This is an optimization exercise on Yosys and OpenROAD, whose aim is a short achievable clock period and few clock cycles, not a production implementation.
RTL that was checked went through simulation tests only; none was proved equivalent to the original.
Some runs may be left out. An edit can pass the tests and still lose a function that they never use.
Function not checked in runs 3 to 6 and 13 to 15: the RTL went through the layout flow alone.
The clock cells of runs 2 to 9 and 11 to 18 come from the design's own scripts or RTL, not from TritonCTS.
The clock port is modelled as an ideal driver, which makes a skipped or thinned clock tree look cheaper than it is; a real chip needs a root buffer or a tree.

$ cat design/flow/config.mk
export PLATFORM = sky130hd
export DESIGN_NAME = procesamiento
export DESIGN_NICKNAME = procesamiento
export VERILOG_FILES = /design/flow/design.v
export SDC_FILE = /design/flow/constraint.sdc
export NUM_CORES = 4
export LEC_CHECK = 0
export ABC_CLOCK_PERIOD_IN_PS = 1500
export CAP_MARGIN = 20
export CORE_MARGIN = 2
export CORE_UTILIZATION = 60
export PLACE_DENSITY = 0.7
export SETUP_SLACK_MARGIN = 3.5
export SLEW_MARGIN = 20
export TNS_END_PERCENT = 100
$ cat design/flow/constraint.sdc
create_clock -name core_clock -period 5.0 [get_ports {clk}]
set_input_delay 1.0000 -clock core_clock [delete_from_list [all_inputs] [get_ports {clk}]]
set_output_delay 1.0000 -clock core_clock [all_outputs]
set_load 0.01 [all_outputs]
$ cat design/flow/design.v
`timescale 10ns / 1ns
module procesamiento#(
		parameter n = 120,
		parameter m = 160,
		parameter AW = 15,
		parameter DW = 12
		)
		(
		clk,
		rst,
		init_procesamiento,
		proc_addr_in,
		proc_data_in,
		color,
		figure,
		done
   );
input clk;
input rst;
input init_procesamiento;
output reg [AW-1:0] proc_addr_in;
input [DW-1:0] proc_data_in;
output reg [1:0] color;
output reg [1:0] figure;
output reg done;
localparam [14:0] IDLE_ADDR = 15'd158;    
reg init_q;                      
reg busy, rdv;
reg s0, s1, sA, s159, s160;      
reg first, fin, lastrow;
reg [7:0] pc;
reg [5:0] r;
reg [14:0] addr_p1;              
reg [14:0] an;                   
reg [14:0] bm, b0;               
reg Snz;                         
reg fin7;                        
wire start = ~busy & init_q;
wire rowend = (s159 & ~Snz) | s160;
wire [14:0] inc = addr_p1 + 15'd1;
always @(posedge clk) init_q <= ~rst & init_procesamiento;
always @(posedge clk) begin
	proc_addr_in <= IDLE_ADDR;
	if (rst) begin
		busy <= 0; rdv <= 0;
		s0 <= 1; s1 <= 0; sA <= 0; s159 <= 0; s160 <= 0;
		first <= 1; fin <= 0; lastrow <= 0;
		pc <= 0; r <= 0;
		addr_p1 <= 0;
		an <= IDLE_ADDR; bm <= 15'h7fff; b0 <= 15'd0;
	end else begin
		if (fin7) busy <= 0;
		if (start) busy <= 1;
		if (s0 & (rdv | start)) begin
			if (fin) begin
				rdv <= 0; first <= 1; fin <= 0; r <= 0; lastrow <= 0;
				an <= IDLE_ADDR; bm <= 15'h7fff; b0 <= 15'd0;
			end else begin
				rdv <= 1;
				s0 <= 0; s1 <= 1;
				proc_addr_in <= bm; addr_p1 <= b0;
				an <= an + 15'd480; bm <= bm + 15'd480; b0 <= b0 + 15'd480;
			end
		end
		if (rdv) begin
			if (s1) begin
				s1 <= 0; sA <= 1; pc <= 8'd2;
				proc_addr_in <= addr_p1; addr_p1 <= inc;
			end
			if (sA & ~s159) begin
				pc <= pc + 8'd1;
				s159 <= (pc == 8'd158);
				proc_addr_in <= addr_p1; addr_p1 <= inc;
			end
			if (s159 & Snz) begin
				sA <= 0; s159 <= 0; s160 <= 1;
				proc_addr_in <= inc;
			end
			if (rowend) begin
				sA <= 0; s159 <= 0; s160 <= 0; s0 <= 1;
				proc_addr_in <= lastrow ? IDLE_ADDR : an;
				first <= 0;
				fin <= lastrow;
				r <= r + 6'd1;
				lastrow <= (r == 6'd38);
			end
		end
	end
end
reg [11:0] d1;
reg f1_p0, f1_first, f1_fin, f1_pa, f1_p159, f1_p160;
always @(posedge clk) begin
	d1 <= proc_data_in;
	f1_first <= first;
	f1_fin <= fin;
	if (rst) begin
		f1_p0 <= 0; f1_pa <= 0; f1_p159 <= 0; f1_p160 <= 0;
	end else begin
		f1_p0 <= (rdv | start) & s0;
		f1_pa <= rdv & sA;
		f1_p159 <= rdv & s159;
		f1_p160 <= rdv & s160;
	end
end
reg [11:0] t2, Sreg;
reg nz2, nz157, en2, re2, fin2, clr2;
wire nz1 = |d1;
wire en1 = (f1_pa & nz2) | f1_p160 | (f1_p0 & ~f1_first & nz157);
always @(posedge clk) begin
	nz2 <= nz1;
	t2 <= en1 ? (f1_p0 ? Sreg : d1) : 12'd0;
	if (f1_p0) begin Sreg <= d1; Snz <= nz1; end
	if (f1_p159) nz157 <= nz1;
	if (rst) begin
		en2 <= 0; re2 <= 0; fin2 <= 0; clr2 <= 0;
	end else begin
		en2 <= en1;
		re2 <= f1_p0 & ~f1_first;
		fin2 <= f1_p0 & f1_fin;
		clr2 <= f1_p0 & f1_first;
	end
end
reg [3:0] R0, R1, R2, G0, G1, G2, B0, B1, B2;
reg [4:0] R3, G3, B3;
reg Rk0, Rk1, Rk2, Gk0, Gk1, Gk2, Bk0, Bk1, Bk2;
reg [7:0] w, wf, wprev;
reg wvld, wgt;
reg [5:0] fv, am;
reg rf3, rf4, rf5, fin3, fin4, fin5, fin6;
always @(posedge clk) begin
	if (clr2) begin
		{Rk0, R0} <= 0; {Rk1, R1} <= 0; {Rk2, R2} <= 0; R3 <= 0;
		{Gk0, G0} <= 0; {Gk1, G1} <= 0; {Gk2, G2} <= 0; G3 <= 0;
		{Bk0, B0} <= 0; {Bk1, B1} <= 0; {Bk2, B2} <= 0; B3 <= 0;
	end else begin
		{Rk0, R0} <= R0 + t2[11:8];
		{Rk1, R1} <= R1 + Rk0;
		{Rk2, R2} <= R2 + Rk1;
		R3 <= R3 + Rk2;
		{Gk0, G0} <= G0 + t2[7:4];
		{Gk1, G1} <= G1 + Gk0;
		{Gk2, G2} <= G2 + Gk1;
		G3 <= G3 + Gk2;
		{Bk0, B0} <= B0 + t2[3:0];
		{Bk1, B1} <= B1 + Bk0;
		{Bk2, B2} <= B2 + Bk1;
		B3 <= B3 + Bk2;
	end
	if (clr2 | rf3) w <= 0;
	else w <= w + en2;
	if (rf3) wf <= w;
	if (rf4) begin
		wvld <= wf > 8'd7;
		wgt <= wprev < wf;
	end
	if (clr2) begin
		fv <= 0; am <= 0; wprev <= 0;
	end else begin
		if (rf4) wprev <= wf;
		if (rf5 & wvld) begin
			fv <= fv + 6'd1;
			if (wgt) am <= am + 6'd1;
		end
	end
	if (rst) begin
		rf3 <= 0; rf4 <= 0; rf5 <= 0;
		fin3 <= 0; fin4 <= 0; fin5 <= 0; fin6 <= 0; fin7 <= 0;
	end else begin
		rf3 <= re2;
		rf4 <= rf3;
		rf5 <= rf4;
		fin3 <= fin2;
		fin4 <= fin3;
		fin5 <= fin4;
		fin6 <= fin5;
		fin7 <= fin6;
	end
end
wire [16:0] R = {R3, R2, R1, R0};
wire [16:0] G = {G3, G2, G1, G0};
wire [16:0] B = {B3, B2, B1, B0};
reg rg_h, rg_e, rg_l, gr_h, gr_l, rb_h, rb_e, rb_l, br_h, br_l, gb_h, gb_e, gb_l, bg_h, bg_l;
reg fa, fb, fz;
always @(posedge clk) begin
	rg_h <= R[16:8] > G[16:8]; gr_h <= G[16:8] > R[16:8]; rg_e <= R[16:8] == G[16:8];
	rg_l <= R[7:0] > G[7:0];   gr_l <= G[7:0] > R[7:0];
	rb_h <= R[16:8] > B[16:8]; br_h <= B[16:8] > R[16:8]; rb_e <= R[16:8] == B[16:8];
	rb_l <= R[7:0] > B[7:0];   br_l <= B[7:0] > R[7:0];
	gb_h <= G[16:8] > B[16:8]; bg_h <= B[16:8] > G[16:8]; gb_e <= G[16:8] == B[16:8];
	gb_l <= G[7:0] > B[7:0];   bg_l <= B[7:0] > G[7:0];
	fa <= fv >= am && am > (fv >> 1);
	fb <= (fv >> 1) >= am && am > (fv >> 2);
	fz <= fv > 0;
end
wire rg = rg_h | (rg_e & rg_l);
wire gr = gr_h | (rg_e & gr_l);
wire rb = rb_h | (rb_e & rb_l);
wire br = br_h | (rb_e & br_l);
wire gb = gb_h | (gb_e & gb_l);
wire bg = bg_h | (gb_e & bg_l);
always @(posedge clk) begin
	if (rst) begin
		done <= 0; color <= 0; figure <= 0;
	end else if (start) begin
		done <= 0;
	end else if (fin7) begin
		done <= 1;
		if (rg & rb) color <= 2'd1;
		else if (gr & gb) color <= 2'd2;
		else if (br & bg) color <= 2'd3;
		else color <= 2'd0;
		if (fa) figure <= 2'd1;
		else if (fb) figure <= 2'd2;
		else if (fz) figure <= 2'd3;
		else figure <= 2'd0;
	end
end
endmodule
$ cat design/flow/run.sh
#!/bin/bash
# synth_recipe.tcl (not shown) runs the flow's synth.tcl, then flattens the netlist and writes it again
# the make line also repeats each setting of config.mk as NAME=value (left out here)
make -C /OpenROAD-flow-scripts/flow DESIGN_CONFIG=/design/flow/config.mk WORK_HOME=/design/flow/orfs CLKGATE_MAP_FILE= SYNTH_SCRIPT=/design/flow/synth_recipe.tcl finish
### Routing congestion, run 1

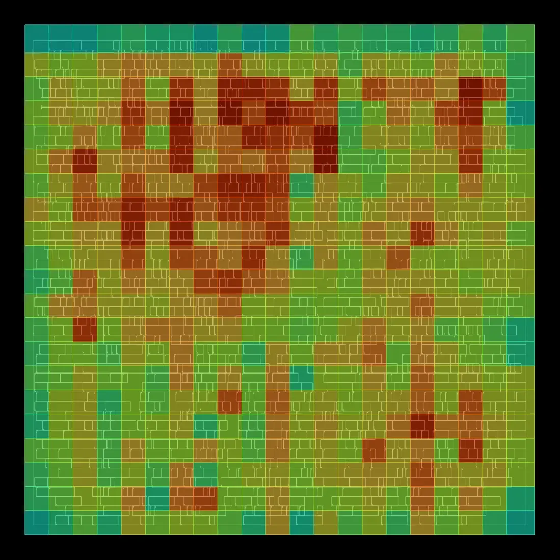
Core Util, Final: 78.9%
gr busiest metal: met2
met1 track demand over resource: 32.7%

### Top view of the die, run 1

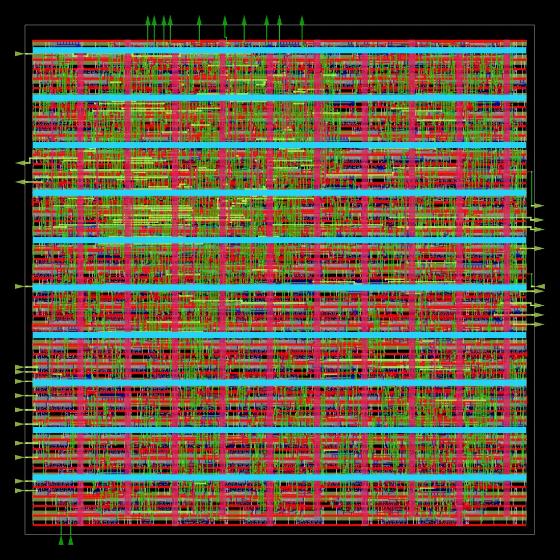
final wirelength: 27.9 mm
Rows: 51

### Signal wires on met4, run 1

(2 px per um)
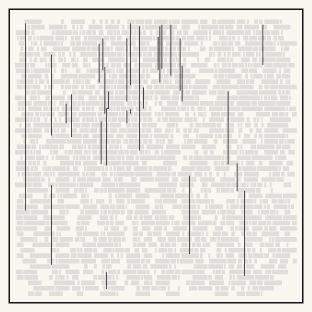
The longest straight run is 93.2 um. The layer holds 2.7% of the routed length.
via count: 9517

==> impl_results.md, run 1 <==
* Highest-count cells in the layout ignoring fill and taps: dfxtp_1, nor2_1, ha_1
* Critical-path top delay cell: dfxtp_2
* Final Hold Viols at 0
* Largest family of logic cells by synthesized area: simple AND/OR/NAND/NOR gates
* FILL cells at 1293
* Outcome: finished clean
* Highest routing layer actually used: met4
* Reg2Reg Setup Slack at 3.42 ns
* GR Layer Usage met2 at 41.7%
* Largest net degree at the start of global routing at 78
* CP Cell Sequence: buf_6
* Drt via density at 5.70
* Most frequent cell after synthesis: dfxtp_1
* Core area at 19600 um2
* Predominant post-synthesis flop cell: dfxtp_1
* Synth area leader: dfxtp_1
* CTS tree: built
* Setup violations, final at 0
* Inst Count DP at around 1500
* N_taps at about 270
* Library cells used by synthesis at 69
* Non-clock buffers at 136
* Non-clock buffering overhead at 8.04%
* CTS root buf: clkbuf_16
* XOR/XNOR Fraction of Synth Area at under 10%
* Fraction of area in registers at 36.9%
* WL met3 at between 1 and 1.5 mm
* CP Data Arrival Time at 0.98 ns
* Skew final at around 0.016 ns
* Dpl cell area at 12700 um2
* Layout cells sized above 1 at 27.1%
* Total negative slack at 0 ns
* YS warnings at 1
* Critical Path Sink Type: output pin
* Reg-to-Reg Start: addr_p1[5]
* CP endpoint: proc_addr_in[5]
* WL met2 at ~13 mm
* Post-Syn Nets at 1397
* CP top delay family: flip-flops
* CP max FO at 1
* Sequential share of the synthesized area at 45.7%
* Worst hold slack at 0.437 ns
* Worst min-delay path class: register to register
* Slew Limit Headroom at 58.2%
* Iteration-0 DRC Markers at ~550
* Seq_cells at 264
* Post-route setup slack at 3.02 ns
* Final Max Slew Viols at 0
* Drt first pass iters at 6
* Initial antenna violation count at 0
Testbench counts for the RTL of run 1, summed over its fixed seeds: cycles 615,532.
==> run 2, diff against run 1 <==
==> design/flow/flow/run.sh (new file) <==
#!/bin/bash
# Standard ORFS layout, except that the clock tree is built by flow/cts_hook.tcl
# (a two-level tree of clkbuf_16: clock port -> 4 buffers -> leaf buffers ->
# flip-flops) in place of TritonCTS. Everything else is standard.sh.
set -euo pipefail
export PRE_CTS_TCL="$PWD/flow/cts_hook.tcl"
bash standard.sh > "$PWD/standard_flow.log" 2>&1
==> design/flow/flow/cts_hook.tcl (new file) <==
# Custom clock tree, run as ORFS's PRE_CTS_TCL hook on the placed design.
# The clock port drives NMID clkbuf_16, each driving NSUB leaf clkbuf_16, each
# driving an equal share of the flip-flops, grouped by recursive bisection of
# their placed locations. TritonCTS is then skipped.

set ccts_nmid 4
set ccts_nsub 3
if {[info exists ::env(CCTS_NMID)]} { set ccts_nmid $::env(CCTS_NMID) }
if {[info exists ::env(CCTS_NSUB)]} { set ccts_nsub $::env(CCTS_NSUB) }

proc ccts_center {it} {
  set box [[$it getInst] getBBox]
  return [list [expr {([$box xMin] + [$box xMax]) / 2}] [expr {([$box yMin] + [$box yMax]) / 2}]]
}

# items: list of {x y payload}; split into n groups of near-equal size
proc ccts_split {items n} {
  if {$n <= 1} { return [list $items] }
  set xs [lmap i $items {lindex $i 0}]
  set ys [lmap i $items {lindex $i 1}]
  set dx [expr {[tcl::mathfunc::max {*}$xs] - [tcl::mathfunc::min {*}$xs]}]
  set dy [expr {[tcl::mathfunc::max {*}$ys] - [tcl::mathfunc::min {*}$ys]}]
  set key [expr {$dx >= $dy ? 0 : 1}]
  set sorted [lsort -integer -index $key $items]
  set n1 [expr {$n / 2}]
  set n2 [expr {$n - $n1}]
  set cut [expr {round([llength $sorted] * double($n1) / $n)}]
  set a [lrange $sorted 0 [expr {$cut - 1}]]
  set b [lrange $sorted $cut end]
  return [concat [ccts_split $a $n1] [ccts_split $b $n2]]
}

proc ccts_centroid {items} {
  set sx 0.0; set sy 0.0
  foreach i $items { set sx [expr {$sx + [lindex $i 0]}]; set sy [expr {$sy + [lindex $i 1]}] }
  set k [llength $items]
  return [list [expr {round($sx / $k)}] [expr {round($sy / $k)}]]
}

proc ccts_buffer {block master name x y innet} {
  set inst [odb::dbInst_create $block $master $name]
  set w [[$inst getMaster] getWidth]
  set h [[$inst getMaster] getHeight]
  $inst setLocation [expr {$x - $w / 2}] [expr {$y - $h / 2}]
  $inst setPlacementStatus PLACED
  set net [odb::dbNet_create $block "${name}_net"]
  $net setSigType CLOCK
  [$inst findITerm A] connect $innet
  [$inst findITerm X] connect $net
  return $net
}

set block [ord::get_db_block]
set master [[ord::get_db] findMaster sky130_fd_sc_hd__clkbuf_16]
set clknet [$block findNet clk]
$clknet setSigType CLOCK

set sinks {}
foreach it [$clknet getITerms] {
  lassign [ccts_center $it] x y
  lappend sinks [list $x $y $it]
}
puts "ccts: [llength $sinks] clock sinks, $ccts_nmid x $ccts_nsub leaf buffers"

set mi 0
foreach mgroup [ccts_split $sinks $ccts_nmid] {
  set leaves [ccts_split $mgroup $ccts_nsub]
  set lcent [lmap l $leaves {ccts_centroid $l}]
  lassign [ccts_centroid $lcent] mx my
  set mnet [ccts_buffer $block $master "ccts_mid_$mi" $mx $my $clknet]
  set li 0
  foreach l $leaves c $lcent {
    lassign $c lx ly
    set lnet [ccts_buffer $block $master "ccts_leaf_${mi}_$li" $lx $ly $mnet]
    foreach s $l {
      set it [lindex $s 2]
      $it disconnect
      $it connect $lnet
    }
    puts "ccts: leaf ${mi}_$li at $lx $ly drives [llength $l] sinks"
    incr li
  }
  incr mi
}

global_connect
set_propagated_clock [all_clocks]

# TritonCTS is replaced by the tree above.
rename clock_tree_synthesis ccts_unused_clock_tree_synthesis
proc clock_tree_synthesis {args} { puts "ccts: TritonCTS skipped" }
==> design/flow/standard.sh (new file) <==
#!/bin/bash
# synth_recipe.tcl (not shown) runs the flow's synth.tcl, then flattens the netlist and writes it again
# the make line also repeats each setting of config.mk as NAME=value (left out here)
make -C /OpenROAD-flow-scripts/flow DESIGN_CONFIG=/design/flow/config.mk WORK_HOME=/design/flow/orfs CLKGATE_MAP_FILE= SYNTH_SCRIPT=/design/flow/synth_recipe.tcl "${@:-finish}"
removed: design/flow/run.sh
==> run 2 against run 1 <==
Compared with the run above: die area is the same; register-to-register slack lost 0.10 ns; clock skew grew 0.0060 ns; routed wire length grew 0.14%; final area shrank 1.9%; sequential share of layout area grew 0.72 points; first-iteration DRC count grew 31%; hold slack lost 0.0085 ns; critical path type unchanged; largest cell class unchanged.
==> impl_results.md, run 2 <==
* Worst min-delay path class: register to register
* Initial antenna violation count at 0 (unchanged)
* Reg-to-Reg Start: addr_p1[0]
* Reg2Reg Setup Slack at 3.32 ns (-0.10 ns)
* Outcome: finished clean
* Rows at 51 (unchanged)
* Library cells used by synthesis at 69 (unchanged)
* Dpl cell area at 12700 um2 (unchanged)
* Iteration-0 DRC Markers at 720 (+31%)
* Drt first pass iters at 5 (-1)
* Highest-count cells in the layout ignoring fill and taps: dfxtp_1, nor2_1, ha_1
* Highest routing layer actually used: met4
* Setup violations, final at 0 (unchanged)
* CP Data Arrival Time at 0.79 ns (-0.19 ns)
* WL met2 at 13.6 mm (+1.0%)
* Sequential share of the synthesized area at 45.7% (unchanged)
* CP top delay family: flip-flops
* Core area at 19600 um2 (unchanged)
* FILL cells at 1337 (+3.4%)
* Final Hold Viols at 0 (unchanged)
* Post-route setup slack at 3.21 ns (+0.196 ns)
* Seq_cells at 264 (unchanged)
* XOR/XNOR Fraction of Synth Area at 5.07% (unchanged)
* Skew final at 0.0223 ns (+0.00603 ns)
* CP endpoint: proc_addr_in[8]
* Total negative slack at 0 ns (unchanged)
* GR Layer Usage met2 at 42.9% (+1.3 points)
* Critical-path top delay cell: dfxtp_2
* CP max FO at 1 (unchanged)
* WL met3 at 1.52 mm (+9.1%)
* Synth area leader: dfxtp_1
* Drt via density at 5.76 (+1.0%)
### Cell classes on the final placement, run 2

(3 px per um) Fill, decap, tap and diode cells in grey.
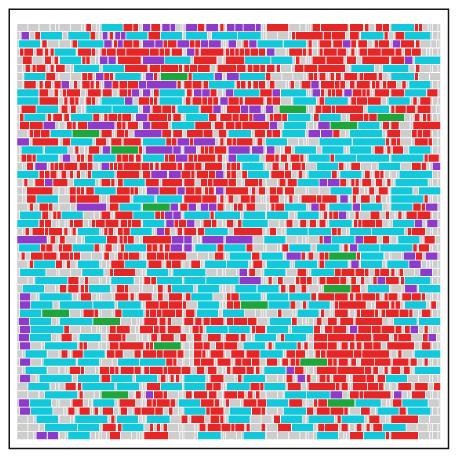
Key: cyan = flops [cells 264, share of their area 38%]; red = combinational and other logic [cells 954, share of their area 49%]; green = clock drivers [cells 16, share of their area 2.7%]; purple = other buffers and delay cells [cells 146, share of their area 9.7%]

### Routing congestion, run 2

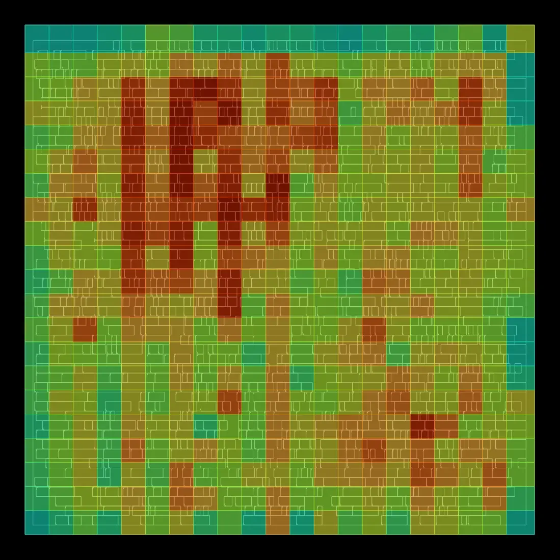
Core Util, Final: 77.4%
met1 track demand over resource: 32.9%

### Signal wires on met4, run 2

(2 px per um)
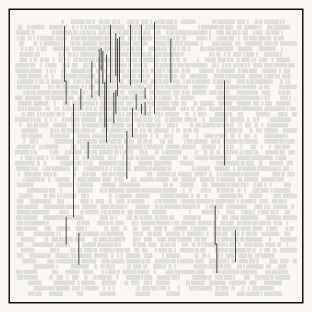
The longest straight run is 56.4 um. The layer carries 684 um of wire. The wires run mostly vertical.

==> run 3, diff against run 2 <==
--- a/design/flow/design.v
+++ b/design/flow/design.v
@@ -31,13 +31,15 @@
 reg [7:0] pc;
 reg [5:0] r;
 reg [14:0] addr_p1;              
+reg lo_ones;                     
+reg [14:0] c159;                 
 reg [14:0] an;                   
 reg [14:0] bm, b0;               
 reg Snz;                         
-reg fin7;                        
+reg fin7, fin8;                  
 wire start = ~busy & init_q;
 wire rowend = (s159 & ~Snz) | s160;
-wire [14:0] inc = addr_p1 + 15'd1;
+wire [14:0] inc = {lo_ones ? addr_p1[14:5] + 10'd1 : addr_p1[14:5], addr_p1[4:0] + 5'd1};
 always @(posedge clk) init_q <= ~rst & init_procesamiento;
 always @(posedge clk) begin
 	proc_addr_in <= IDLE_ADDR;
@@ -46,39 +48,40 @@
 		s0 <= 1; s1 <= 0; sA <= 0; s159 <= 0; s160 <= 0;
 		first <= 1; fin <= 0; lastrow <= 0;
 		pc <= 0; r <= 0;
-		addr_p1 <= 0;
+		addr_p1 <= 0; lo_ones <= 0; c159 <= 15'd159;
 		an <= IDLE_ADDR; bm <= 15'h7fff; b0 <= 15'd0;
 	end else begin
-		if (fin7) busy <= 0;
+		if (fin8) busy <= 0;
 		if (start) busy <= 1;
 		if (s0 & (rdv | start)) begin
 			if (fin) begin
 				rdv <= 0; first <= 1; fin <= 0; r <= 0; lastrow <= 0;
-				an <= IDLE_ADDR; bm <= 15'h7fff; b0 <= 15'd0;
+				an <= IDLE_ADDR; bm <= 15'h7fff; b0 <= 15'd0; c159 <= 15'd159;
 			end else begin
 				rdv <= 1;
 				s0 <= 0; s1 <= 1;
-				proc_addr_in <= bm; addr_p1 <= b0;
+				proc_addr_in <= bm; addr_p1 <= b0; lo_ones <= &b0[4:0];
 				an <= an + 15'd480; bm <= bm + 15'd480; b0 <= b0 + 15'd480;
 			end
 		end
 		if (rdv) begin
 			if (s1) begin
 				s1 <= 0; sA <= 1; pc <= 8'd2;
-				proc_addr_in <= addr_p1; addr_p1 <= inc;
+				proc_addr_in <= addr_p1; addr_p1 <= inc; lo_ones <= addr_p1[4:0] == 5'd30;
 			end
 			if (sA & ~s159) begin
 				pc <= pc + 8'd1;
 				s159 <= (pc == 8'd158);
-				proc_addr_in <= addr_p1; addr_p1 <= inc;
+				proc_addr_in <= addr_p1; addr_p1 <= inc; lo_ones <= addr_p1[4:0] == 5'd30;
 			end
 			if (s159 & Snz) begin
 				sA <= 0; s159 <= 0; s160 <= 1;
-				proc_addr_in <= inc;
+				proc_addr_in <= c159;
 			end
 			if (rowend) begin
 				sA <= 0; s159 <= 0; s160 <= 0; s0 <= 1;
 				proc_addr_in <= lastrow ? IDLE_ADDR : an;
+				c159 <= c159 + 15'd480;
 				first <= 0;
 				fin <= lastrow;
 				r <= r + 6'd1;
@@ -164,7 +167,7 @@
 	end
 	if (rst) begin
 		rf3 <= 0; rf4 <= 0; rf5 <= 0;
-		fin3 <= 0; fin4 <= 0; fin5 <= 0; fin6 <= 0; fin7 <= 0;
+		fin3 <= 0; fin4 <= 0; fin5 <= 0; fin6 <= 0; fin7 <= 0; fin8 <= 0;
 	end else begin
 		rf3 <= re2;
 		rf4 <= rf3;
@@ -174,36 +177,39 @@
 		fin5 <= fin4;
 		fin6 <= fin5;
 		fin7 <= fin6;
+		fin8 <= fin7;
 	end
 end
 wire [16:0] R = {R3, R2, R1, R0};
 wire [16:0] G = {G3, G2, G1, G0};
 wire [16:0] B = {B3, B2, B1, B0};
-reg rg_h, rg_e, rg_l, gr_h, gr_l, rb_h, rb_e, rb_l, br_h, br_l, gb_h, gb_e, gb_l, bg_h, bg_l;
+function [2:0] cmp3;             
+	input [5:0] a, b;
+	cmp3 = {a > b, a < b, a == b};
+endfunction
+reg [2:0] cRG2, cRG1, cRG0, cRB2, cRB1, cRB0, cGB2, cGB1, cGB0;
+reg rg, gr, rb, br, gb, bg;
 reg fa, fb, fz;
 always @(posedge clk) begin
-	rg_h <= R[16:8] > G[16:8]; gr_h <= G[16:8] > R[16:8]; rg_e <= R[16:8] == G[16:8];
-	rg_l <= R[7:0] > G[7:0];   gr_l <= G[7:0] > R[7:0];
-	rb_h <= R[16:8] > B[16:8]; br_h <= B[16:8] > R[16:8]; rb_e <= R[16:8] == B[16:8];
-	rb_l <= R[7:0] > B[7:0];   br_l <= B[7:0] > R[7:0];
-	gb_h <= G[16:8] > B[16:8]; bg_h <= B[16:8] > G[16:8]; gb_e <= G[16:8] == B[16:8];
-	gb_l <= G[7:0] > B[7:0];   bg_l <= B[7:0] > G[7:0];
+	cRG2 <= cmp3({1'b0, R[16:12]}, {1'b0, G[16:12]}); cRG1 <= cmp3(R[11:6], G[11:6]); cRG0 <= cmp3(R[5:0], G[5:0]);
+	cRB2 <= cmp3({1'b0, R[16:12]}, {1'b0, B[16:12]}); cRB1 <= cmp3(R[11:6], B[11:6]); cRB0 <= cmp3(R[5:0], B[5:0]);
+	cGB2 <= cmp3({1'b0, G[16:12]}, {1'b0, B[16:12]}); cGB1 <= cmp3(G[11:6], B[11:6]); cGB0 <= cmp3(G[5:0], B[5:0]);
+	rg <= cRG2[2] | (cRG2[0] & (cRG1[2] | (cRG1[0] & cRG0[2])));
+	gr <= cRG2[1] | (cRG2[0] & (cRG1[1] | (cRG1[0] & cRG0[1])));
+	rb <= cRB2[2] | (cRB2[0] & (cRB1[2] | (cRB1[0] & cRB0[2])));
+	br <= cRB2[1] | (cRB2[0] & (cRB1[1] | (cRB1[0] & cRB0[1])));
+	gb <= cGB2[2] | (cGB2[0] & (cGB1[2] | (cGB1[0] & cGB0[2])));
+	bg <= cGB2[1] | (cGB2[0] & (cGB1[1] | (cGB1[0] & cGB0[1])));
 	fa <= fv >= am && am > (fv >> 1);
 	fb <= (fv >> 1) >= am && am > (fv >> 2);
 	fz <= fv > 0;
 end
-wire rg = rg_h | (rg_e & rg_l);
-wire gr = gr_h | (rg_e & gr_l);
-wire rb = rb_h | (rb_e & rb_l);
-wire br = br_h | (rb_e & br_l);
-wire gb = gb_h | (gb_e & gb_l);
-wire bg = bg_h | (gb_e & bg_l);
 always @(posedge clk) begin
 	if (rst) begin
 		done <= 0; color <= 0; figure <= 0;
 	end else if (start) begin
 		done <= 0;
-	end else if (fin7) begin
+	end else if (fin8) begin
 		done <= 1;
 		if (rg & rb) color <= 2'd1;
 		else if (gr & gb) color <= 2'd2;
==> run 3 against run 2 <==
Compared with the run above: area after synthesis up 12%; final area is 12% higher; register-to-register slack better by 0.04 ns; critical endpoint is now proc_addr_in[3]; largest cell class unchanged.
==> impl_results.md, run 3 <==
* Sequential share of the synthesized area at 45.7% (about the same)
* Drt first pass iters at 6 (+1)
* Worst min-delay path class: register to register
* Outcome: finished clean
* CP top delay family: flip-flops
* Total negative slack at 0 ns (unchanged)
* Final Hold Viols at 0 (unchanged)
* Reg-to-Reg Start: s159
* Met1 track demand over resource at 35.7% (+2.9 points)
* CP Data Arrival Time at 0.80 ns (about the same)
* Dpl cell area at 13900 um2 (+10%)
* Library cells used by synthesis at 81 (+17%)
* Highest-count cells in the layout ignoring fill and taps: dfxtp_1, nor2_1, ha_1
* Initial antenna violation count at 0 (unchanged)
* XOR/XNOR Fraction of Synth Area at 4.03% (-1.0 points)
* Seq_cells at 296 (+12%)
* WL met2 at 15.9 mm (+17%)
* Drt via density at 6.11 (+6.0%)
* Critical-path top delay cell: dfxtp_2
* Highest routing layer actually used: met4
* Slew Limit Headroom at 59.6%
* CP max FO at 1 (unchanged)
* Reg2Reg Setup Slack at 3.36 ns (+0.04 ns)
* WP data required at 4.00 ns
* Iteration-0 DRC Markers at 996 (+38%)
* Rows at 54 (+5.9%)
* FILL cells at 1436 (+7.4%)
* WL met3 at 2.83 mm (+87%)
### Metal 2, run 3

(3 px per um)
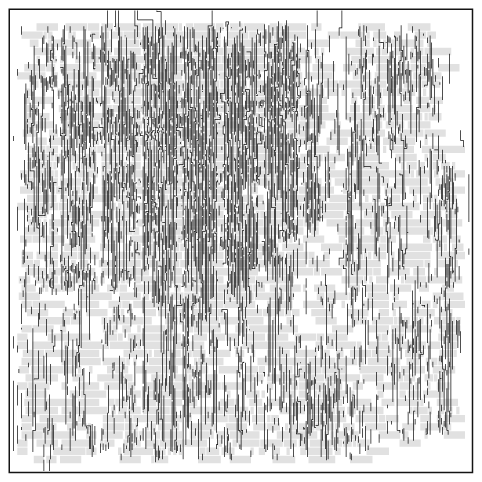
The longest straight run is 49.3 um. The wires run mostly vertical. The layer carries 15900 um of wire. 1424 nets have wire on it.

### Top view of the die, run 3

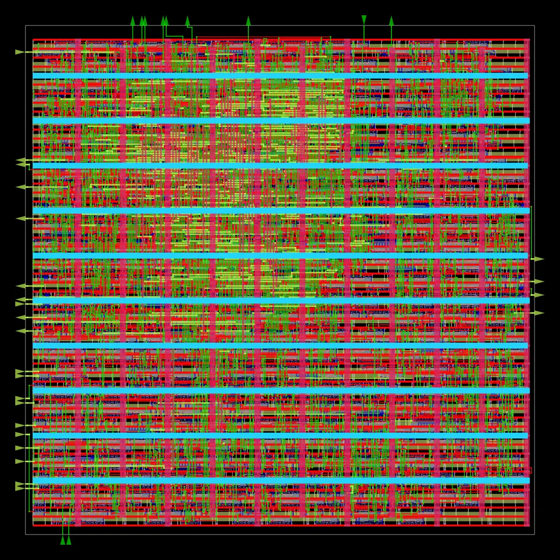
final non-filler cell total: 1804
Core Util, Final: 77.0%

### Clock distribution, run 3

(4 px per um)
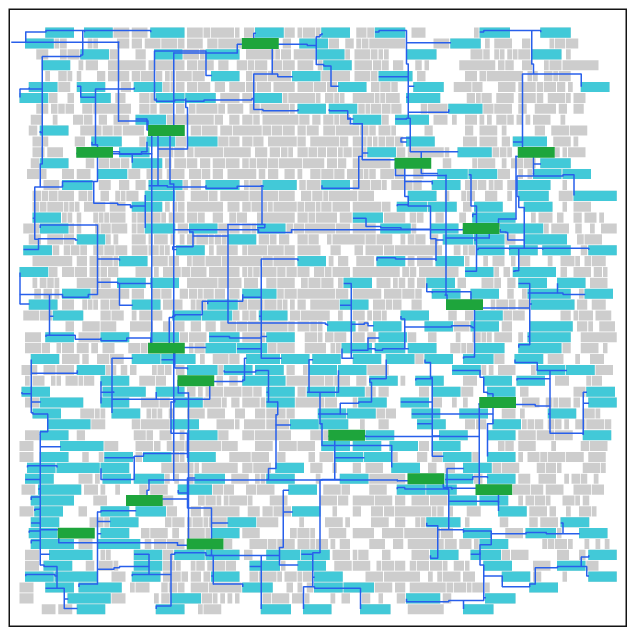
Key: cyan = flip-flops [count 296]; green = clock drivers [count 16]; blue = clock wires [length 3150 um]
Position of the flops: spread over the die.

==> run 4, diff against run 3 <==
--- a/design/flow/flow/cts_hook.tcl
+++ b/design/flow/flow/cts_hook.tcl
@@ -4,7 +4,7 @@
 # their placed locations. TritonCTS is then skipped.
 
 set ccts_nmid 4
-set ccts_nsub 3
+set ccts_nsub 4
 if {[info exists ::env(CCTS_NMID)]} { set ccts_nmid $::env(CCTS_NMID) }
 if {[info exists ::env(CCTS_NSUB)]} { set ccts_nsub $::env(CCTS_NSUB) }
 
==> run 4 against run 3 <==
Compared with the run above: still clean on timing, DRC and antenna; synthesized cell count did not move; clock skew fell by 0.0066 ns; sequential share of layout area shrank 0.17 points; area after synthesis did not move; setup slack lost 0.0088 ns; critical path type unchanged; critical endpoint is now proc_addr_in[1].
==> impl_results.md, run 4 <==
* Highest routing layer actually used: met4
* Slew Limit Headroom at 59.9% (+0.27 points)
* Drt via density at 6.10 (about the same)
* WL met3 at 2.60 mm (-8.3%)
* CP max FO at 1 (unchanged)
* Initial antenna violation count at 0 (unchanged)
* Seq_cells at 296 (unchanged)
* CP Data Arrival Time at 0.81 ns (about the same)
* Iteration-0 DRC Markers at 1062 (+6.6%)
* Total negative slack at 0 ns (unchanged)
* Dpl cell area at 13900 um2 (unchanged)
* WP data required at 4.00 ns (about the same)
* Highest-count cells in the layout ignoring fill and taps: dfxtp_1, nor2_1, ha_1
* Drt first pass iters at 9 (+3)
* Outcome: finished clean
* Rows at 54 (unchanged)
* Critical-path top delay cell: dfxtp_2
* Reg-to-Reg Start: busy
* Final non-filler cell total at 1807 (+0.17%)
* Met1 track demand over resource at 35.1% (-0.69 points)
* CP top delay family: flip-flops
* Sequential share of the synthesized area at 45.7% (unchanged)
* XOR/XNOR Fraction of Synth Area at 4.03% (unchanged)
* FILL cells at 1388 (-3.3%)
### Clock distribution, run 4

(4 px per um)
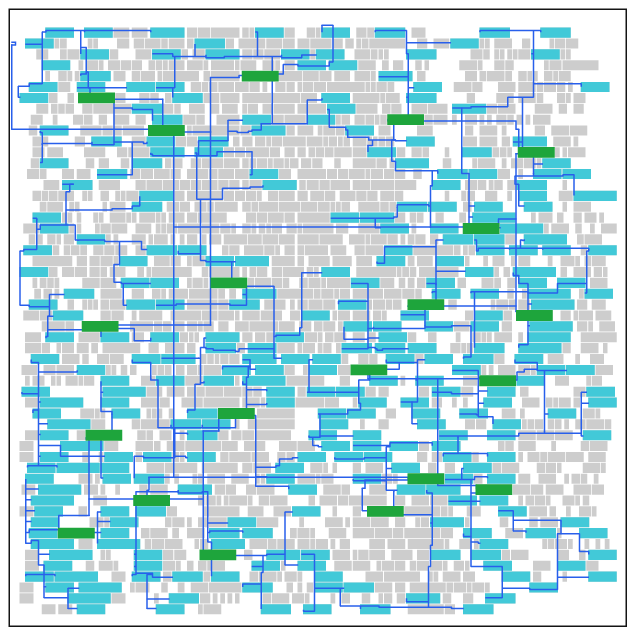
Key: green = clock drivers [count 20]; blue = clock wires [length 3250 um]; cyan = flip-flops [count 296]
There are 21 routed clock nets.

### Routing congestion, run 4

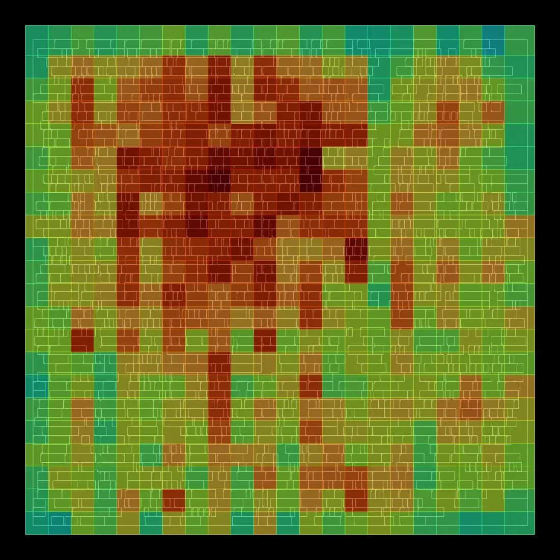
WL per Instance: 19.3 um
met3 usage: 3.66%
Core Util, Final: 77.4%
Tot GR Track Use: 25.5%
GR Layer Usage met2: 42.2%

### Metal 2, run 4

(3 px per um)
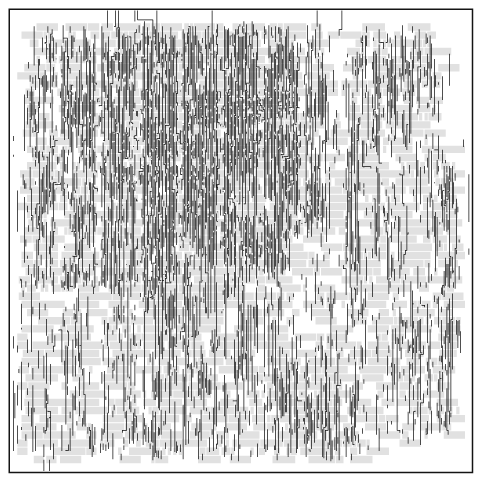
The longest straight run is 49.3 um. The layer carries 16000 um of wire. The wires run mostly vertical. 1435 nets have wire on it.
via count: 11000
final wirelength: 35.0 mm

==> run 5, diff against run 4 <==
--- a/design/flow/flow/cts_hook.tcl
+++ b/design/flow/flow/cts_hook.tcl
@@ -4,7 +4,7 @@
 # their placed locations. TritonCTS is then skipped.
 
 set ccts_nmid 4
-set ccts_nsub 4
+set ccts_nsub 6
 if {[info exists ::env(CCTS_NMID)]} { set ccts_nmid $::env(CCTS_NMID) }
 if {[info exists ::env(CCTS_NSUB)]} { set ccts_nsub $::env(CCTS_NSUB) }
 
==> run 5 against run 4 <==
Compared with the run above: synthesized cell count did not move; first-iteration DRC count up 7.3%; routed wire length increased by 4.0%; setup slack lost 0.0088 ns; flip-flop and latch count unchanged; cell count is 0.33% higher; via count is 1.2% higher; hold slack lost 0.0084 ns; largest cell class unchanged.
==> impl_results.md, run 5 <==
* Outcome: finished clean
* Reg-to-Reg Start: s159
* Commonest non-fill, non-tap cell in the layout: dfxtp_1
* Sequential share of the synthesized area at 45.7% (unchanged)
* Minimum clock period after layout at 1.82 ns
* WL per Instance at 20.1 um (+3.7%)
* Tot GR Track Use at 26.2% (+0.67 points)
* XOR/XNOR Fraction of Synth Area at 4.03% (unchanged)
* Total negative slack at 0 ns (unchanged)
* Highest routing layer actually used: met4
* Drt first pass iters at 6 (-3)
* Final non-filler cell total at 1813 (+0.33%)
* Slew Limit Headroom at 60.2% (+0.28 points)
* Initial antenna violation count at 0 (unchanged)
* Inst Count DP at between 1500 and 2000
* WP data required at 4.00 ns (about the same)
* Met1 track demand over resource at 35.3% (+0.27 points)
* Dpl cell area at 13900 um2 (unchanged)
* Drt via density at 6.16 (+0.89%)
* Port bufs at 34
* Iteration-0 DRC Markers at 1140 (+7.3%)
* Met3 usage at 3.61% (-0.056 points)
* Highest-count cells in the layout ignoring fill and taps: dfxtp_1, nor2_1, ha_1
* GR Layer Usage met2 at 44.6% (+2.4 points)
* WL met3 at 2.94 mm (+13%)
* Seq_cells at 296 (unchanged)
* CP top delay family: flip-flops
* Largest cells by area after synthesis: dfxtp_1, ha_1, edfxtp_1, nor2_1, inv_1
* FILL cells at 1384 (-0.29%)
### Cell classes on the final placement, run 5

(3 px per um) Fill, decap, tap and diode cells in grey.
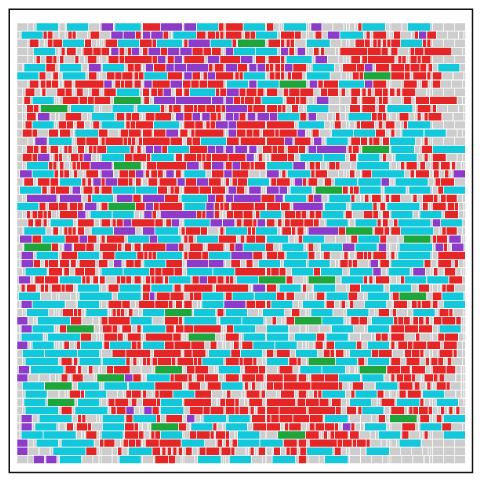
Key: red = combinational and other logic [cells 1038, share of their area 48%]; cyan = flops [cells 296, share of their area 37%]; purple = other buffers and delay cells [cells 171, share of their area 11%]; green = clock drivers [cells 28, share of their area 4.2%]
core area: 22000 um2
Rows: 54
Final Cell Area: 17200 um2

### Top view of the die, run 5

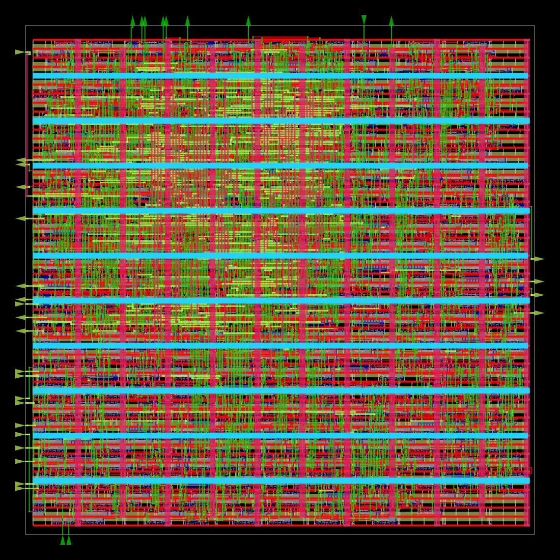
final wirelength: 36.4 mm
Core Util, Final: 78.3%
width of the die: 154 um

### Signal wires on met4, run 5

(2 px per um)
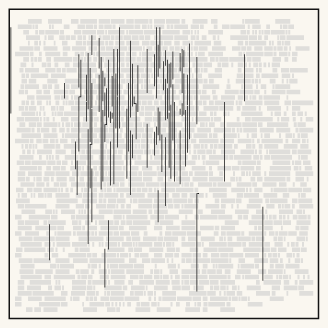
The longest straight run is 67.3 um. 72 nets have wire on it. The layer carries 1990 um of wire. The wires run mostly vertical.
via count: 11200

==> run 6, diff against run 5 <==
--- a/design/flow/flow/cts_hook.tcl
+++ b/design/flow/flow/cts_hook.tcl
@@ -4,7 +4,7 @@
 # their placed locations. TritonCTS is then skipped.
 
 set ccts_nmid 4
-set ccts_nsub 6
+set ccts_nsub 3
 if {[info exists ::env(CCTS_NMID)]} { set ccts_nmid $::env(CCTS_NMID) }
 if {[info exists ::env(CCTS_NSUB)]} { set ccts_nsub $::env(CCTS_NSUB) }
 
@@ -55,6 +55,36 @@
 set clknet [$block findNet clk]
 $clknet setSigType CLOCK
 
+# Move each flip-flop that drives an output port's buffer next to that buffer,
+# so the flip-flop's output wire is short; detailed placement legalizes it.
+set die [$block getDieArea]
+set dcx [expr {([$die xMin] + [$die xMax]) / 2}]
+set dcy [expr {([$die yMin] + [$die yMax]) / 2}]
+foreach bt [$block getBTerms] {
+  if {[$bt getIoType] ne "OUTPUT"} { continue }
+  set n [$bt getNet]
+  if {$n eq "NULL"} { continue }
+  set buf ""
+  foreach it [$n getITerms] { if {[$it isOutputSignal]} { set buf [$it getInst] } }
+  if {$buf eq ""} { continue }
+  set a [$buf findITerm A]
+  if {$a eq "NULL" || [$a getNet] eq "NULL"} { continue }
+  set ff ""
+  foreach it [[$a getNet] getITerms] { if {[$it isOutputSignal]} { set ff [$it getInst] } }
+  if {$ff eq "" || ![string match "*dfxtp*" [[$ff getMaster] getName]]} { continue }
+  set bb [$buf getBBox]
+  set bx [expr {([$bb xMin] + [$bb xMax]) / 2}]
+  set by [expr {([$bb yMin] + [$bb yMax]) / 2}]
+  set dx [expr {$dcx - $bx}]
+  set dy [expr {$dcy - $by}]
+  set d [expr {sqrt($dx * $dx + $dy * $dy) + 1.0}]
+  set step 6000
+  set fx [expr {round($bx + $step * $dx / $d - [[$ff getMaster] getWidth] / 2)}]
+  set fy [expr {round($by + $step * $dy / $d - [[$ff getMaster] getHeight] / 2)}]
+  $ff setLocation $fx $fy
+  puts "ccts: [$ff getName] moved next to [$buf getName]"
+}
+
 set sinks {}
 foreach it [$clknet getITerms] {
   lassign [ccts_center $it] x y
==> run 6 against run 5 <==
Compared with the run above: fmax grew 1.3%; first-iteration DRC count grew 4.8%; sequential share of layout area shrank 0.42 points; via count grew 3.4%; register-to-register slack worse by 0.07 ns; cell count grew 0.50%; core utilization up 1.2 points; area after synthesis stayed put; largest cell class unchanged; highest routed layer unchanged.
==> impl_results.md, run 6 <==
* Final Hold Viols at 0
* Biggest regs: addr_p1 (15), c159 (15), proc_addr_in (15)
* Slew Limit Headroom at 58.6% (-1.6 points)
* Gpl congestion at about 0.84
* Dpl cell area at 13900 um2 (unchanged)
* Crit path launch type: register
* WP data required at 5.20 ns (+1.20 ns)
* Outcome: finished clean
* Multi-input combinational area share at 45.5%
* Commonest non-fill, non-tap cell in the layout: dfxtp_1
* Starting Density at 61.4%
* Highest-count cells in the layout ignoring fill and taps: dfxtp_1, nor2_1, buf_4
* Inst Count DP at 1643 (unchanged)
* Total gr overflow at 0
* DIE AREA at 23700 um2
* XOR/XNOR Fraction of Synth Area at 4.03% (unchanged)
* Syn-to-layout area delta at 29.5%
* Drt first pass iters at 6 (unchanged)
* Initial antenna violation count at 0 (unchanged)
* Rows at 54 (unchanged)
* Multi-input gate area at 7940 um2
* Largest family of logic cells by synthesized area: simple AND/OR/NAND/NOR gates
* Reg2Reg Setup Slack at around 3.2 ns
* Skew final at about 0.05 ns
* Drt via density at 6.33 (+2.9%)
* WL met3 at 3.15 mm (+7.2%)
* Reg-to-Reg Start: s1
* Highest routing layer actually used: met4
* Core area at 22000 um2 (unchanged)
* Gr busiest metal: met2
* Via count at 11500 (+3.4%)
* Port bufs at 34 (unchanged)
* DP Wirelength at between 15 and 20 mm
* Seq_cells at 296 (unchanged)
* Largest cells by area after synthesis: dfxtp_1, ha_1, edfxtp_1, nor2_1, inv_1
* Minimum clock period after layout at 1.80 ns (-0.0228 ns)
* Width of the die at 154 um (unchanged)
* Iteration-0 DRC Markers at 1195 (+4.8%)
* Mux cell area share after synthesis at 2.65%
* Final Cell Area at 17500 um2 (+1.5%)
* Total negative slack at 0 ns (unchanged)
* Antenna-violating nets left at 0
* Sequential share of the synthesized area at 45.7% (unchanged)
* Vias in the first global route at a little over 10000
* WL per Instance at 20.8 um (+3.9%)
* Met3 usage at 2.31% (-1.3 points)
* FILL cells at 1323 (-4.4%)
* Final wirelength at 38.0 mm (+4.4%)
* CP Depth at 6
* WL met2 at 17.3 mm
* Reg2Reg Depth at 6
* CP top delay family: compound AO/OA/AOI/OAI gates
* GR Layer Usage met2 at 44.9% (+0.34 points)
### Signal wires on met4, run 6

(2 px per um)
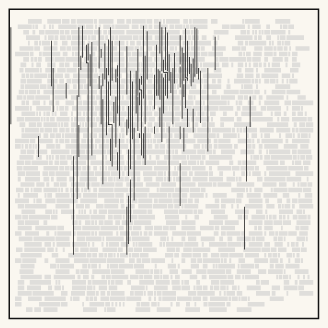
83 nets have wire on it. The layer carries 2090 um of wire. The layer holds 5.5% of the routed length. The wires run mostly vertical.

### Routing congestion, run 6

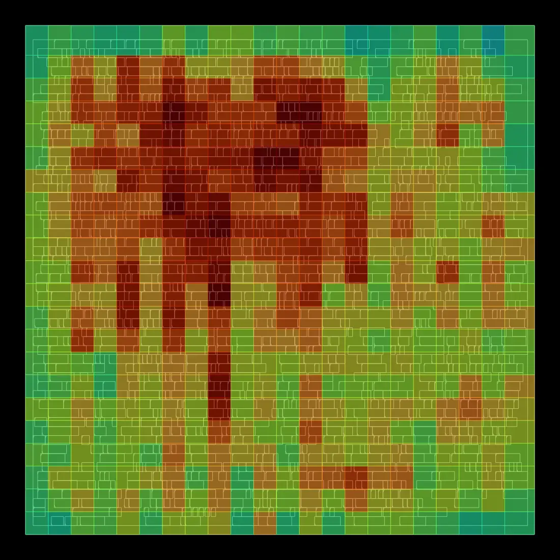
Core Util, Final: 79.5%
Tot GR Track Use: 26.4%
met1 track demand over resource: 36.5%

### Top view of the die, run 6

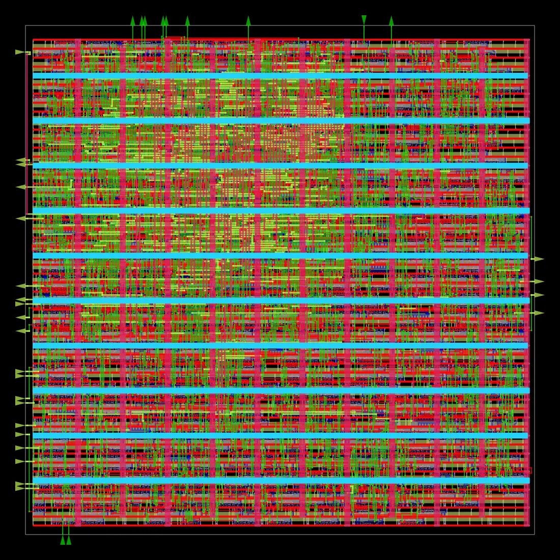
I/O pin count: 35
chip height: 154 um
final non-filler cell total: 1822

==> run 7, diff against run 6 <==
--- a/design/flow/design.v
+++ b/design/flow/design.v
@@ -27,66 +27,72 @@
 reg init_q;                      
 reg busy, rdv;
 reg s0, s1, sA, s159, s160;      
+reg s0go;                        
 reg first, fin, lastrow;
 reg [7:0] pc;
 reg [5:0] r;
 reg [14:0] addr_p1;              
 reg lo_ones;                     
-reg [14:0] c159;                 
 reg [14:0] an;                   
 reg [14:0] bm, b0;               
+reg [14:0] c159;                 
 reg Snz;                         
 reg fin7, fin8;                  
 wire start = ~busy & init_q;
 wire rowend = (s159 & ~Snz) | s160;
+wire sel_bm = s0go | (s0 & start);
+wire sel_p1 = s1 | (sA & ~s159);
+wire sel_c159 = s159 & Snz;
 wire [14:0] inc = {lo_ones ? addr_p1[14:5] + 10'd1 : addr_p1[14:5], addr_p1[4:0] + 5'd1};
 always @(posedge clk) init_q <= ~rst & init_procesamiento;
 always @(posedge clk) begin
-	proc_addr_in <= IDLE_ADDR;
+	if (sel_bm) proc_addr_in <= bm;
+	else if (sel_p1) proc_addr_in <= addr_p1;
+	else if (sel_c159) proc_addr_in <= c159;
+	else proc_addr_in <= an;
+	addr_p1 <= s0 ? b0 : inc;
+	lo_ones <= s0 ? &b0[4:0] : addr_p1[4:0] == 5'd30;
+	if (sel_bm) begin
+		an <= lastrow ? IDLE_ADDR : an + 15'd480;
+		bm <= bm + 15'd480;
+		b0 <= b0 + 15'd480;
+	end else if (~busy) begin
+		an <= IDLE_ADDR; bm <= 15'h7fff; b0 <= 15'd0;
+	end
+	if (rowend) c159 <= c159 + 15'd480;
+	else if (~busy) c159 <= 15'd159;
+end
+always @(posedge clk) begin
 	if (rst) begin
 		busy <= 0; rdv <= 0;
-		s0 <= 1; s1 <= 0; sA <= 0; s159 <= 0; s160 <= 0;
+		s0 <= 1; s1 <= 0; sA <= 0; s159 <= 0; s160 <= 0; s0go <= 0;
 		first <= 1; fin <= 0; lastrow <= 0;
 		pc <= 0; r <= 0;
-		addr_p1 <= 0; lo_ones <= 0; c159 <= 15'd159;
-		an <= IDLE_ADDR; bm <= 15'h7fff; b0 <= 15'd0;
 	end else begin
 		if (fin8) busy <= 0;
-		if (start) busy <= 1;
+		if (start) begin busy <= 1; rdv <= 1; end
 		if (s0 & (rdv | start)) begin
 			if (fin) begin
 				rdv <= 0; first <= 1; fin <= 0; r <= 0; lastrow <= 0;
-				an <= IDLE_ADDR; bm <= 15'h7fff; b0 <= 15'd0; c159 <= 15'd159;
 			end else begin
-				rdv <= 1;
 				s0 <= 0; s1 <= 1;
-				proc_addr_in <= bm; addr_p1 <= b0; lo_ones <= &b0[4:0];
-				an <= an + 15'd480; bm <= bm + 15'd480; b0 <= b0 + 15'd480;
 			end
 		end
-		if (rdv) begin
-			if (s1) begin
-				s1 <= 0; sA <= 1; pc <= 8'd2;
-				proc_addr_in <= addr_p1; addr_p1 <= inc; lo_ones <= addr_p1[4:0] == 5'd30;
-			end
-			if (sA & ~s159) begin
-				pc <= pc + 8'd1;
-				s159 <= (pc == 8'd158);
-				proc_addr_in <= addr_p1; addr_p1 <= inc; lo_ones <= addr_p1[4:0] == 5'd30;
-			end
-			if (s159 & Snz) begin
-				sA <= 0; s159 <= 0; s160 <= 1;
-				proc_addr_in <= c159;
-			end
-			if (rowend) begin
-				sA <= 0; s159 <= 0; s160 <= 0; s0 <= 1;
-				proc_addr_in <= lastrow ? IDLE_ADDR : an;
-				c159 <= c159 + 15'd480;
-				first <= 0;
-				fin <= lastrow;
-				r <= r + 6'd1;
-				lastrow <= (r == 6'd38);
-			end
+		if (s1) begin
+			s1 <= 0; sA <= 1;
+		end
+		pc <= s1 ? 8'd3 : pc + 8'd1;
+		if (sA & ~s159) s159 <= (pc == 8'd159);
+		if (sel_c159) begin
+			sA <= 0; s159 <= 0; s160 <= 1;
+		end
+		s0go <= rowend & ~lastrow;
+		if (rowend) begin
+			sA <= 0; s159 <= 0; s160 <= 0; s0 <= 1;
+			first <= 0;
+			fin <= lastrow;
+			r <= r + 6'd1;
+			lastrow <= (r == 6'd38);
 		end
 	end
 end
@@ -100,9 +106,9 @@
 		f1_p0 <= 0; f1_pa <= 0; f1_p159 <= 0; f1_p160 <= 0;
 	end else begin
 		f1_p0 <= (rdv | start) & s0;
-		f1_pa <= rdv & sA;
-		f1_p159 <= rdv & s159;
-		f1_p160 <= rdv & s160;
+		f1_pa <= sA;
+		f1_p159 <= s159;
+		f1_p160 <= s160;
 	end
 end
 reg [11:0] t2, Sreg;
==> run 7 against run 6 <==
Compared with the run above: register-to-register slack gained 0.18 ns; via count shrank 25%; global-route usage shrank 5.3 points; synthesized cell count shrank 12%; core utilization shrank 7.6 points; cell count shrank 13%; critical path type is now register to output pin; area after synthesis shrank 6.5%; routed wire length shrank 35%; flip-flop and latch count shrank 5; highest routed layer unchanged; die area shrank 6.3%; critical path depth shrank 5.
==> impl_results.md, run 7 <==
* Outcome: finished clean
* Antenna-violating nets left at 0 (unchanged)
* Width of the die at 149 um (-3.2%)
* CP Depth at 1 (-5)
* Tot GR Track Use at 21.1% (-5.3 points)
* Commonest non-fill, non-tap cell in the layout: dfxtp_1
* Drt first pass iters at 5 (-1)
* Highest-count cells in the layout ignoring fill and taps: dfxtp_1, nor2_1, ha_1
* FILL cells at 1496 (+13%)
* Starting Density at 60.6% (-0.84 points)
* CP top delay family: flip-flops
* Slew Limit Headroom at 59.5% (+0.89 points)
* Minimum clock period after layout at 1.75 ns (-0.0494 ns)
* Total negative slack at 0 ns (unchanged)
* Rows at 53 (-1.9%)
* Core area at 20800 um2 (-5.2%)
* WL met2 at 12.1 mm (-30%)
* Initial antenna violation count at 0 (unchanged)
* Met1 track demand over resource at 29.5% (-7.1 points)
* Reg2Reg Setup Slack at 3.38 ns (+0.18 ns)
* Reg2Reg Depth at 4 (-2)
* Biggest regs: addr_p1 (15), proc_addr_in (15)
* Sequential share of the synthesized area at 52.1% (+6.3 points)
* Reg-to-Reg Start: b0[6]
* Dpl cell area at 13200 um2 (-5.5%)
* Multi-input combinational area share at 41.7% (-3.8 points)
* Via count at 8671 (-25%)
* Mux cell area share after synthesis at 1.76% (-0.89 points)
* DP Wirelength at 15.5 mm (-17%)
* Iteration-0 DRC Markers at 448 (-63%)
* Drt via density at 5.46 (-14%)
* XOR/XNOR Fraction of Synth Area at 5.49% (+1.5 points)
* WL per Instance at 15.6 um (-25%)
* Gpl congestion at 0.793 (-5.4%)
* Seq_cells at 291 (-1.7%)
* Final Hold Viols at 0 (unchanged)
* WL met3 at 869 um (-72%)
* Port bufs at 34 (unchanged)
* Vias in the first global route at 8122 (-21%)
* Gr busiest metal: met2
Testbench counts for the RTL of run 7, summed over its fixed seeds: cycles 615,628.
### Signal wires on met4, run 7

(2 px per um)
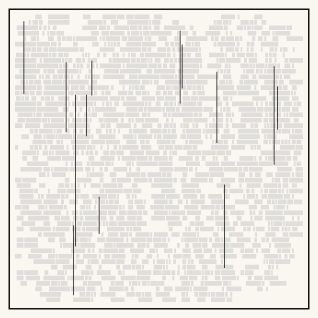
The layer holds 1.8% of the routed length. The wires run mostly vertical. 10 nets have wire on it. The longest straight run is 75.5 um.

### Metal 2, run 7

(3 px per um)
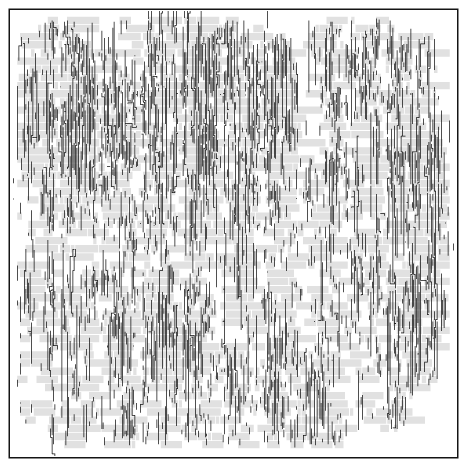
The wires run mostly vertical. The longest straight run is 46.2 um. The layer carries 12100 um of wire. The layer holds 49% of the routed length.

### Top view of the die, run 7

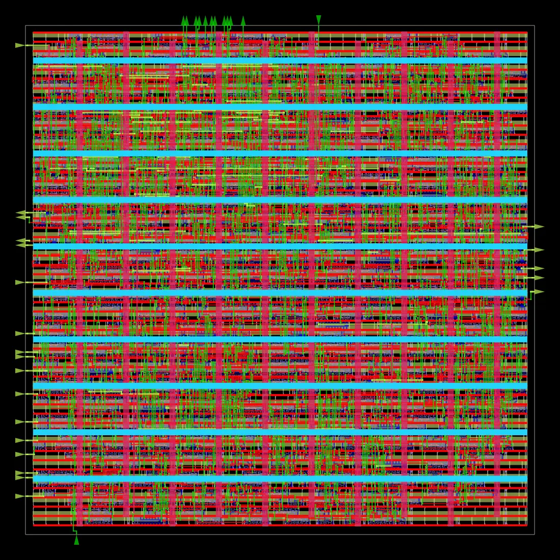
final wirelength: 24.8 mm
final non-filler cell total: 1589
Core Util, Final: 71.9%
chip height: 149 um
DIE AREA: 22200 um2

==> run 8, diff against run 7 <==
--- a/design/flow/flow/cts_hook.tcl
+++ b/design/flow/flow/cts_hook.tcl
@@ -1,10 +1,11 @@
 # Custom clock tree, run as ORFS's PRE_CTS_TCL hook on the placed design.
-# The clock port drives NMID clkbuf_16, each driving NSUB leaf clkbuf_16, each
+# The clock port drives NMID clkbuf_16, each driving NSUB leaf buffers, each
 # driving an equal share of the flip-flops, grouped by recursive bisection of
 # their placed locations. TritonCTS is then skipped.
 
 set ccts_nmid 4
-set ccts_nsub 3
+set ccts_nsub 6
+set ccts_leaf sky130_fd_sc_hd__clkbuf_8
 if {[info exists ::env(CCTS_NMID)]} { set ccts_nmid $::env(CCTS_NMID) }
 if {[info exists ::env(CCTS_NSUB)]} { set ccts_nsub $::env(CCTS_NSUB) }
 
@@ -52,6 +53,7 @@
 
 set block [ord::get_db_block]
 set master [[ord::get_db] findMaster sky130_fd_sc_hd__clkbuf_16]
+set lmaster [[ord::get_db] findMaster $ccts_leaf]
 set clknet [$block findNet clk]
 $clknet setSigType CLOCK
 
@@ -101,7 +103,7 @@
   set li 0
   foreach l $leaves c $lcent {
     lassign $c lx ly
-    set lnet [ccts_buffer $block $master "ccts_leaf_${mi}_$li" $lx $ly $mnet]
+    set lnet [ccts_buffer $block $lmaster "ccts_leaf_${mi}_$li" $lx $ly $mnet]
     foreach s $l {
       set it [lindex $s 2]
       $it disconnect
==> run 8 against run 7 <==
Compared with the run above: critical path type unchanged; critical endpoint is now proc_addr_in[9]; clock skew increased by 0.0075 ns; core utilization about the same; first-iteration DRC count decreased by 14%; fmax decreased by 0.37%; final area about the same.
==> impl_results.md, run 8 <==
* Port bufs at 34 (unchanged)
* WL per Instance at 15.7 um (+0.53%)
* Reg-to-Reg Start: b0[6]
* Rows at 53 (unchanged)
* Outcome: finished clean
* Core Util, Final at 71.9% (about the same)
* CP top delay family: flip-flops
* Worst hold slack at 0.365 ns
* Width of the die at 149 um (unchanged)
* Seq_cells at 291 (unchanged)
* DIE AREA at 22200 um2 (unchanged)
* Multi-input combinational area share at 41.8% (+0.077 points)
* CP Depth at 1 (unchanged)
* FILL cells at 1480 (-1.1%)
* Minimum clock period after layout at 1.76 ns (+0.00641 ns)
* Starting Density at 60.6% (unchanged)
* Max-Cap Viols at 0
* Gpl congestion at 0.793 (unchanged)
* Mux cell area share after synthesis at 1.76% (unchanged)
* EDFF count, synth at 74
* Initial antenna violation count at 0 (unchanged)
* Slew Limit Headroom at 58.7% (-0.80 points)
* Gr busiest metal: met2
* XOR/XNOR Fraction of Synth Area at 5.49% (unchanged)
* Highest-count cells in the layout ignoring fill and taps: dfxtp_1, nor2_1, ha_1
* Iteration-0 DRC Markers at 386 (-14%)
* Chip height at 149 um (unchanged)
* Tot GR Track Use at 21.5% (+0.38 points)
* Sequential share of the synthesized area at 52.1% (unchanged)
* Drt first pass iters at 5 (unchanged)
* Antenna-violating nets left at 0 (unchanged)
* Biggest regs: addr_p1 (15), proc_addr_in (15)
* Drt via density at 5.47 (+0.19%)
* Commonest non-fill, non-tap cell in the layout: dfxtp_1
* Core area at 20800 um2 (unchanged)
* Met1 track demand over resource at 28.7% (-0.78 points)
* WL met3 at 1.09 mm (+26%)
* DP Wirelength at 15.5 mm (unchanged)
* Final non-filler cell total at 1596 (+0.44%)
### Signal wires on met4, run 8

(2 px per um)
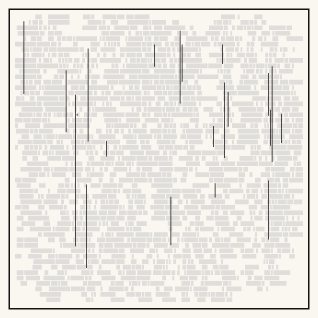
The longest straight run is 75.5 um. The layer carries 538 um of wire. 15 nets have wire on it.
final wirelength: 25.0 mm
via count: 8726

### Clock distribution, run 8

(4 px per um)
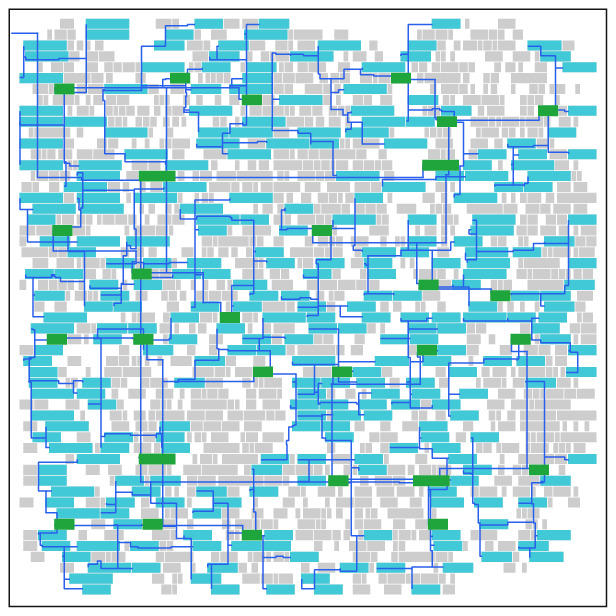
Key: green = clock drivers [count 28]; blue = clock wires [length 3200 um]; cyan = flip-flops [count 291]
Position of the flops: spread over the die. There are 29 routed clock nets.
worst-skew pair later-pin latency: 0.31 ns

### Metal 2, run 8

(3 px per um)
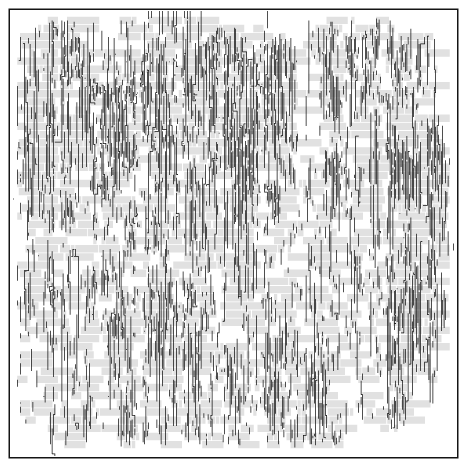
1239 nets have wire on it. The layer holds 48% of the routed length. The wires run mostly vertical. The longest straight run is 46.2 um. The layer carries 12000 um of wire.

==> run 9, diff against run 8 <==
--- a/design/flow/flow/cts_hook.tcl
+++ b/design/flow/flow/cts_hook.tcl
@@ -4,8 +4,8 @@
 # their placed locations. TritonCTS is then skipped.
 
 set ccts_nmid 4
-set ccts_nsub 6
-set ccts_leaf sky130_fd_sc_hd__clkbuf_8
+set ccts_nsub 8
+set ccts_leaf sky130_fd_sc_hd__clkbuf_4
 if {[info exists ::env(CCTS_NMID)]} { set ccts_nmid $::env(CCTS_NMID) }
 if {[info exists ::env(CCTS_NSUB)]} { set ccts_nsub $::env(CCTS_NSUB) }
 
==> run 9 against run 8 <==
Compared with the run above: hold slack lost 0.0037 ns; sequential share of layout area is essentially flat; critical path depth unchanged; final area grew 0.16%; clock skew grew 0.0074 ns.
==> impl_results.md, run 9 <==
* CP Depth at 1 (unchanged)
* Slew Limit Headroom at 60.3% (+1.7 points)
* Antenna-violating nets left at 0 (unchanged)
* Minimum clock period after layout at 1.78 ns (+0.0253 ns)
* Rows at 53 (unchanged)
* Core Util, Final at 72.0% (+0.11 points)
* WL met3 at 988 um (-9.7%)
* Core area at 20800 um2 (unchanged)
* Highest-count cells in the layout ignoring fill and taps: dfxtp_1, nor2_1, ha_1
* Reg-to-Reg Start: an[6]
* Outcome: finished clean
* Starting Density at 60.6% (unchanged)
* Met1 track demand over resource at 29.5% (+0.79 points)
* WL per Instance at 15.8 um (+0.53%)
* DIE AREA at 22200 um2 (unchanged)
* Final non-filler cell total at 1612 (+1.0%)
* Biggest regs: addr_p1 (15), proc_addr_in (15)
* Initial antenna violation count at 0 (unchanged)
* EDFF count, synth at 74 (unchanged)
* Commonest non-fill, non-tap cell in the layout: dfxtp_1
* Drt first pass iters at 5 (unchanged)
* Sequential share of the synthesized area at 52.1% (unchanged)
* CP top delay family: flip-flops
* DP Wirelength at 15.5 mm (unchanged)
* Width of the die at 149 um (unchanged)
* Worst hold slack at 0.361 ns (-0.00369 ns)
* FILL cells at 1494 (+0.95%)
### Metal 2, run 9

(3 px per um)
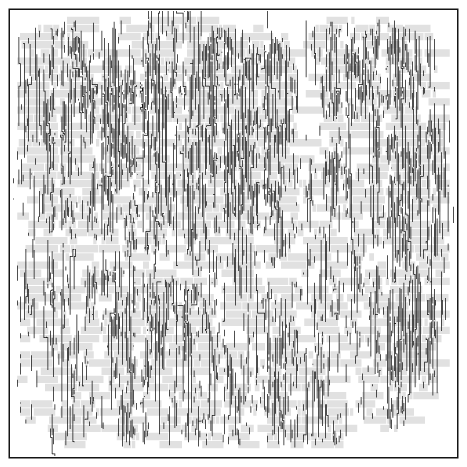
1252 nets have wire on it. The wires run mostly vertical.
via count: 8800
final wirelength: 25.4 mm
GR Layer Usage met2: 36.3%

### Signal wires on met4, run 9

(2 px per um)
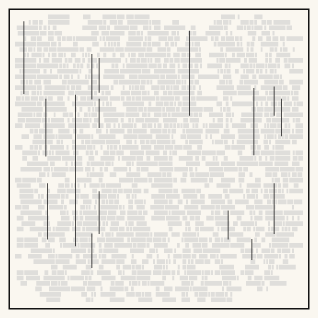
The longest straight run is 75.5 um. The wires run mostly vertical. The layer carries 418 um of wire. The layer holds 1.6% of the routed length. 8 nets have wire on it.

### Routing congestion, run 9

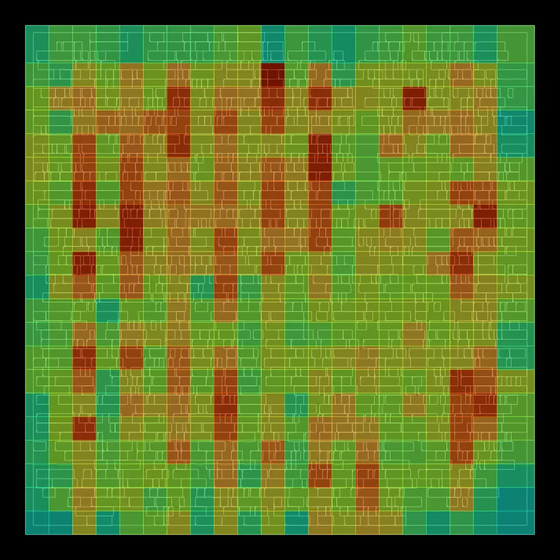
met3 usage: 2.81%
Tot GR Track Use: 21.3%

==> run 10, diff against run 9 <==
==> design/flow/flow/run.sh (replaced) <==
#!/bin/bash
# Standard ORFS layout, except that the clock tree is built by flow/cts_hook.tcl
# (a two-level tree of clock inverters: clock port -> 4 inverters -> leaf inverters ->
# flip-flops) in place of TritonCTS. Everything else is standard.sh.
set -euo pipefail
export PRE_CTS_TCL="$PWD/flow/cts_hook.tcl"
bash standard.sh > "$PWD/standard_flow.log" 2>&1
--- a/design/flow/flow/cts_hook.tcl
+++ b/design/flow/flow/cts_hook.tcl
@@ -1,11 +1,13 @@
 # Custom clock tree, run as ORFS's PRE_CTS_TCL hook on the placed design.
-# The clock port drives NMID clkbuf_16, each driving NSUB leaf buffers, each
-# driving an equal share of the flip-flops, grouped by recursive bisection of
-# their placed locations. TritonCTS is then skipped.
+# The clock port drives NMID clock inverters, each driving NSUB leaf clock
+# inverters, each driving an equal share of the flip-flops, grouped by
+# recursive bisection of their placed locations; the two inversions cancel.
+# TritonCTS is then skipped.
 
 set ccts_nmid 4
-set ccts_nsub 8
-set ccts_leaf sky130_fd_sc_hd__clkbuf_4
+set ccts_nsub 2
+set ccts_mid sky130_fd_sc_hd__clkinv_16
+set ccts_leaf sky130_fd_sc_hd__clkinv_16
 if {[info exists ::env(CCTS_NMID)]} { set ccts_nmid $::env(CCTS_NMID) }
 if {[info exists ::env(CCTS_NSUB)]} { set ccts_nsub $::env(CCTS_NSUB) }
 
@@ -47,12 +49,14 @@
   set net [odb::dbNet_create $block "${name}_net"]
   $net setSigType CLOCK
   [$inst findITerm A] connect $innet
-  [$inst findITerm X] connect $net
+  set out [$inst findITerm X]
+  if {$out eq "NULL"} { set out [$inst findITerm Y] }
+  $out connect $net
   return $net
 }
 
 set block [ord::get_db_block]
-set master [[ord::get_db] findMaster sky130_fd_sc_hd__clkbuf_16]
+set master [[ord::get_db] findMaster $ccts_mid]
 set lmaster [[ord::get_db] findMaster $ccts_leaf]
 set clknet [$block findNet clk]
 $clknet setSigType CLOCK
==> run 10 against run 9 <==
Compared with the run above: the run now fails in 4_1_cts; area after synthesis unchanged; synthesized cell count unchanged.
==> impl_results.md, run 10 <==
* XOR/XNOR Fraction of Synth Area at 5.49%
* Log Error: [ERROR DPL-0038] Utilization greater than 100%, impossible to legalize
* Area share of the largest cell type after synthesis at between 30% and 40%
* Last step reached: 4_1_cts
* Predominant post-synthesis flop cell: dfxtp_1
* Post-synthesis simple-gate area fraction at 16.3%
* Outcome: did not finish
* Inst Count DP at ~1500
* Post-synthesis register bit count at about 290
* Post-Synthesis Cells at 1215
* Largest family of logic cells by synthesized area: simple AND/OR/NAND/NOR gates
* Synth async-reset ratio at 0%
* DP Wirelength at 15.5 mm (unchanged)
* Rows at 53 (unchanged)
* YS warnings at 1
* Sequential share of the synthesized area at 52.1% (unchanged)
* Mux cell area share after synthesis at 1.76%
* Post-Synth Adder-Cell Area at roughly 12%
* Post-Place Setup Slack at 2.27 ns
* Library cells used by synthesis at 56
* Largest cells by area after synthesis: dfxtp_1, edfxtp_1, ha_1, nor2_1, xnor2_1
* Synth area leader: dfxtp_1
* Most common library cells after synthesis: dfxtp_1, nor2_1, ha_1, inv_1, edfxtp_1
* Mean Syn Cell Area at 10.4 um2
* Most frequent cell after synthesis: dfxtp_1
* Synth Area in Compound Gates at under 10%
* Gpl congestion at approximately 0.8
* Chip height at between 100 and 150 um
* Post-synthesis cell area at 12600 um2
* Starting Density at 60.6% (unchanged)
* Port bufs at 34
* Width of the die at 149 um (unchanged)
* Dpl cell area at 13200 um2
* EDFF count, synth at 74 (unchanged)
* Post-Syn Nets at 1351
* I/O pin count at 35
==> run 11, diff against run 10 <==
--- a/design/flow/flow/cts_hook.tcl
+++ b/design/flow/flow/cts_hook.tcl
@@ -125,3 +125,8 @@
 # TritonCTS is replaced by the tree above.
 rename clock_tree_synthesis ccts_unused_clock_tree_synthesis
 proc clock_tree_synthesis {args} { puts "ccts: TritonCTS skipped" }
+
+# repair_clock_inverters would clone the leaf inverters next to every
+# flip-flop; the tree above is already placed as intended.
+rename repair_clock_inverters ccts_unused_repair_clock_inverters
+proc repair_clock_inverters {args} { puts "ccts: repair_clock_inverters skipped" }
==> run 11 against run 10 <==
Compared with the run above: the run now finishes clean; area after synthesis unchanged; synthesized cell count did not move.
==> impl_results.md, run 11 <==
* Met1 wire length at between 10 and 15 mm
* Post-synthesis register bit count at 291 (unchanged)
* Worst-skew pair later-pin latency at about 0.16 ns
* Most frequent cell after synthesis: dfxtp_1
* Largest net degree at the start of global routing at between 50 and 60
* Dpl cell area at 13200 um2 (unchanged)
* Inst Count DP at 1492 (unchanged)
* Sequential share of the synthesized area at 52.1% (unchanged)
* Largest family of logic cells by synthesized area: simple AND/OR/NAND/NOR gates
* EDFF count, synth at 74 (unchanged)
* I/O pin count at 35 (unchanged)
* Post-Synth Adder-Cell Area at 12.2% (unchanged)
* Area share of the largest cell type after synthesis at 34.5% (unchanged)
* Mean Syn Cell Area at 10.4 um2 (unchanged)
* Width of the die at 149 um (unchanged)
* Post-Synthesis Cells at 1215 (unchanged)
* DIE AREA at 22200 um2
* Most common library cells after synthesis: dfxtp_1, nor2_1, ha_1, inv_1, edfxtp_1
* Synth Area in Compound Gates at 8.17% (unchanged)
* Worst min-delay path class: register to register
* Starting Density at 60.6% (unchanged)
* Predominant post-synthesis flop cell: dfxtp_1
* Synth area leader: dfxtp_1
* Largest cells by area after synthesis: dfxtp_1, edfxtp_1, ha_1, nor2_1, xnor2_1
* YS warnings at 1 (unchanged)
* Mux cell area share after synthesis at 1.76% (unchanged)
* Post-synthesis simple-gate area fraction at 16.3% (unchanged)
* Synth async-reset ratio at 0% (unchanged)
* DP Wirelength at 15.5 mm (unchanged)
* Setup violations, final at 0
* Chip height at 149 um (unchanged)
* Unrepaired setup endpoints after global routing: true
* XOR/XNOR Fraction of Synth Area at 5.49% (unchanged)
* Library cells used by synthesis at 56 (unchanged)
* Outcome: finished clean
* Post-Syn Nets at 1351 (unchanged)
* Port bufs at 34 (unchanged)
* Gpl congestion at 0.793 (unchanged)
* Post-Place Setup Slack at 2.27 ns (unchanged)
* Post-synthesis cell area at 12600 um2 (unchanged)
* Tot GR Track Use at 20.9%
* Critical-path top delay cell: or4_4
* Final Hold Viols at 0
### Top view of the die, run 11

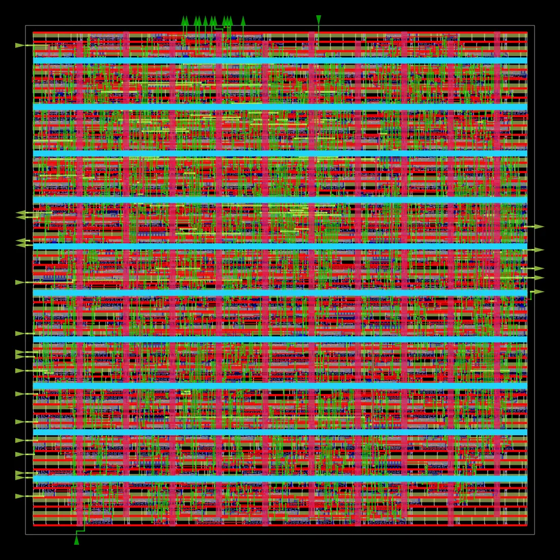
final non-filler cell total: 1581
Core Util, Final: 71.7%
Rows: 53

### Cell classes on the final placement, run 11

(3 px per um) Fill, decap, tap and diode cells in grey.
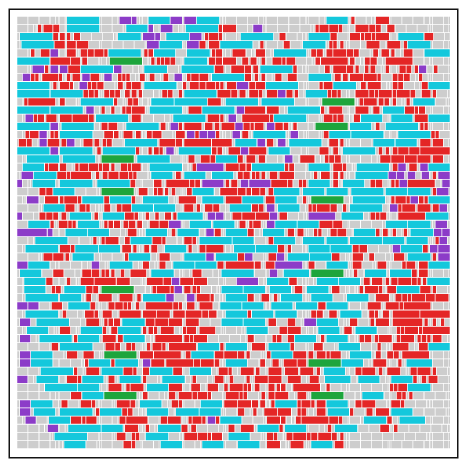
Key: cyan = flops [cells 291, share of their area 46%]; purple = other buffers and delay cells [cells 112, share of their area 7.1%]; red = combinational and other logic [cells 891, share of their area 45%]; green = clock drivers [cells 12, share of their area 2.5%]
Final Cell Area: 14900 um2
core area: 20800 um2
fraction of area in registers: 44.5%

### Signal wires on met4, run 11

(2 px per um)
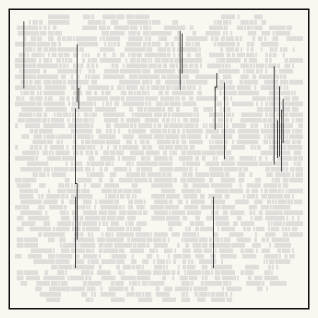
The layer holds 1.9% of the routed length. The layer carries 479 um of wire. The longest straight run is 49.0 um. 13 nets have wire on it.

==> run 12, diff against run 11 <==
--- a/design/flow/flow/cts_hook.tcl
+++ b/design/flow/flow/cts_hook.tcl
@@ -5,9 +5,9 @@
 # TritonCTS is then skipped.
 
 set ccts_nmid 4
-set ccts_nsub 2
+set ccts_nsub 3
 set ccts_mid sky130_fd_sc_hd__clkinv_16
-set ccts_leaf sky130_fd_sc_hd__clkinv_16
+set ccts_leaf sky130_fd_sc_hd__clkinv_8
 if {[info exists ::env(CCTS_NMID)]} { set ccts_nmid $::env(CCTS_NMID) }
 if {[info exists ::env(CCTS_NSUB)]} { set ccts_nsub $::env(CCTS_NSUB) }
 
==> run 12 against run 11 <==
Compared with the run above: routed wire length is 0.48% lower; via count is 0.46% higher; sequential share of layout area is 0.19 points higher; global-route usage is 0.37 points higher; flip-flop and latch count stayed put; area after synthesis stayed put; first-iteration DRC count is 0.69% lower; hold slack worse by 0.0048 ns; setup slack worse by 0.0063 ns; register-to-register slack hardly changed.
==> impl_results.md, run 12 <==
* Post-synthesis simple-gate area fraction at 16.3% (unchanged)
* DIE AREA at 22200 um2 (unchanged)
* Worst-skew pair later-pin latency at 0.16 ns (about the same)
* I/O pin count at 35 (unchanged)
* Biggest regs: addr_p1 (15), proc_addr_in (15)
* Most frequent cell after synthesis: dfxtp_1
* Post-Place Setup Slack at 2.27 ns (unchanged)
* Gr busiest metal: met2
* Unrepaired setup endpoints after global routing: true
* Synth area leader: dfxtp_1
* Post-Synthesis Cells at 1215 (unchanged)
* Top cell category: flip-flops and latches
* Highest-count cells in the layout ignoring fill and taps: dfxtp_1, nor2_1, ha_1
* Iteration-0 DRC Markers at ~430
* XOR/XNOR Fraction of Synth Area at 5.49% (unchanged)
* Layout cells sized above 1 at between 20% and 30%
* Inverters at 106
* Post-Synth Adder-Cell Area at 12.2% (unchanged)
* Largest net degree at the start of global routing at 53 (unchanged)
* Met1 wire length at 11.6 mm (-2.0%)
* YS warnings at 1 (unchanged)
* Fin crit share at 32.9%
* Synth Area in Compound Gates at 8.17% (unchanged)
* Rows at 53 (unchanged)
* Worst min-delay path class: register to register
* Mean Syn Cell Area at 10.4 um2 (unchanged)
* Largest family of logic cells by synthesized area: simple AND/OR/NAND/NOR gates
* Synth async-reset ratio at 0% (unchanged)
* Core area at 20800 um2 (unchanged)
* Post-synthesis register bit count at 291 (unchanged)
* Post-Syn Nets at 1351 (unchanged)
* Final Hold Viols at 0 (unchanged)
* Library cells used by synthesis at 56 (unchanged)
* Largest cells by area after synthesis: dfxtp_1, edfxtp_1, ha_1, nor2_1, xnor2_1
* Inst Count DP at 1492 (unchanged)
* DP Wirelength at 15.5 mm (unchanged)
* Predominant post-synthesis flop cell: dfxtp_1
* Gpl congestion at 0.793 (unchanged)
* Dpl cell area at 13200 um2 (unchanged)
* Outcome: finished clean
* Port bufs at 34 (unchanged)
* Starting Density at 60.6% (unchanged)
* Critical-path top delay cell: or4_4
* Met1 track demand over resource at about 30%
* Most common library cells after synthesis: dfxtp_1, nor2_1, ha_1, inv_1, edfxtp_1
* Sequential share of the synthesized area at 52.1% (unchanged)
* Area share of the largest cell type after synthesis at 34.5% (unchanged)
* Post-synthesis cell area at 12600 um2 (unchanged)
* EDFF count, synth at 74 (unchanged)
* Mux cell area share after synthesis at 1.76% (unchanged)
* Setup violations, final at 0 (unchanged)
* Fraction of area in registers at 44.7% (+0.19 points)
* Tot GR Track Use at 21.3% (+0.37 points)
* Setup repair bufs after CTS at 42
### Top view of the die, run 12

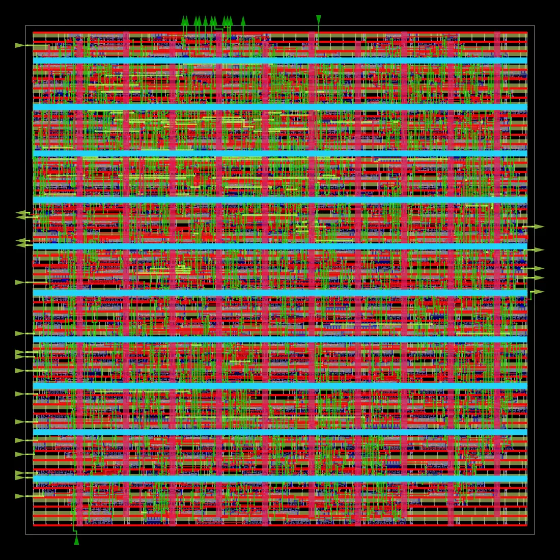
Core Util, Final: 71.4%
final wirelength: 24.9 mm
Final Cell Area: 14900 um2
final non-filler cell total: 1589
width of the die: 149 um

### Metal 2, run 12

(3 px per um)
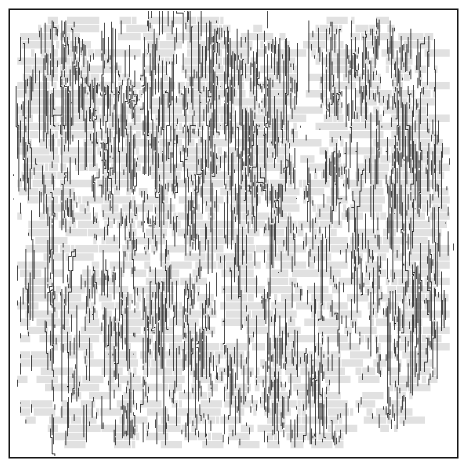
The layer holds 48% of the routed length. 1233 nets have wire on it.

### Clock distribution, run 12

(4 px per um)
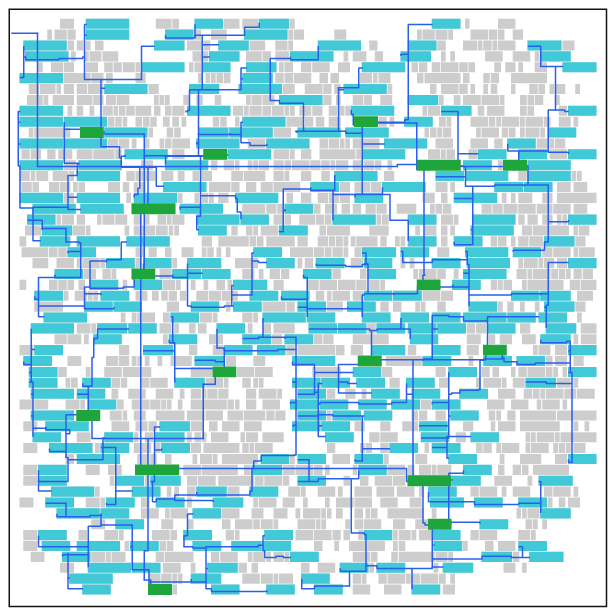
Key: cyan = flip-flops [count 291]; blue = clock wires [length 2890 um]; green = clock drivers [count 16]
There are 17 routed clock nets. Position of the flops: spread over the die.

==> run 13, diff against run 12 <==
--- a/design/flow/design.v
+++ b/design/flow/design.v
@@ -24,13 +24,15 @@
 output reg [1:0] figure;
 output reg done;
 localparam [14:0] IDLE_ADDR = 15'd158;    
+reg rst_q;
+always @(posedge clk) rst_q <= rst;
 reg init_q;                      
 reg busy, rdv;
 reg s0, s1, sA, s159, s160;      
 reg s0go;                        
-reg first, fin, lastrow;
+reg first, fin;
 reg [7:0] pc;
-reg [5:0] r;
+reg [5:0] rn;                    
 reg [14:0] addr_p1;              
 reg lo_ones;                     
 reg [14:0] an;                   
@@ -39,11 +41,13 @@
 reg Snz;                         
 reg fin7, fin8;                  
 wire start = ~busy & init_q;
+wire lastrow = rn == 6'd0;       
 wire rowend = (s159 & ~Snz) | s160;
 wire sel_bm = s0go | (s0 & start);
 wire sel_p1 = s1 | (sA & ~s159);
 wire sel_c159 = s159 & Snz;
 wire [14:0] inc = {lo_ones ? addr_p1[14:5] + 10'd1 : addr_p1[14:5], addr_p1[4:0] + 5'd1};
+wire [14:0] base = {rn, 9'd0} - {4'd0, rn, 5'd0};     
 always @(posedge clk) init_q <= ~rst & init_procesamiento;
 always @(posedge clk) begin
 	if (sel_bm) proc_addr_in <= bm;
@@ -52,32 +56,28 @@
 	else proc_addr_in <= an;
 	addr_p1 <= s0 ? b0 : inc;
 	lo_ones <= s0 ? &b0[4:0] : addr_p1[4:0] == 5'd30;
-	if (sel_bm) begin
-		an <= lastrow ? IDLE_ADDR : an + 15'd480;
-		bm <= bm + 15'd480;
-		b0 <= b0 + 15'd480;
-	end else if (~busy) begin
-		an <= IDLE_ADDR; bm <= 15'h7fff; b0 <= 15'd0;
-	end
-	if (rowend) c159 <= c159 + 15'd480;
-	else if (~busy) c159 <= 15'd159;
-end
-always @(posedge clk) begin
-	if (rst) begin
+	an <= base + 15'd158;
+	bm <= base - 15'd1;
+	b0 <= base;
+	c159 <= lastrow ? 15'd18879 : base - 15'd321;
+end
+always @(posedge clk) begin
+	if (rst_q) begin
 		busy <= 0; rdv <= 0;
 		s0 <= 1; s1 <= 0; sA <= 0; s159 <= 0; s160 <= 0; s0go <= 0;
-		first <= 1; fin <= 0; lastrow <= 0;
-		pc <= 0; r <= 0;
+		first <= 1; fin <= 0;
+		pc <= 0; rn <= 0;
 	end else begin
 		if (fin8) busy <= 0;
 		if (start) begin busy <= 1; rdv <= 1; end
 		if (s0 & (rdv | start)) begin
 			if (fin) begin
-				rdv <= 0; first <= 1; fin <= 0; r <= 0; lastrow <= 0;
+				rdv <= 0; first <= 1; fin <= 0;
 			end else begin
 				s0 <= 0; s1 <= 1;
 			end
 		end
+		if (sel_bm) rn <= (rn == 6'd39) ? 6'd0 : rn + 6'd1;
 		if (s1) begin
 			s1 <= 0; sA <= 1;
 		end
@@ -91,8 +91,6 @@
 			sA <= 0; s159 <= 0; s160 <= 0; s0 <= 1;
 			first <= 0;
 			fin <= lastrow;
-			r <= r + 6'd1;
-			lastrow <= (r == 6'd38);
 		end
 	end
 end
@@ -102,7 +100,7 @@
 	d1 <= proc_data_in;
 	f1_first <= first;
 	f1_fin <= fin;
-	if (rst) begin
+	if (rst_q) begin
 		f1_p0 <= 0; f1_pa <= 0; f1_p159 <= 0; f1_p160 <= 0;
 	end else begin
 		f1_p0 <= (rdv | start) & s0;
@@ -120,7 +118,7 @@
 	t2 <= en1 ? (f1_p0 ? Sreg : d1) : 12'd0;
 	if (f1_p0) begin Sreg <= d1; Snz <= nz1; end
 	if (f1_p159) nz157 <= nz1;
-	if (rst) begin
+	if (rst_q) begin
 		en2 <= 0; re2 <= 0; fin2 <= 0; clr2 <= 0;
 	end else begin
 		en2 <= en1;
@@ -132,7 +130,7 @@
 reg [3:0] R0, R1, R2, G0, G1, G2, B0, B1, B2;
 reg [4:0] R3, G3, B3;
 reg Rk0, Rk1, Rk2, Gk0, Gk1, Gk2, Bk0, Bk1, Bk2;
-reg [7:0] w, wf, wprev;
+reg [7:0] w, wq, wprev;
 reg wvld, wgt;
 reg [5:0] fv, am;
 reg rf3, rf4, rf5, fin3, fin4, fin5, fin6;
@@ -157,21 +155,18 @@
 	end
 	if (clr2 | rf3) w <= 0;
 	else w <= w + en2;
-	if (rf3) wf <= w;
-	if (rf4) begin
-		wvld <= wf > 8'd7;
-		wgt <= wprev < wf;
-	end
+	wq <= w;
+	wvld <= wq > 8'd7;
+	wgt <= wprev < wq;
+	if (clr2) wprev <= 0;
+	else if (rf4) wprev <= wq;
 	if (clr2) begin
-		fv <= 0; am <= 0; wprev <= 0;
-	end else begin
-		if (rf4) wprev <= wf;
-		if (rf5 & wvld) begin
-			fv <= fv + 6'd1;
-			if (wgt) am <= am + 6'd1;
-		end
-	end
-	if (rst) begin
+		fv <= 0; am <= 0;
+	end else begin
+		fv <= fv + (rf5 & wvld);
+		am <= am + (rf5 & wvld & wgt);
+	end
+	if (rst_q) begin
 		rf3 <= 0; rf4 <= 0; rf5 <= 0;
 		fin3 <= 0; fin4 <= 0; fin5 <= 0; fin6 <= 0; fin7 <= 0; fin8 <= 0;
 	end else begin
@@ -211,7 +206,7 @@
 	fz <= fv > 0;
 end
 always @(posedge clk) begin
-	if (rst) begin
+	if (rst_q) begin
 		done <= 0; color <= 0; figure <= 0;
 	end else if (start) begin
 		done <= 0;
--- a/design/flow/flow/cts_hook.tcl
+++ b/design/flow/flow/cts_hook.tcl
@@ -5,9 +5,9 @@
 # TritonCTS is then skipped.
 
 set ccts_nmid 4
-set ccts_nsub 3
+set ccts_nsub 2
 set ccts_mid sky130_fd_sc_hd__clkinv_16
-set ccts_leaf sky130_fd_sc_hd__clkinv_8
+set ccts_leaf sky130_fd_sc_hd__clkinv_16
 if {[info exists ::env(CCTS_NMID)]} { set ccts_nmid $::env(CCTS_NMID) }
 if {[info exists ::env(CCTS_NSUB)]} { set ccts_nsub $::env(CCTS_NSUB) }
 
==> run 13 against run 12 <==
Compared with the run above: critical endpoint is now bm[14]; core utilization grew 4.2 points; flip-flop and latch count shrank 2; sequential share of layout area shrank 3.2 points; first-iteration DRC count is the same; die area shrank 4.9%; global-route usage shrank 0.54 points.
==> impl_results.md, run 13 <==
* Fraction of area in registers at 41.5% (-3.2 points)
* Post-synthesis register bit count at 289 (-0.69%)
* Fin crit share at 42.3% (+9.3 points)
* Post-Place Setup Slack at 2.64 ns (+0.372 ns)
* Largest net degree at the start of global routing at 46 (-13%)
* Highest-count cells in the layout ignoring fill and taps: dfxtp_1, nor2_1, ha_1
* I/O pin count at 35 (unchanged)
* Iteration-0 DRC Markers at 431 (unchanged)
* Core area at 19500 um2 (-6.2%)
* Worst-skew pair later-pin latency at 0.17 ns (about the same)
* Outcome: finished clean
* Post-Synthesis Cells at 1172 (-3.5%)
* Predominant post-synthesis flop cell: dfxtp_1
* YS warnings at 1 (unchanged)
* Layout cells sized above 1 at 26.5% (+5.1 points)
* Mean Syn Cell Area at 10.2 um2 (-1.5%)
* Post-synthesis simple-gate area fraction at 15.0% (-1.3 points)
* Synth area leader: dfxtp_1
* Rows at 51 (-3.8%)
* Area share of the largest cell type after synthesis at 44.3% (+9.8 points)
* Setup violations, final at 0 (unchanged)
* DP Wirelength at 14.4 mm (-6.9%)
* XOR/XNOR Fraction of Synth Area at 5.79% (+0.30 points)
* Largest family of logic cells by synthesized area: simple AND/OR/NAND/NOR gates
* Post-Synth Adder-Cell Area at 13.5% (+1.3 points)
### Top view of the die, run 13

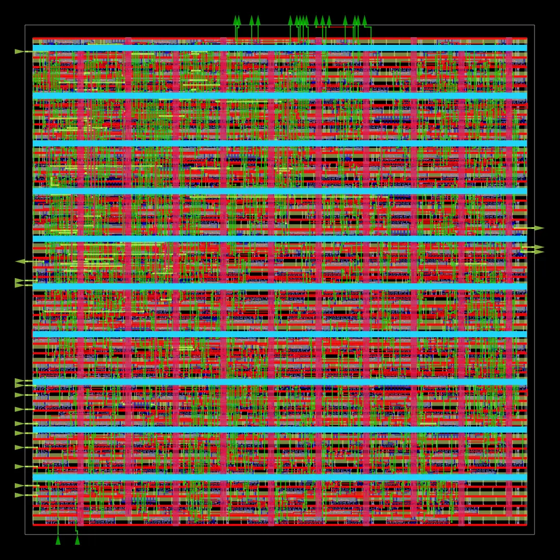
final wirelength: 23.8 mm
final non-filler cell total: 1542

### Routing congestion, run 13

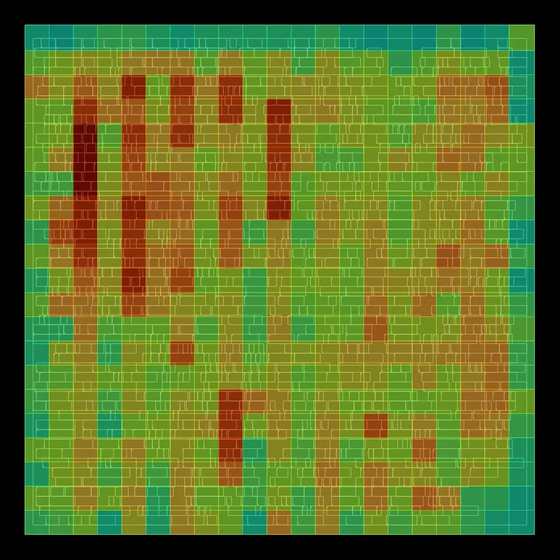
Core Util, Final: 75.6%
met1 track demand over resource: 28.9%
GR Layer Usage met2: 37.1%
met3 usage: 1.01%

### Signal wires on met4, run 13

(2 px per um)
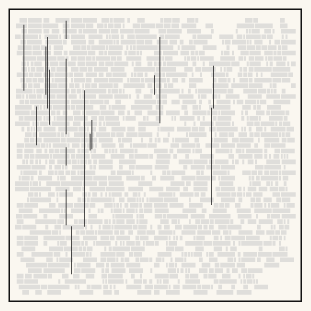
13 nets have wire on it. The longest straight run is 68.0 um. The wires run mostly vertical.

==> run 14, diff against run 13 <==
--- a/design/flow/design.v
+++ b/design/flow/design.v
@@ -47,7 +47,16 @@
 wire sel_p1 = s1 | (sA & ~s159);
 wire sel_c159 = s159 & Snz;
 wire [14:0] inc = {lo_ones ? addr_p1[14:5] + 10'd1 : addr_p1[14:5], addr_p1[4:0] + 5'd1};
-wire [14:0] base = {rn, 9'd0} - {4'd0, rn, 5'd0};     
+function [14:0] row_tab;
+	input [5:0] k;
+	input integer off;           
+	integer i;
+	begin
+		row_tab = 15'd0;
+		for (i = 0; i < 40; i = i + 1)
+			row_tab = row_tab | ({15{k == i}} & ((480 * i + off + 32768) % 32768));
+	end
+endfunction
 always @(posedge clk) init_q <= ~rst & init_procesamiento;
 always @(posedge clk) begin
 	if (sel_bm) proc_addr_in <= bm;
@@ -56,10 +65,10 @@
 	else proc_addr_in <= an;
 	addr_p1 <= s0 ? b0 : inc;
 	lo_ones <= s0 ? &b0[4:0] : addr_p1[4:0] == 5'd30;
-	an <= base + 15'd158;
-	bm <= base - 15'd1;
-	b0 <= base;
-	c159 <= lastrow ? 15'd18879 : base - 15'd321;
+	an <= row_tab(rn, 158);
+	bm <= row_tab(rn, -1);
+	b0 <= row_tab(rn, 0);
+	c159 <= lastrow ? 15'd18879 : row_tab(rn, -321);
 end
 always @(posedge clk) begin
 	if (rst_q) begin
==> run 14 against run 13 <==
Compared with the run above: synthesized cell count is 14% higher; register-to-register slack improved by 0.27 ns; global-route usage grew 3.8 points; largest cell class unchanged; via count increased by 19%; flip-flop and latch count is 2 higher; clock skew about the same; routed wire length up 23%; first-iteration DRC count up 83%; sequential share of layout area is 1.0 points lower; area after synthesis increased by 7.4%.
==> impl_results.md, run 14 <==
* Largest net degree at the start of global routing at 56 (+22%)
* Rows at 53 (+3.9%)
* Iteration-0 DRC Markers at 790 (+83%)
* Met3 usage at 2.30% (+1.3 points)
* Post-Synthesis Cells at 1340 (+14%)
* Hold depth at 0
* CP Data Arrival Time at 1.89 ns
* Synth area leader: dfxtp_1
* Predominant post-synthesis flop cell: dfxtp_1
* DP Wirelength at 18.0 mm (+25%)
* Outcome: finished clean
* Layout cells sized above 1 at 22.1% (-4.4 points)
* Post-synthesis simple-gate area fraction at 18.5% (+3.5 points)
* Skew final at 0.0118 ns
* XOR/XNOR Fraction of Synth Area at 4.02% (-1.8 points)
* GR Layer Usage met2 at 40.3% (+3.2 points)
* Antenna-violating nets left at 0
* Worst Path Buf+Inv at 2
* Reg2Reg Setup Slack at 3.15 ns
* Post-synthesis register bit count at 291 (+0.69%)
* Largest family of logic cells by synthesized area: simple AND/OR/NAND/NOR gates
* Fin crit share at 36.9% (-5.4 points)
* Setup violations, final at 0 (unchanged)
* Met1 track demand over resource at 35.1% (+6.2 points)
* Post-Synth Adder-Cell Area at 11.8% (-1.6 points)
* Mean Syn Cell Area at 9.60 um2 (-6.0%)
* Fmax at 0.542 GHz
* WL met3 at 1.63 mm
* I/O pin count at 35 (unchanged)
* YS warnings at 1 (unchanged)
### Signal wires on met4, run 14

(2 px per um)
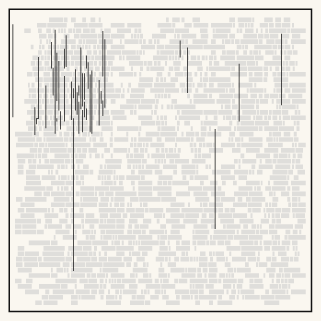
The longest straight run is 76.2 um. 36 nets have wire on it. The wires run mostly vertical. The layer carries 850 um of wire.
final wirelength: 29.3 mm
via count: 9683

### Cell classes on the final placement, run 14

(3 px per um) Fill, decap, tap and diode cells in grey.
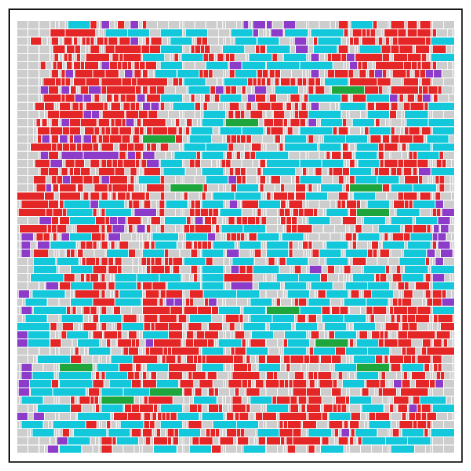
Key: green = clock drivers [cells 12, share of their area 2.4%]; cyan = flops [cells 291, share of their area 41%]; purple = other buffers and delay cells [cells 111, share of their area 6.8%]; red = combinational and other logic [cells 997, share of their area 49%]
core area: 21000 um2
Core Util, Final: 72.5%
Final Cell Area: 15200 um2
fraction of area in registers: 40.5%

### Top view of the die, run 14

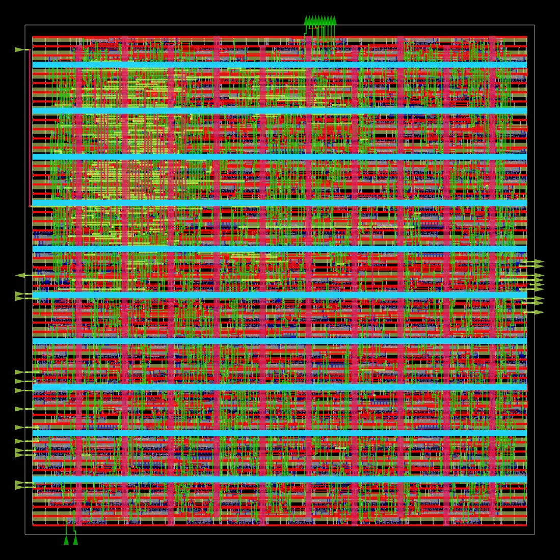
final non-filler cell total: 1686
DIE AREA: 22600 um2
width of the die: 150 um
chip height: 150 um

==> run 15, diff against run 14 <==
--- a/design/flow/design.v
+++ b/design/flow/design.v
@@ -32,7 +32,7 @@
 reg s0go;                        
 reg first, fin;
 reg [7:0] pc;
-reg [5:0] rn;                    
+reg [39:0] rn;                   
 reg [14:0] addr_p1;              
 reg lo_ones;                     
 reg [14:0] an;                   
@@ -41,20 +41,20 @@
 reg Snz;                         
 reg fin7, fin8;                  
 wire start = ~busy & init_q;
-wire lastrow = rn == 6'd0;       
+wire lastrow = rn[0];            
 wire rowend = (s159 & ~Snz) | s160;
 wire sel_bm = s0go | (s0 & start);
 wire sel_p1 = s1 | (sA & ~s159);
 wire sel_c159 = s159 & Snz;
 wire [14:0] inc = {lo_ones ? addr_p1[14:5] + 10'd1 : addr_p1[14:5], addr_p1[4:0] + 5'd1};
 function [14:0] row_tab;
-	input [5:0] k;
+	input [39:0] k;
 	input integer off;           
 	integer i;
 	begin
 		row_tab = 15'd0;
 		for (i = 0; i < 40; i = i + 1)
-			row_tab = row_tab | ({15{k == i}} & ((480 * i + off + 32768) % 32768));
+			row_tab = row_tab | ({15{k[i]}} & ((480 * i + off + 32768) % 32768));
 	end
 endfunction
 always @(posedge clk) init_q <= ~rst & init_procesamiento;
@@ -75,7 +75,7 @@
 		busy <= 0; rdv <= 0;
 		s0 <= 1; s1 <= 0; sA <= 0; s159 <= 0; s160 <= 0; s0go <= 0;
 		first <= 1; fin <= 0;
-		pc <= 0; rn <= 0;
+		pc <= 0; rn <= 40'd1;
 	end else begin
 		if (fin8) busy <= 0;
 		if (start) begin busy <= 1; rdv <= 1; end
@@ -86,7 +86,7 @@
 				s0 <= 0; s1 <= 1;
 			end
 		end
-		if (sel_bm) rn <= (rn == 6'd39) ? 6'd0 : rn + 6'd1;
+		if (sel_bm) rn <= {rn[38:0], rn[39]};
 		if (s1) begin
 			s1 <= 0; sA <= 1;
 		end
==> run 15 against run 14 <==
Compared with the run above: still clean on timing, DRC and antenna; global-route usage decreased by 1.9 points; first-iteration DRC count decreased by 19%; sequential share of layout area grew 4.5 points; setup slack worse by 0.031 ns; synthesized cell count rose by 2.9%; area after synthesis grew 2.2%; fmax decreased by 1.6%; final area increased by 0.20%; cell count increased by 1.4%; critical path depth shrank 4; critical endpoint is now bm[13].
==> impl_results.md, run 15 <==
* Outcome: finished clean
* Core area at 21700 um2 (+3.2%)
* Width of the die at 152 um (+1.1%)
* Drt first pass iters at 5
* Slew Limit Headroom at 60.9%
* Worst Path Buf+Inv at 0 (-2)
* Fraction of area in registers at 45.0% (+4.5 points)
* Worst hold slack at 0.358 ns
* Synth async-reset ratio at 0%
* Antenna-violating nets left at 0 (unchanged)
* WL met3 at 973 um (-40%)
* Iteration-0 DRC Markers at 638 (-19%)
* Final Cell Area at 15300 um2 (+0.20%)
* Predominant post-synthesis flop cell: dfxtp_1
* Post-Place Setup Slack at approximately 2.6 ns
* Final non-filler cell total at 1709 (+1.4%)
* CP max FO at 4
* DIE AREA at 23100 um2 (+2.1%)
* Biggest regs: rn (40), addr_p1 (15), proc_addr_in (15)
* Min-Delay Endpoint: wq[0]
* Chip height at 152 um (+1.1%)
* CP Data Arrival Time at 1.93 ns (+0.04 ns)
* WL per Instance at 16.4 um
* Via count at 9502 (-1.9%)
* Post-Synth Adder-Cell Area at 11.2% (-0.63 points)
* Fmax at 0.533 GHz (-1.6%)
* Largest net degree at the start of global routing at 74 (+32%)
* Post-synthesis register bit count at 325 (+12%)
* Synth area leader: dfxtp_1
* Final wirelength at 28.0 mm (-4.4%)
* Final Max Slew Viols at 0
* Mux cell area share after synthesis at 1.68%
* Layout cells sized above 1 at 18.3% (-3.8 points)
* Reg2Reg Setup Slack at 3.12 ns (-0.03 ns)
* YS warnings at 1 (unchanged)
* Clock transition at path regs at 0.09 ns
* Setup violations, final at 0 (unchanged)
* Largest family of logic cells by synthesized area: simple AND/OR/NAND/NOR gates
* Fin crit share at 37.5% (+0.61 points)
* Starting Density at 60.6%
* DP Wirelength at 18.2 mm (+0.68%)
* Vias in the first global route at between 8000 and 9000
* Mean Syn Cell Area at 9.53 um2 (-0.71%)
* Hold depth at 0 (unchanged)
* XOR/XNOR Fraction of Synth Area at 3.60% (-0.42 points)
* Post-synthesis simple-gate area fraction at 19.9% (+1.4 points)
* I/O pin count at 35 (unchanged)
### Routing congestion, run 15

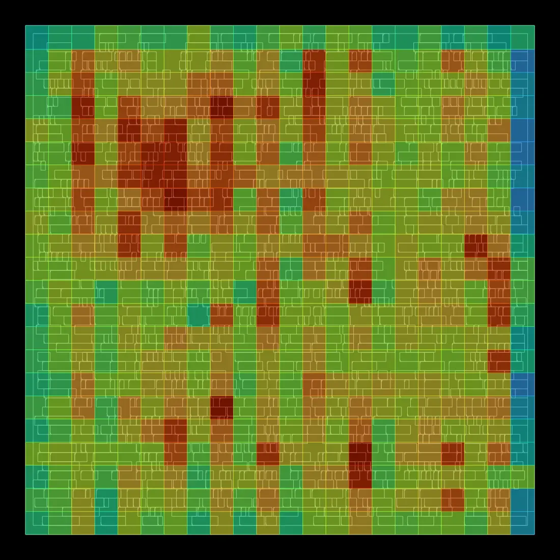
met3 usage: 1.45%
Core Util, Final: 70.4%
Tot GR Track Use: 22.7%
met1 track demand over resource: 33.5%
GR Layer Usage met2: 37.5%

### Clock distribution, run 15

(4 px per um)
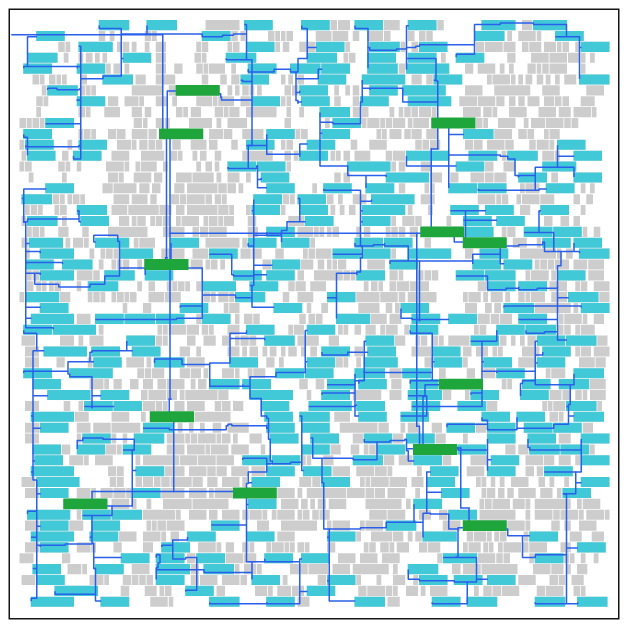
Key: green = clock drivers [count 12]; cyan = flip-flops [count 325]; blue = clock wires [length 2910 um]
There are 13 routed clock nets.
worst-skew pair later-pin latency: 0.17 ns
skew final: 0.0127 ns

### Metal 2, run 15

(3 px per um)
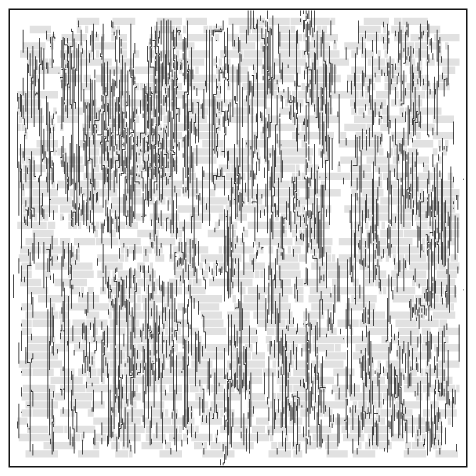
The layer holds 47% of the routed length. The longest straight run is 65.3 um. The wires run mostly vertical. 1261 nets have wire on it. The layer carries 13000 um of wire.

==> run 16, diff against run 15 <==
--- a/design/flow/design.v
+++ b/design/flow/design.v
@@ -32,61 +32,63 @@
 reg s0go;                        
 reg first, fin;
 reg [7:0] pc;
-reg [39:0] rn;                   
+reg [5:0] r;                     
+reg lastrow, row38;              
 reg [14:0] addr_p1;              
 reg lo_ones;                     
 reg [14:0] an;                   
-reg [14:0] bm, b0;               
+reg [14:0] q_bm, q_c159, q_an;   
 reg [14:0] c159;                 
 reg Snz;                         
 reg fin7, fin8;                  
 wire start = ~busy & init_q;
-wire lastrow = rn[0];            
 wire rowend = (s159 & ~Snz) | s160;
-wire sel_bm = s0go | (s0 & start);
-wire sel_p1 = s1 | (sA & ~s159);
+wire sel_p1 = s0go | (s0 & start) | s1 | (sA & ~s159);
 wire sel_c159 = s159 & Snz;
 wire [14:0] inc = {lo_ones ? addr_p1[14:5] + 10'd1 : addr_p1[14:5], addr_p1[4:0] + 5'd1};
-function [14:0] row_tab;
-	input [39:0] k;
-	input integer off;           
-	integer i;
-	begin
-		row_tab = 15'd0;
-		for (i = 0; i < 40; i = i + 1)
-			row_tab = row_tab | ({15{k[i]}} & ((480 * i + off + 32768) % 32768));
-	end
-endfunction
 always @(posedge clk) init_q <= ~rst & init_procesamiento;
 always @(posedge clk) begin
-	if (sel_bm) proc_addr_in <= bm;
+	if (rst_q) proc_addr_in <= IDLE_ADDR;
 	else if (sel_p1) proc_addr_in <= addr_p1;
 	else if (sel_c159) proc_addr_in <= c159;
 	else proc_addr_in <= an;
-	addr_p1 <= s0 ? b0 : inc;
-	lo_ones <= s0 ? &b0[4:0] : addr_p1[4:0] == 5'd30;
-	an <= row_tab(rn, 158);
-	bm <= row_tab(rn, -1);
-	b0 <= row_tab(rn, 0);
-	c159 <= lastrow ? 15'd18879 : row_tab(rn, -321);
+	q_bm <= an - 15'd159;
+	q_c159 <= an + 15'd1;
+	q_an <= an + 15'd480;
+	if (rowend) begin
+		addr_p1 <= q_bm; lo_ones <= &q_bm[4:0];
+	end else if (~busy & ~init_q) begin
+		addr_p1 <= 15'h7fff; lo_ones <= 1'b1;
+	end else begin
+		addr_p1 <= inc; lo_ones <= addr_p1[4:0] == 5'd30;
+	end
+	if (rowend) begin
+		an <= row38 ? IDLE_ADDR : q_an;
+		c159 <= q_c159;
+	end else if (start) begin
+		an <= 15'd638;               
+	end else if (~busy) begin
+		an <= IDLE_ADDR;
+		c159 <= 15'd159;             
+	end
 end
 always @(posedge clk) begin
 	if (rst_q) begin
 		busy <= 0; rdv <= 0;
 		s0 <= 1; s1 <= 0; sA <= 0; s159 <= 0; s160 <= 0; s0go <= 0;
 		first <= 1; fin <= 0;
-		pc <= 0; rn <= 40'd1;
+		pc <= 0; r <= 0; lastrow <= 0; row38 <= 0;
 	end else begin
 		if (fin8) busy <= 0;
 		if (start) begin busy <= 1; rdv <= 1; end
 		if (s0 & (rdv | start)) begin
 			if (fin) begin
 				rdv <= 0; first <= 1; fin <= 0;
+				r <= 0; lastrow <= 0; row38 <= 0;
 			end else begin
 				s0 <= 0; s1 <= 1;
 			end
 		end
-		if (sel_bm) rn <= {rn[38:0], rn[39]};
 		if (s1) begin
 			s1 <= 0; sA <= 1;
 		end
@@ -100,6 +102,9 @@
 			sA <= 0; s159 <= 0; s160 <= 0; s0 <= 1;
 			first <= 0;
 			fin <= lastrow;
+			r <= r + 6'd1;
+			row38 <= r == 6'd37;
+			lastrow <= row38;
 		end
 	end
 end
==> run 16 against run 15 <==
Compared with the run above: still clean on timing, DRC and antenna; routed wire length fell by 8.7%; die area rose by 0.15%; fmax rose by 16%; global-route usage fell by 1.6 points; critical path type is now register to output pin; critical endpoint is now color[0].
==> impl_results.md, run 16 <==
* Starting Density at 60.7% (+0.092 points)
* DIE AREA at 23100 um2 (+0.15%)
* Largest net degree at the start of global routing at 61 (-18%)
* Post-synthesis simple-gate area fraction at 15.4% (-4.5 points)
* WL per Instance at 16.0 um (-2.5%)
* Core Util, Final at 71.3% (+0.84 points)
* Chip height at 152 um (about the same)
* Synth area leader: dfxtp_1
* Fmax at 0.620 GHz (+16%)
* Drt first pass iters at 5 (unchanged)
* CP max FO at 2 (-2)
* Post-Place Setup Slack at 1.75 ns (-0.850 ns)
* Skew final at 0.0103 ns (-0.00238 ns)
* Core area at 21700 um2 (unchanged)
* Final Cell Area at 15500 um2 (+1.2%)
* Met1 track demand over resource at 30.5% (-3.0 points)
* CP Data Arrival Time at 0.61 ns (-1.32 ns)
* Predominant post-synthesis flop cell: dfxtp_1
* YS warnings at 1 (unchanged)
* Outcome: finished clean
* Worst hold slack at 0.353 ns (-0.00533 ns)
* Min-Delay Endpoint: f1_first
Testbench counts for the RTL of run 16, summed over its fixed seeds: cycles 615,628.
### Signal wires on met4, run 16

(2 px per um)
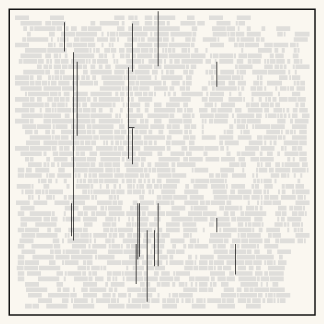
16 nets have wire on it. The layer holds 1.8% of the routed length. The layer carries 471 um of wire.
final wirelength: 25.5 mm
via count: 8677

### Clock distribution, run 16

(4 px per um)
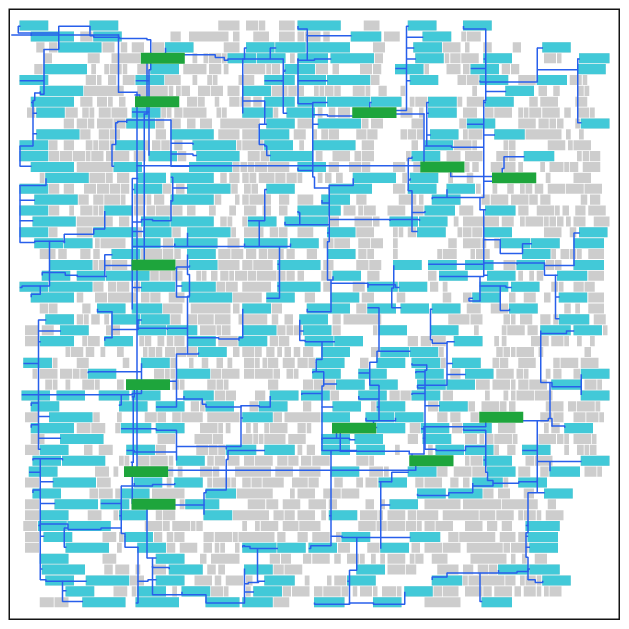
Key: blue = clock wires [length 2820 um]; green = clock drivers [count 12]; cyan = flip-flops [count 323]
Position of the flops: spread over the die. There are 13 routed clock nets.

### Metal 2, run 16

(3 px per um)
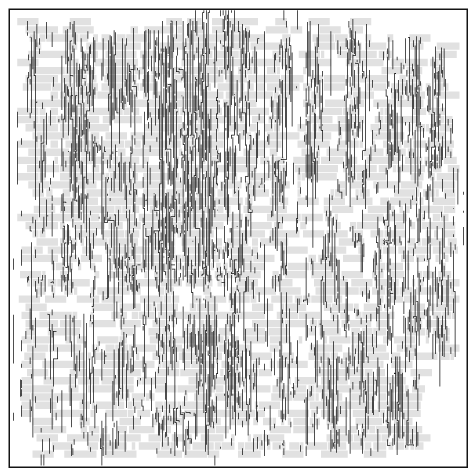
The wires run mostly vertical. The layer holds 48% of the routed length. The longest straight run is 47.6 um.

==> run 17, diff against run 16 <==
--- a/design/flow/flow/cts_hook.tcl
+++ b/design/flow/flow/cts_hook.tcl
@@ -5,7 +5,7 @@
 # TritonCTS is then skipped.
 
 set ccts_nmid 4
-set ccts_nsub 2
+set ccts_nsub 3
 set ccts_mid sky130_fd_sc_hd__clkinv_16
 set ccts_leaf sky130_fd_sc_hd__clkinv_16
 if {[info exists ::env(CCTS_NMID)]} { set ccts_nmid $::env(CCTS_NMID) }
==> run 17 against run 16 <==
Compared with the run above: still clean; via count increased by 1.0%; synthesized cell count unchanged; hold slack improved by 0.0011 ns; core utilization increased by 0.28 points; register-to-register slack about the same; sequential share of layout area decreased by 0.20 points; global-route usage increased by 0.29 points; clock skew about the same; first-iteration DRC count decreased by 17%; critical path type unchanged; largest cell class unchanged; highest routed layer unchanged.
==> impl_results.md, run 17 <==
* Outcome: finished clean
* Min-Delay Endpoint: f1_first
* CP endpoint: proc_addr_in[12]
* DIE AREA at 23100 um2 (unchanged)
* Skew final at 0.0103 ns (+0.0000429 ns)
* Final Cell Area at 15500 um2 (+0.39%)
* Chip height at 152 um (unchanged)
* Rows at 54
* Unrepaired setup endpoints after global routing: true
* Predominant post-synthesis flop cell: dfxtp_1
* Fin crit share at 32.3%
* Core area at 21700 um2 (unchanged)
* Worst hold slack at 0.354 ns (+0.00109 ns)
* Largest net degree at the start of global routing at 61 (unchanged)
* Post-Place Setup Slack at 1.75 ns (unchanged)
* Synth area leader: dfxtp_1
* EDFF count, synth at 54
* Starting Density at 60.7% (unchanged)
* YS warnings at 1 (unchanged)
* Post-cts sizing count at 165
* Met1 track demand over resource at 30.9% (+0.37 points)
* Post-synthesis simple-gate area fraction at 15.4% (unchanged)
* Drt first pass iters at 5 (unchanged)
* CP Data Arrival Time at 0.62 ns (about the same)
* Fmax at 0.618 GHz (-0.35%)
### Metal 2, run 17

(3 px per um)
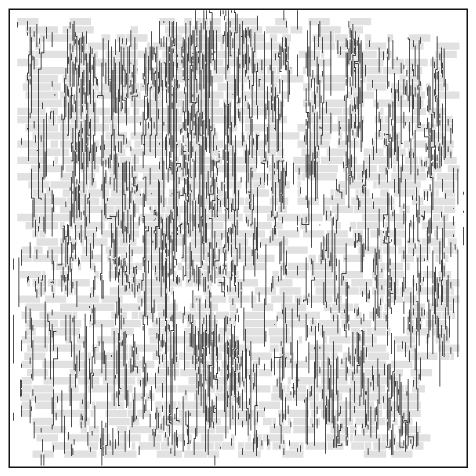
The longest straight run is 60.0 um. The wires run mostly vertical. The layer carries 12200 um of wire. 1203 nets have wire on it. The layer holds 48% of the routed length.
GR Layer Usage met2: 36.2%
via count: 8767
final wirelength: 25.7 mm

### Cell classes on the final placement, run 17

(3 px per um) Fill, decap, tap and diode cells in grey.
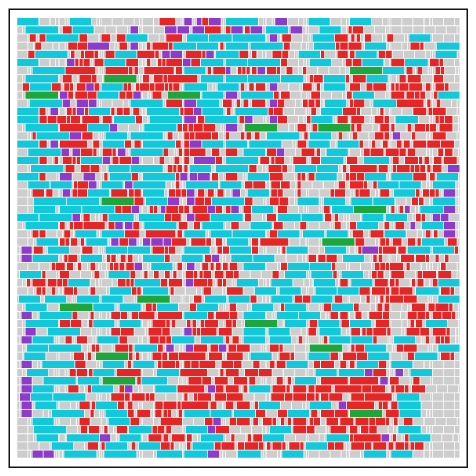
Key: red = combinational and other logic [cells 869, share of their area 43%]; purple = other buffers and delay cells [cells 117, share of their area 6.8%]; green = clock drivers [cells 16, share of their area 3.2%]; cyan = flops [cells 323, share of their area 47%]

### Routing congestion, run 17

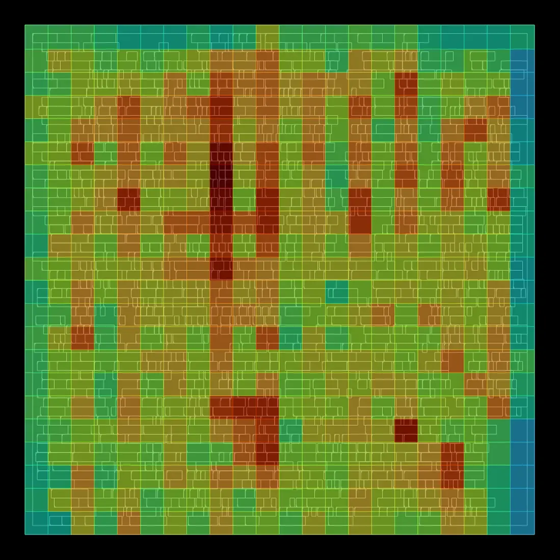
Tot GR Track Use: 21.4%
WL per Instance: 16.0 um
met3 usage: 1.76%
Core Util, Final: 71.5%

==> run 18, diff against run 17 <==
--- a/design/flow/flow/cts_hook.tcl
+++ b/design/flow/flow/cts_hook.tcl
@@ -5,7 +5,7 @@
 # TritonCTS is then skipped.
 
 set ccts_nmid 4
-set ccts_nsub 3
+set ccts_nsub 2
 set ccts_mid sky130_fd_sc_hd__clkinv_16
 set ccts_leaf sky130_fd_sc_hd__clkinv_16
 if {[info exists ::env(CCTS_NMID)]} { set ccts_nmid $::env(CCTS_NMID) }
@@ -88,6 +88,7 @@
   set fx [expr {round($bx + $step * $dx / $d - [[$ff getMaster] getWidth] / 2)}]
   set fy [expr {round($by + $step * $dy / $d - [[$ff getMaster] getHeight] / 2)}]
   $ff setLocation $fx $fy
+  $buf swapMaster [[ord::get_db] findMaster sky130_fd_sc_hd__buf_8]
   puts "ccts: [$ff getName] moved next to [$buf getName]"
 }
 
==> run 18 against run 17 <==
Compared with the run above: critical path type unchanged; largest cell class unchanged; routed wire length decreased by 0.60%; critical path depth unchanged.
==> impl_results.md, run 18 <==
* Core area at 21700 um2 (unchanged)
* Fmax at 0.613 GHz (-0.93%)
* Final Cell Area at 15500 um2 (-0.22%)
* YS warnings at 1 (unchanged)
* Skew final at 0.0122 ns (+0.00185 ns)
* Area occupied by registers at about 7100 um2
* Multi-input gates at 786
* DIE AREA at 23100 um2 (unchanged)
* Iteration-0 DRC Markers at 366
* Fin crit share at 32.7% (+0.30 points)
* CP Data Arrival Time at 0.63 ns (about the same)
* Predominant post-synthesis flop cell: dfxtp_1
* Worst hold slack at 0.354 ns (+0.000459 ns)
* Outcome: finished clean
* Drt first pass iters at 5 (unchanged)
* WL met3 at between 700 and 800 um
* Clock transition at path regs at 0.09 ns
* Largest net degree at the start of global routing at 61 (unchanged)
* Dpl cell area at 13700 um2
* HP Start: first
* Tot GR Track Use at 21.3% (-0.098 points)
* CP Cell Sequence: buf_8
* Post-synthesis simple-gate area fraction at 15.4% (unchanged)
* Actual slew at the worst max-slew pin at between 0.7 and 0.8 ns
* Synth area leader: dfxtp_1
* Inst Count DP at 1506
* Starting Density at 60.7% (unchanged)
* Largest stage delay on the critical path at around 0.37 ns
* Chip height at 152 um (unchanged)
* Post-Place Setup Slack at 1.75 ns (unchanged)
* Hold depth at 0
* Min-Delay Endpoint: f1_first
* GR Layer Usage met2 at 36.4% (+0.21 points)
* Met1 wire length at approximately 12 mm
* Unrepaired setup endpoints after global routing: true
* Post-cts sizing count at 88 (-47%)
* Rows at 54 (unchanged)
* Cts hold-fix bufs at 0
* EDFF count, synth at 54 (unchanged)
* Commonest non-fill, non-tap cell in the layout: dfxtp_1
* CP endpoint: proc_addr_in[9]
* Crit path launch type: register
### Signal wires on met4, run 18

(2 px per um)
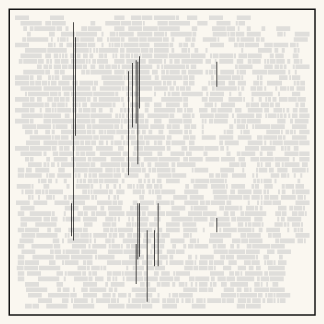
The layer carries 543 um of wire. The wires run mostly vertical. The longest straight run is 109 um. 16 nets have wire on it.
via count: 8657
final wirelength: 25.5 mm

### Clock distribution, run 18

(4 px per um)
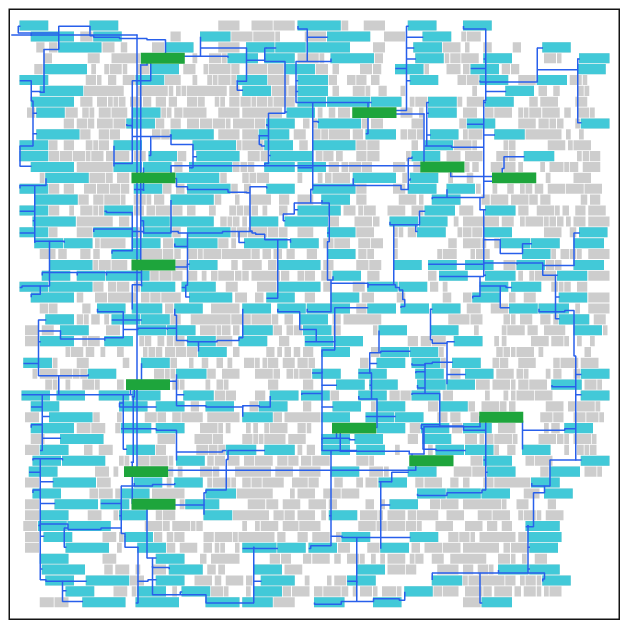
Key: cyan = flip-flops [count 323]; blue = clock wires [length 2800 um]; green = clock drivers [count 12]
There are 13 routed clock nets. Position of the flops: spread over the die.

### Routing congestion, run 18

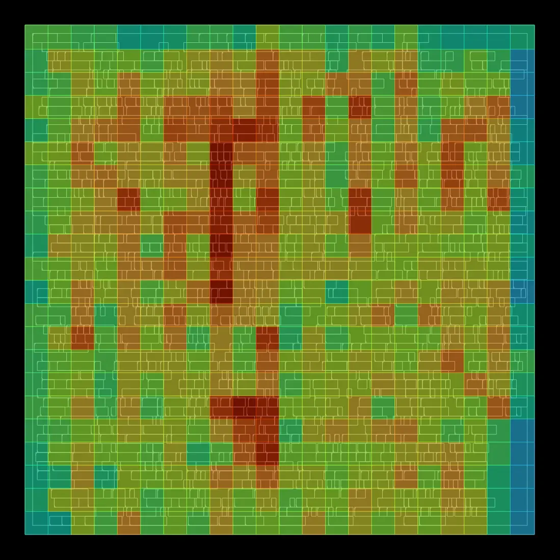
Core Util, Final: 71.4%
met3 usage: 1.25%
WL per Instance: 16.0 um
met1 track demand over resource: 31.0%

==> afterwards: timing with drivers on the ports <==
The results above use ideal ports. As a check the final layouts listed here were re-extracted and re-timed, cells and wires unchanged. Step 1 (the two cells are an assumption about what drives the block):
set clk [get_ports {clk}]
set_driving_cell -lib_cell sky130_fd_sc_hd__clkbuf_16 $clk
set_driving_cell -lib_cell sky130_fd_sc_hd__buf_2 [delete_from_list [all_inputs] $clk]
Step 2 moves the port delays by t, midway between the first and last clock arrival at a register: inputs arrive t later, outputs are due t later. That takes back most of the time a late clock gives input paths. Three values: ideal, step 1, step 2; two values: the first two.
run | t (ns) | setup slack, ns | hold slack, ns | pins driven straight from the clock port
run 1 | 0.571 | 3.017 / 2.967 / 2.978 | 0.437 / 0.437 / 0.437 | 1
run 2 | 0.401 | 3.213 / 3.107 / 3.128 | 0.428 / 0.428 / 0.428 | 4
run 3 | 0.415 | 3.195 / 3.093 / 2.912 | 0.377 / 0.377 / 0.377 | 4
run 4 | 0.410 | 3.186 / 3.082 / 2.879 | 0.379 / 0.379 / 0.379 | 4
run 5 | 0.423 | 3.177 / 3.076 / 2.887 | 0.370 / 0.370 / 0.370 | 4
run 6 | 0.416 | 3.200 / 3.098 / 2.904 | 0.380 / 0.380 / 0.380 | 4
run 7 | 0.399 | 3.250 / 3.150 / 3.210 | 0.363 / 0.363 / 0.363 | 4
run 8 | 0.403 | 3.243 / 3.140 / 3.205 | 0.365 / 0.365 / 0.365 | 4
run 9 | 0.417 | 3.218 / 3.119 / 3.202 | 0.361 / 0.361 / 0.361 | 4
run 11 | 0.383 | 3.359 / 3.171 / 3.075 | 0.369 / 0.370 / 0.370 | 4
run 12 | 0.377 | 3.353 / 3.177 / 3.314 | 0.364 / 0.365 / 0.365 | 4
run 13 | 0.377 | 2.886 / 2.885 / 2.885 | 0.352 / 0.353 / 0.353 | 4
run 14 | 0.379 | 3.155 / 3.155 / 3.155 | 0.363 / 0.364 / 0.364 | 4
run 15 | 0.384 | 3.124 / 3.124 / 3.124 | 0.358 / 0.358 / 0.358 | 4
run 16 | 0.384 | 3.388 / 3.165 / 3.327 | 0.353 / 0.353 / 0.353 | 4
run 17 | 0.402 | 3.383 / 3.150 / 3.331 | 0.354 / 0.354 / 0.354 | 4
run 18 | 0.383 | 3.367 / 3.143 / 3.329 | 0.354 / 0.355 / 0.355 | 4
After both steps setup and hold are still met in every run listed. For run 4, which loses most, drivers alone change the setup slack by -0.104 ns; drivers and shift together by -0.307 ns.
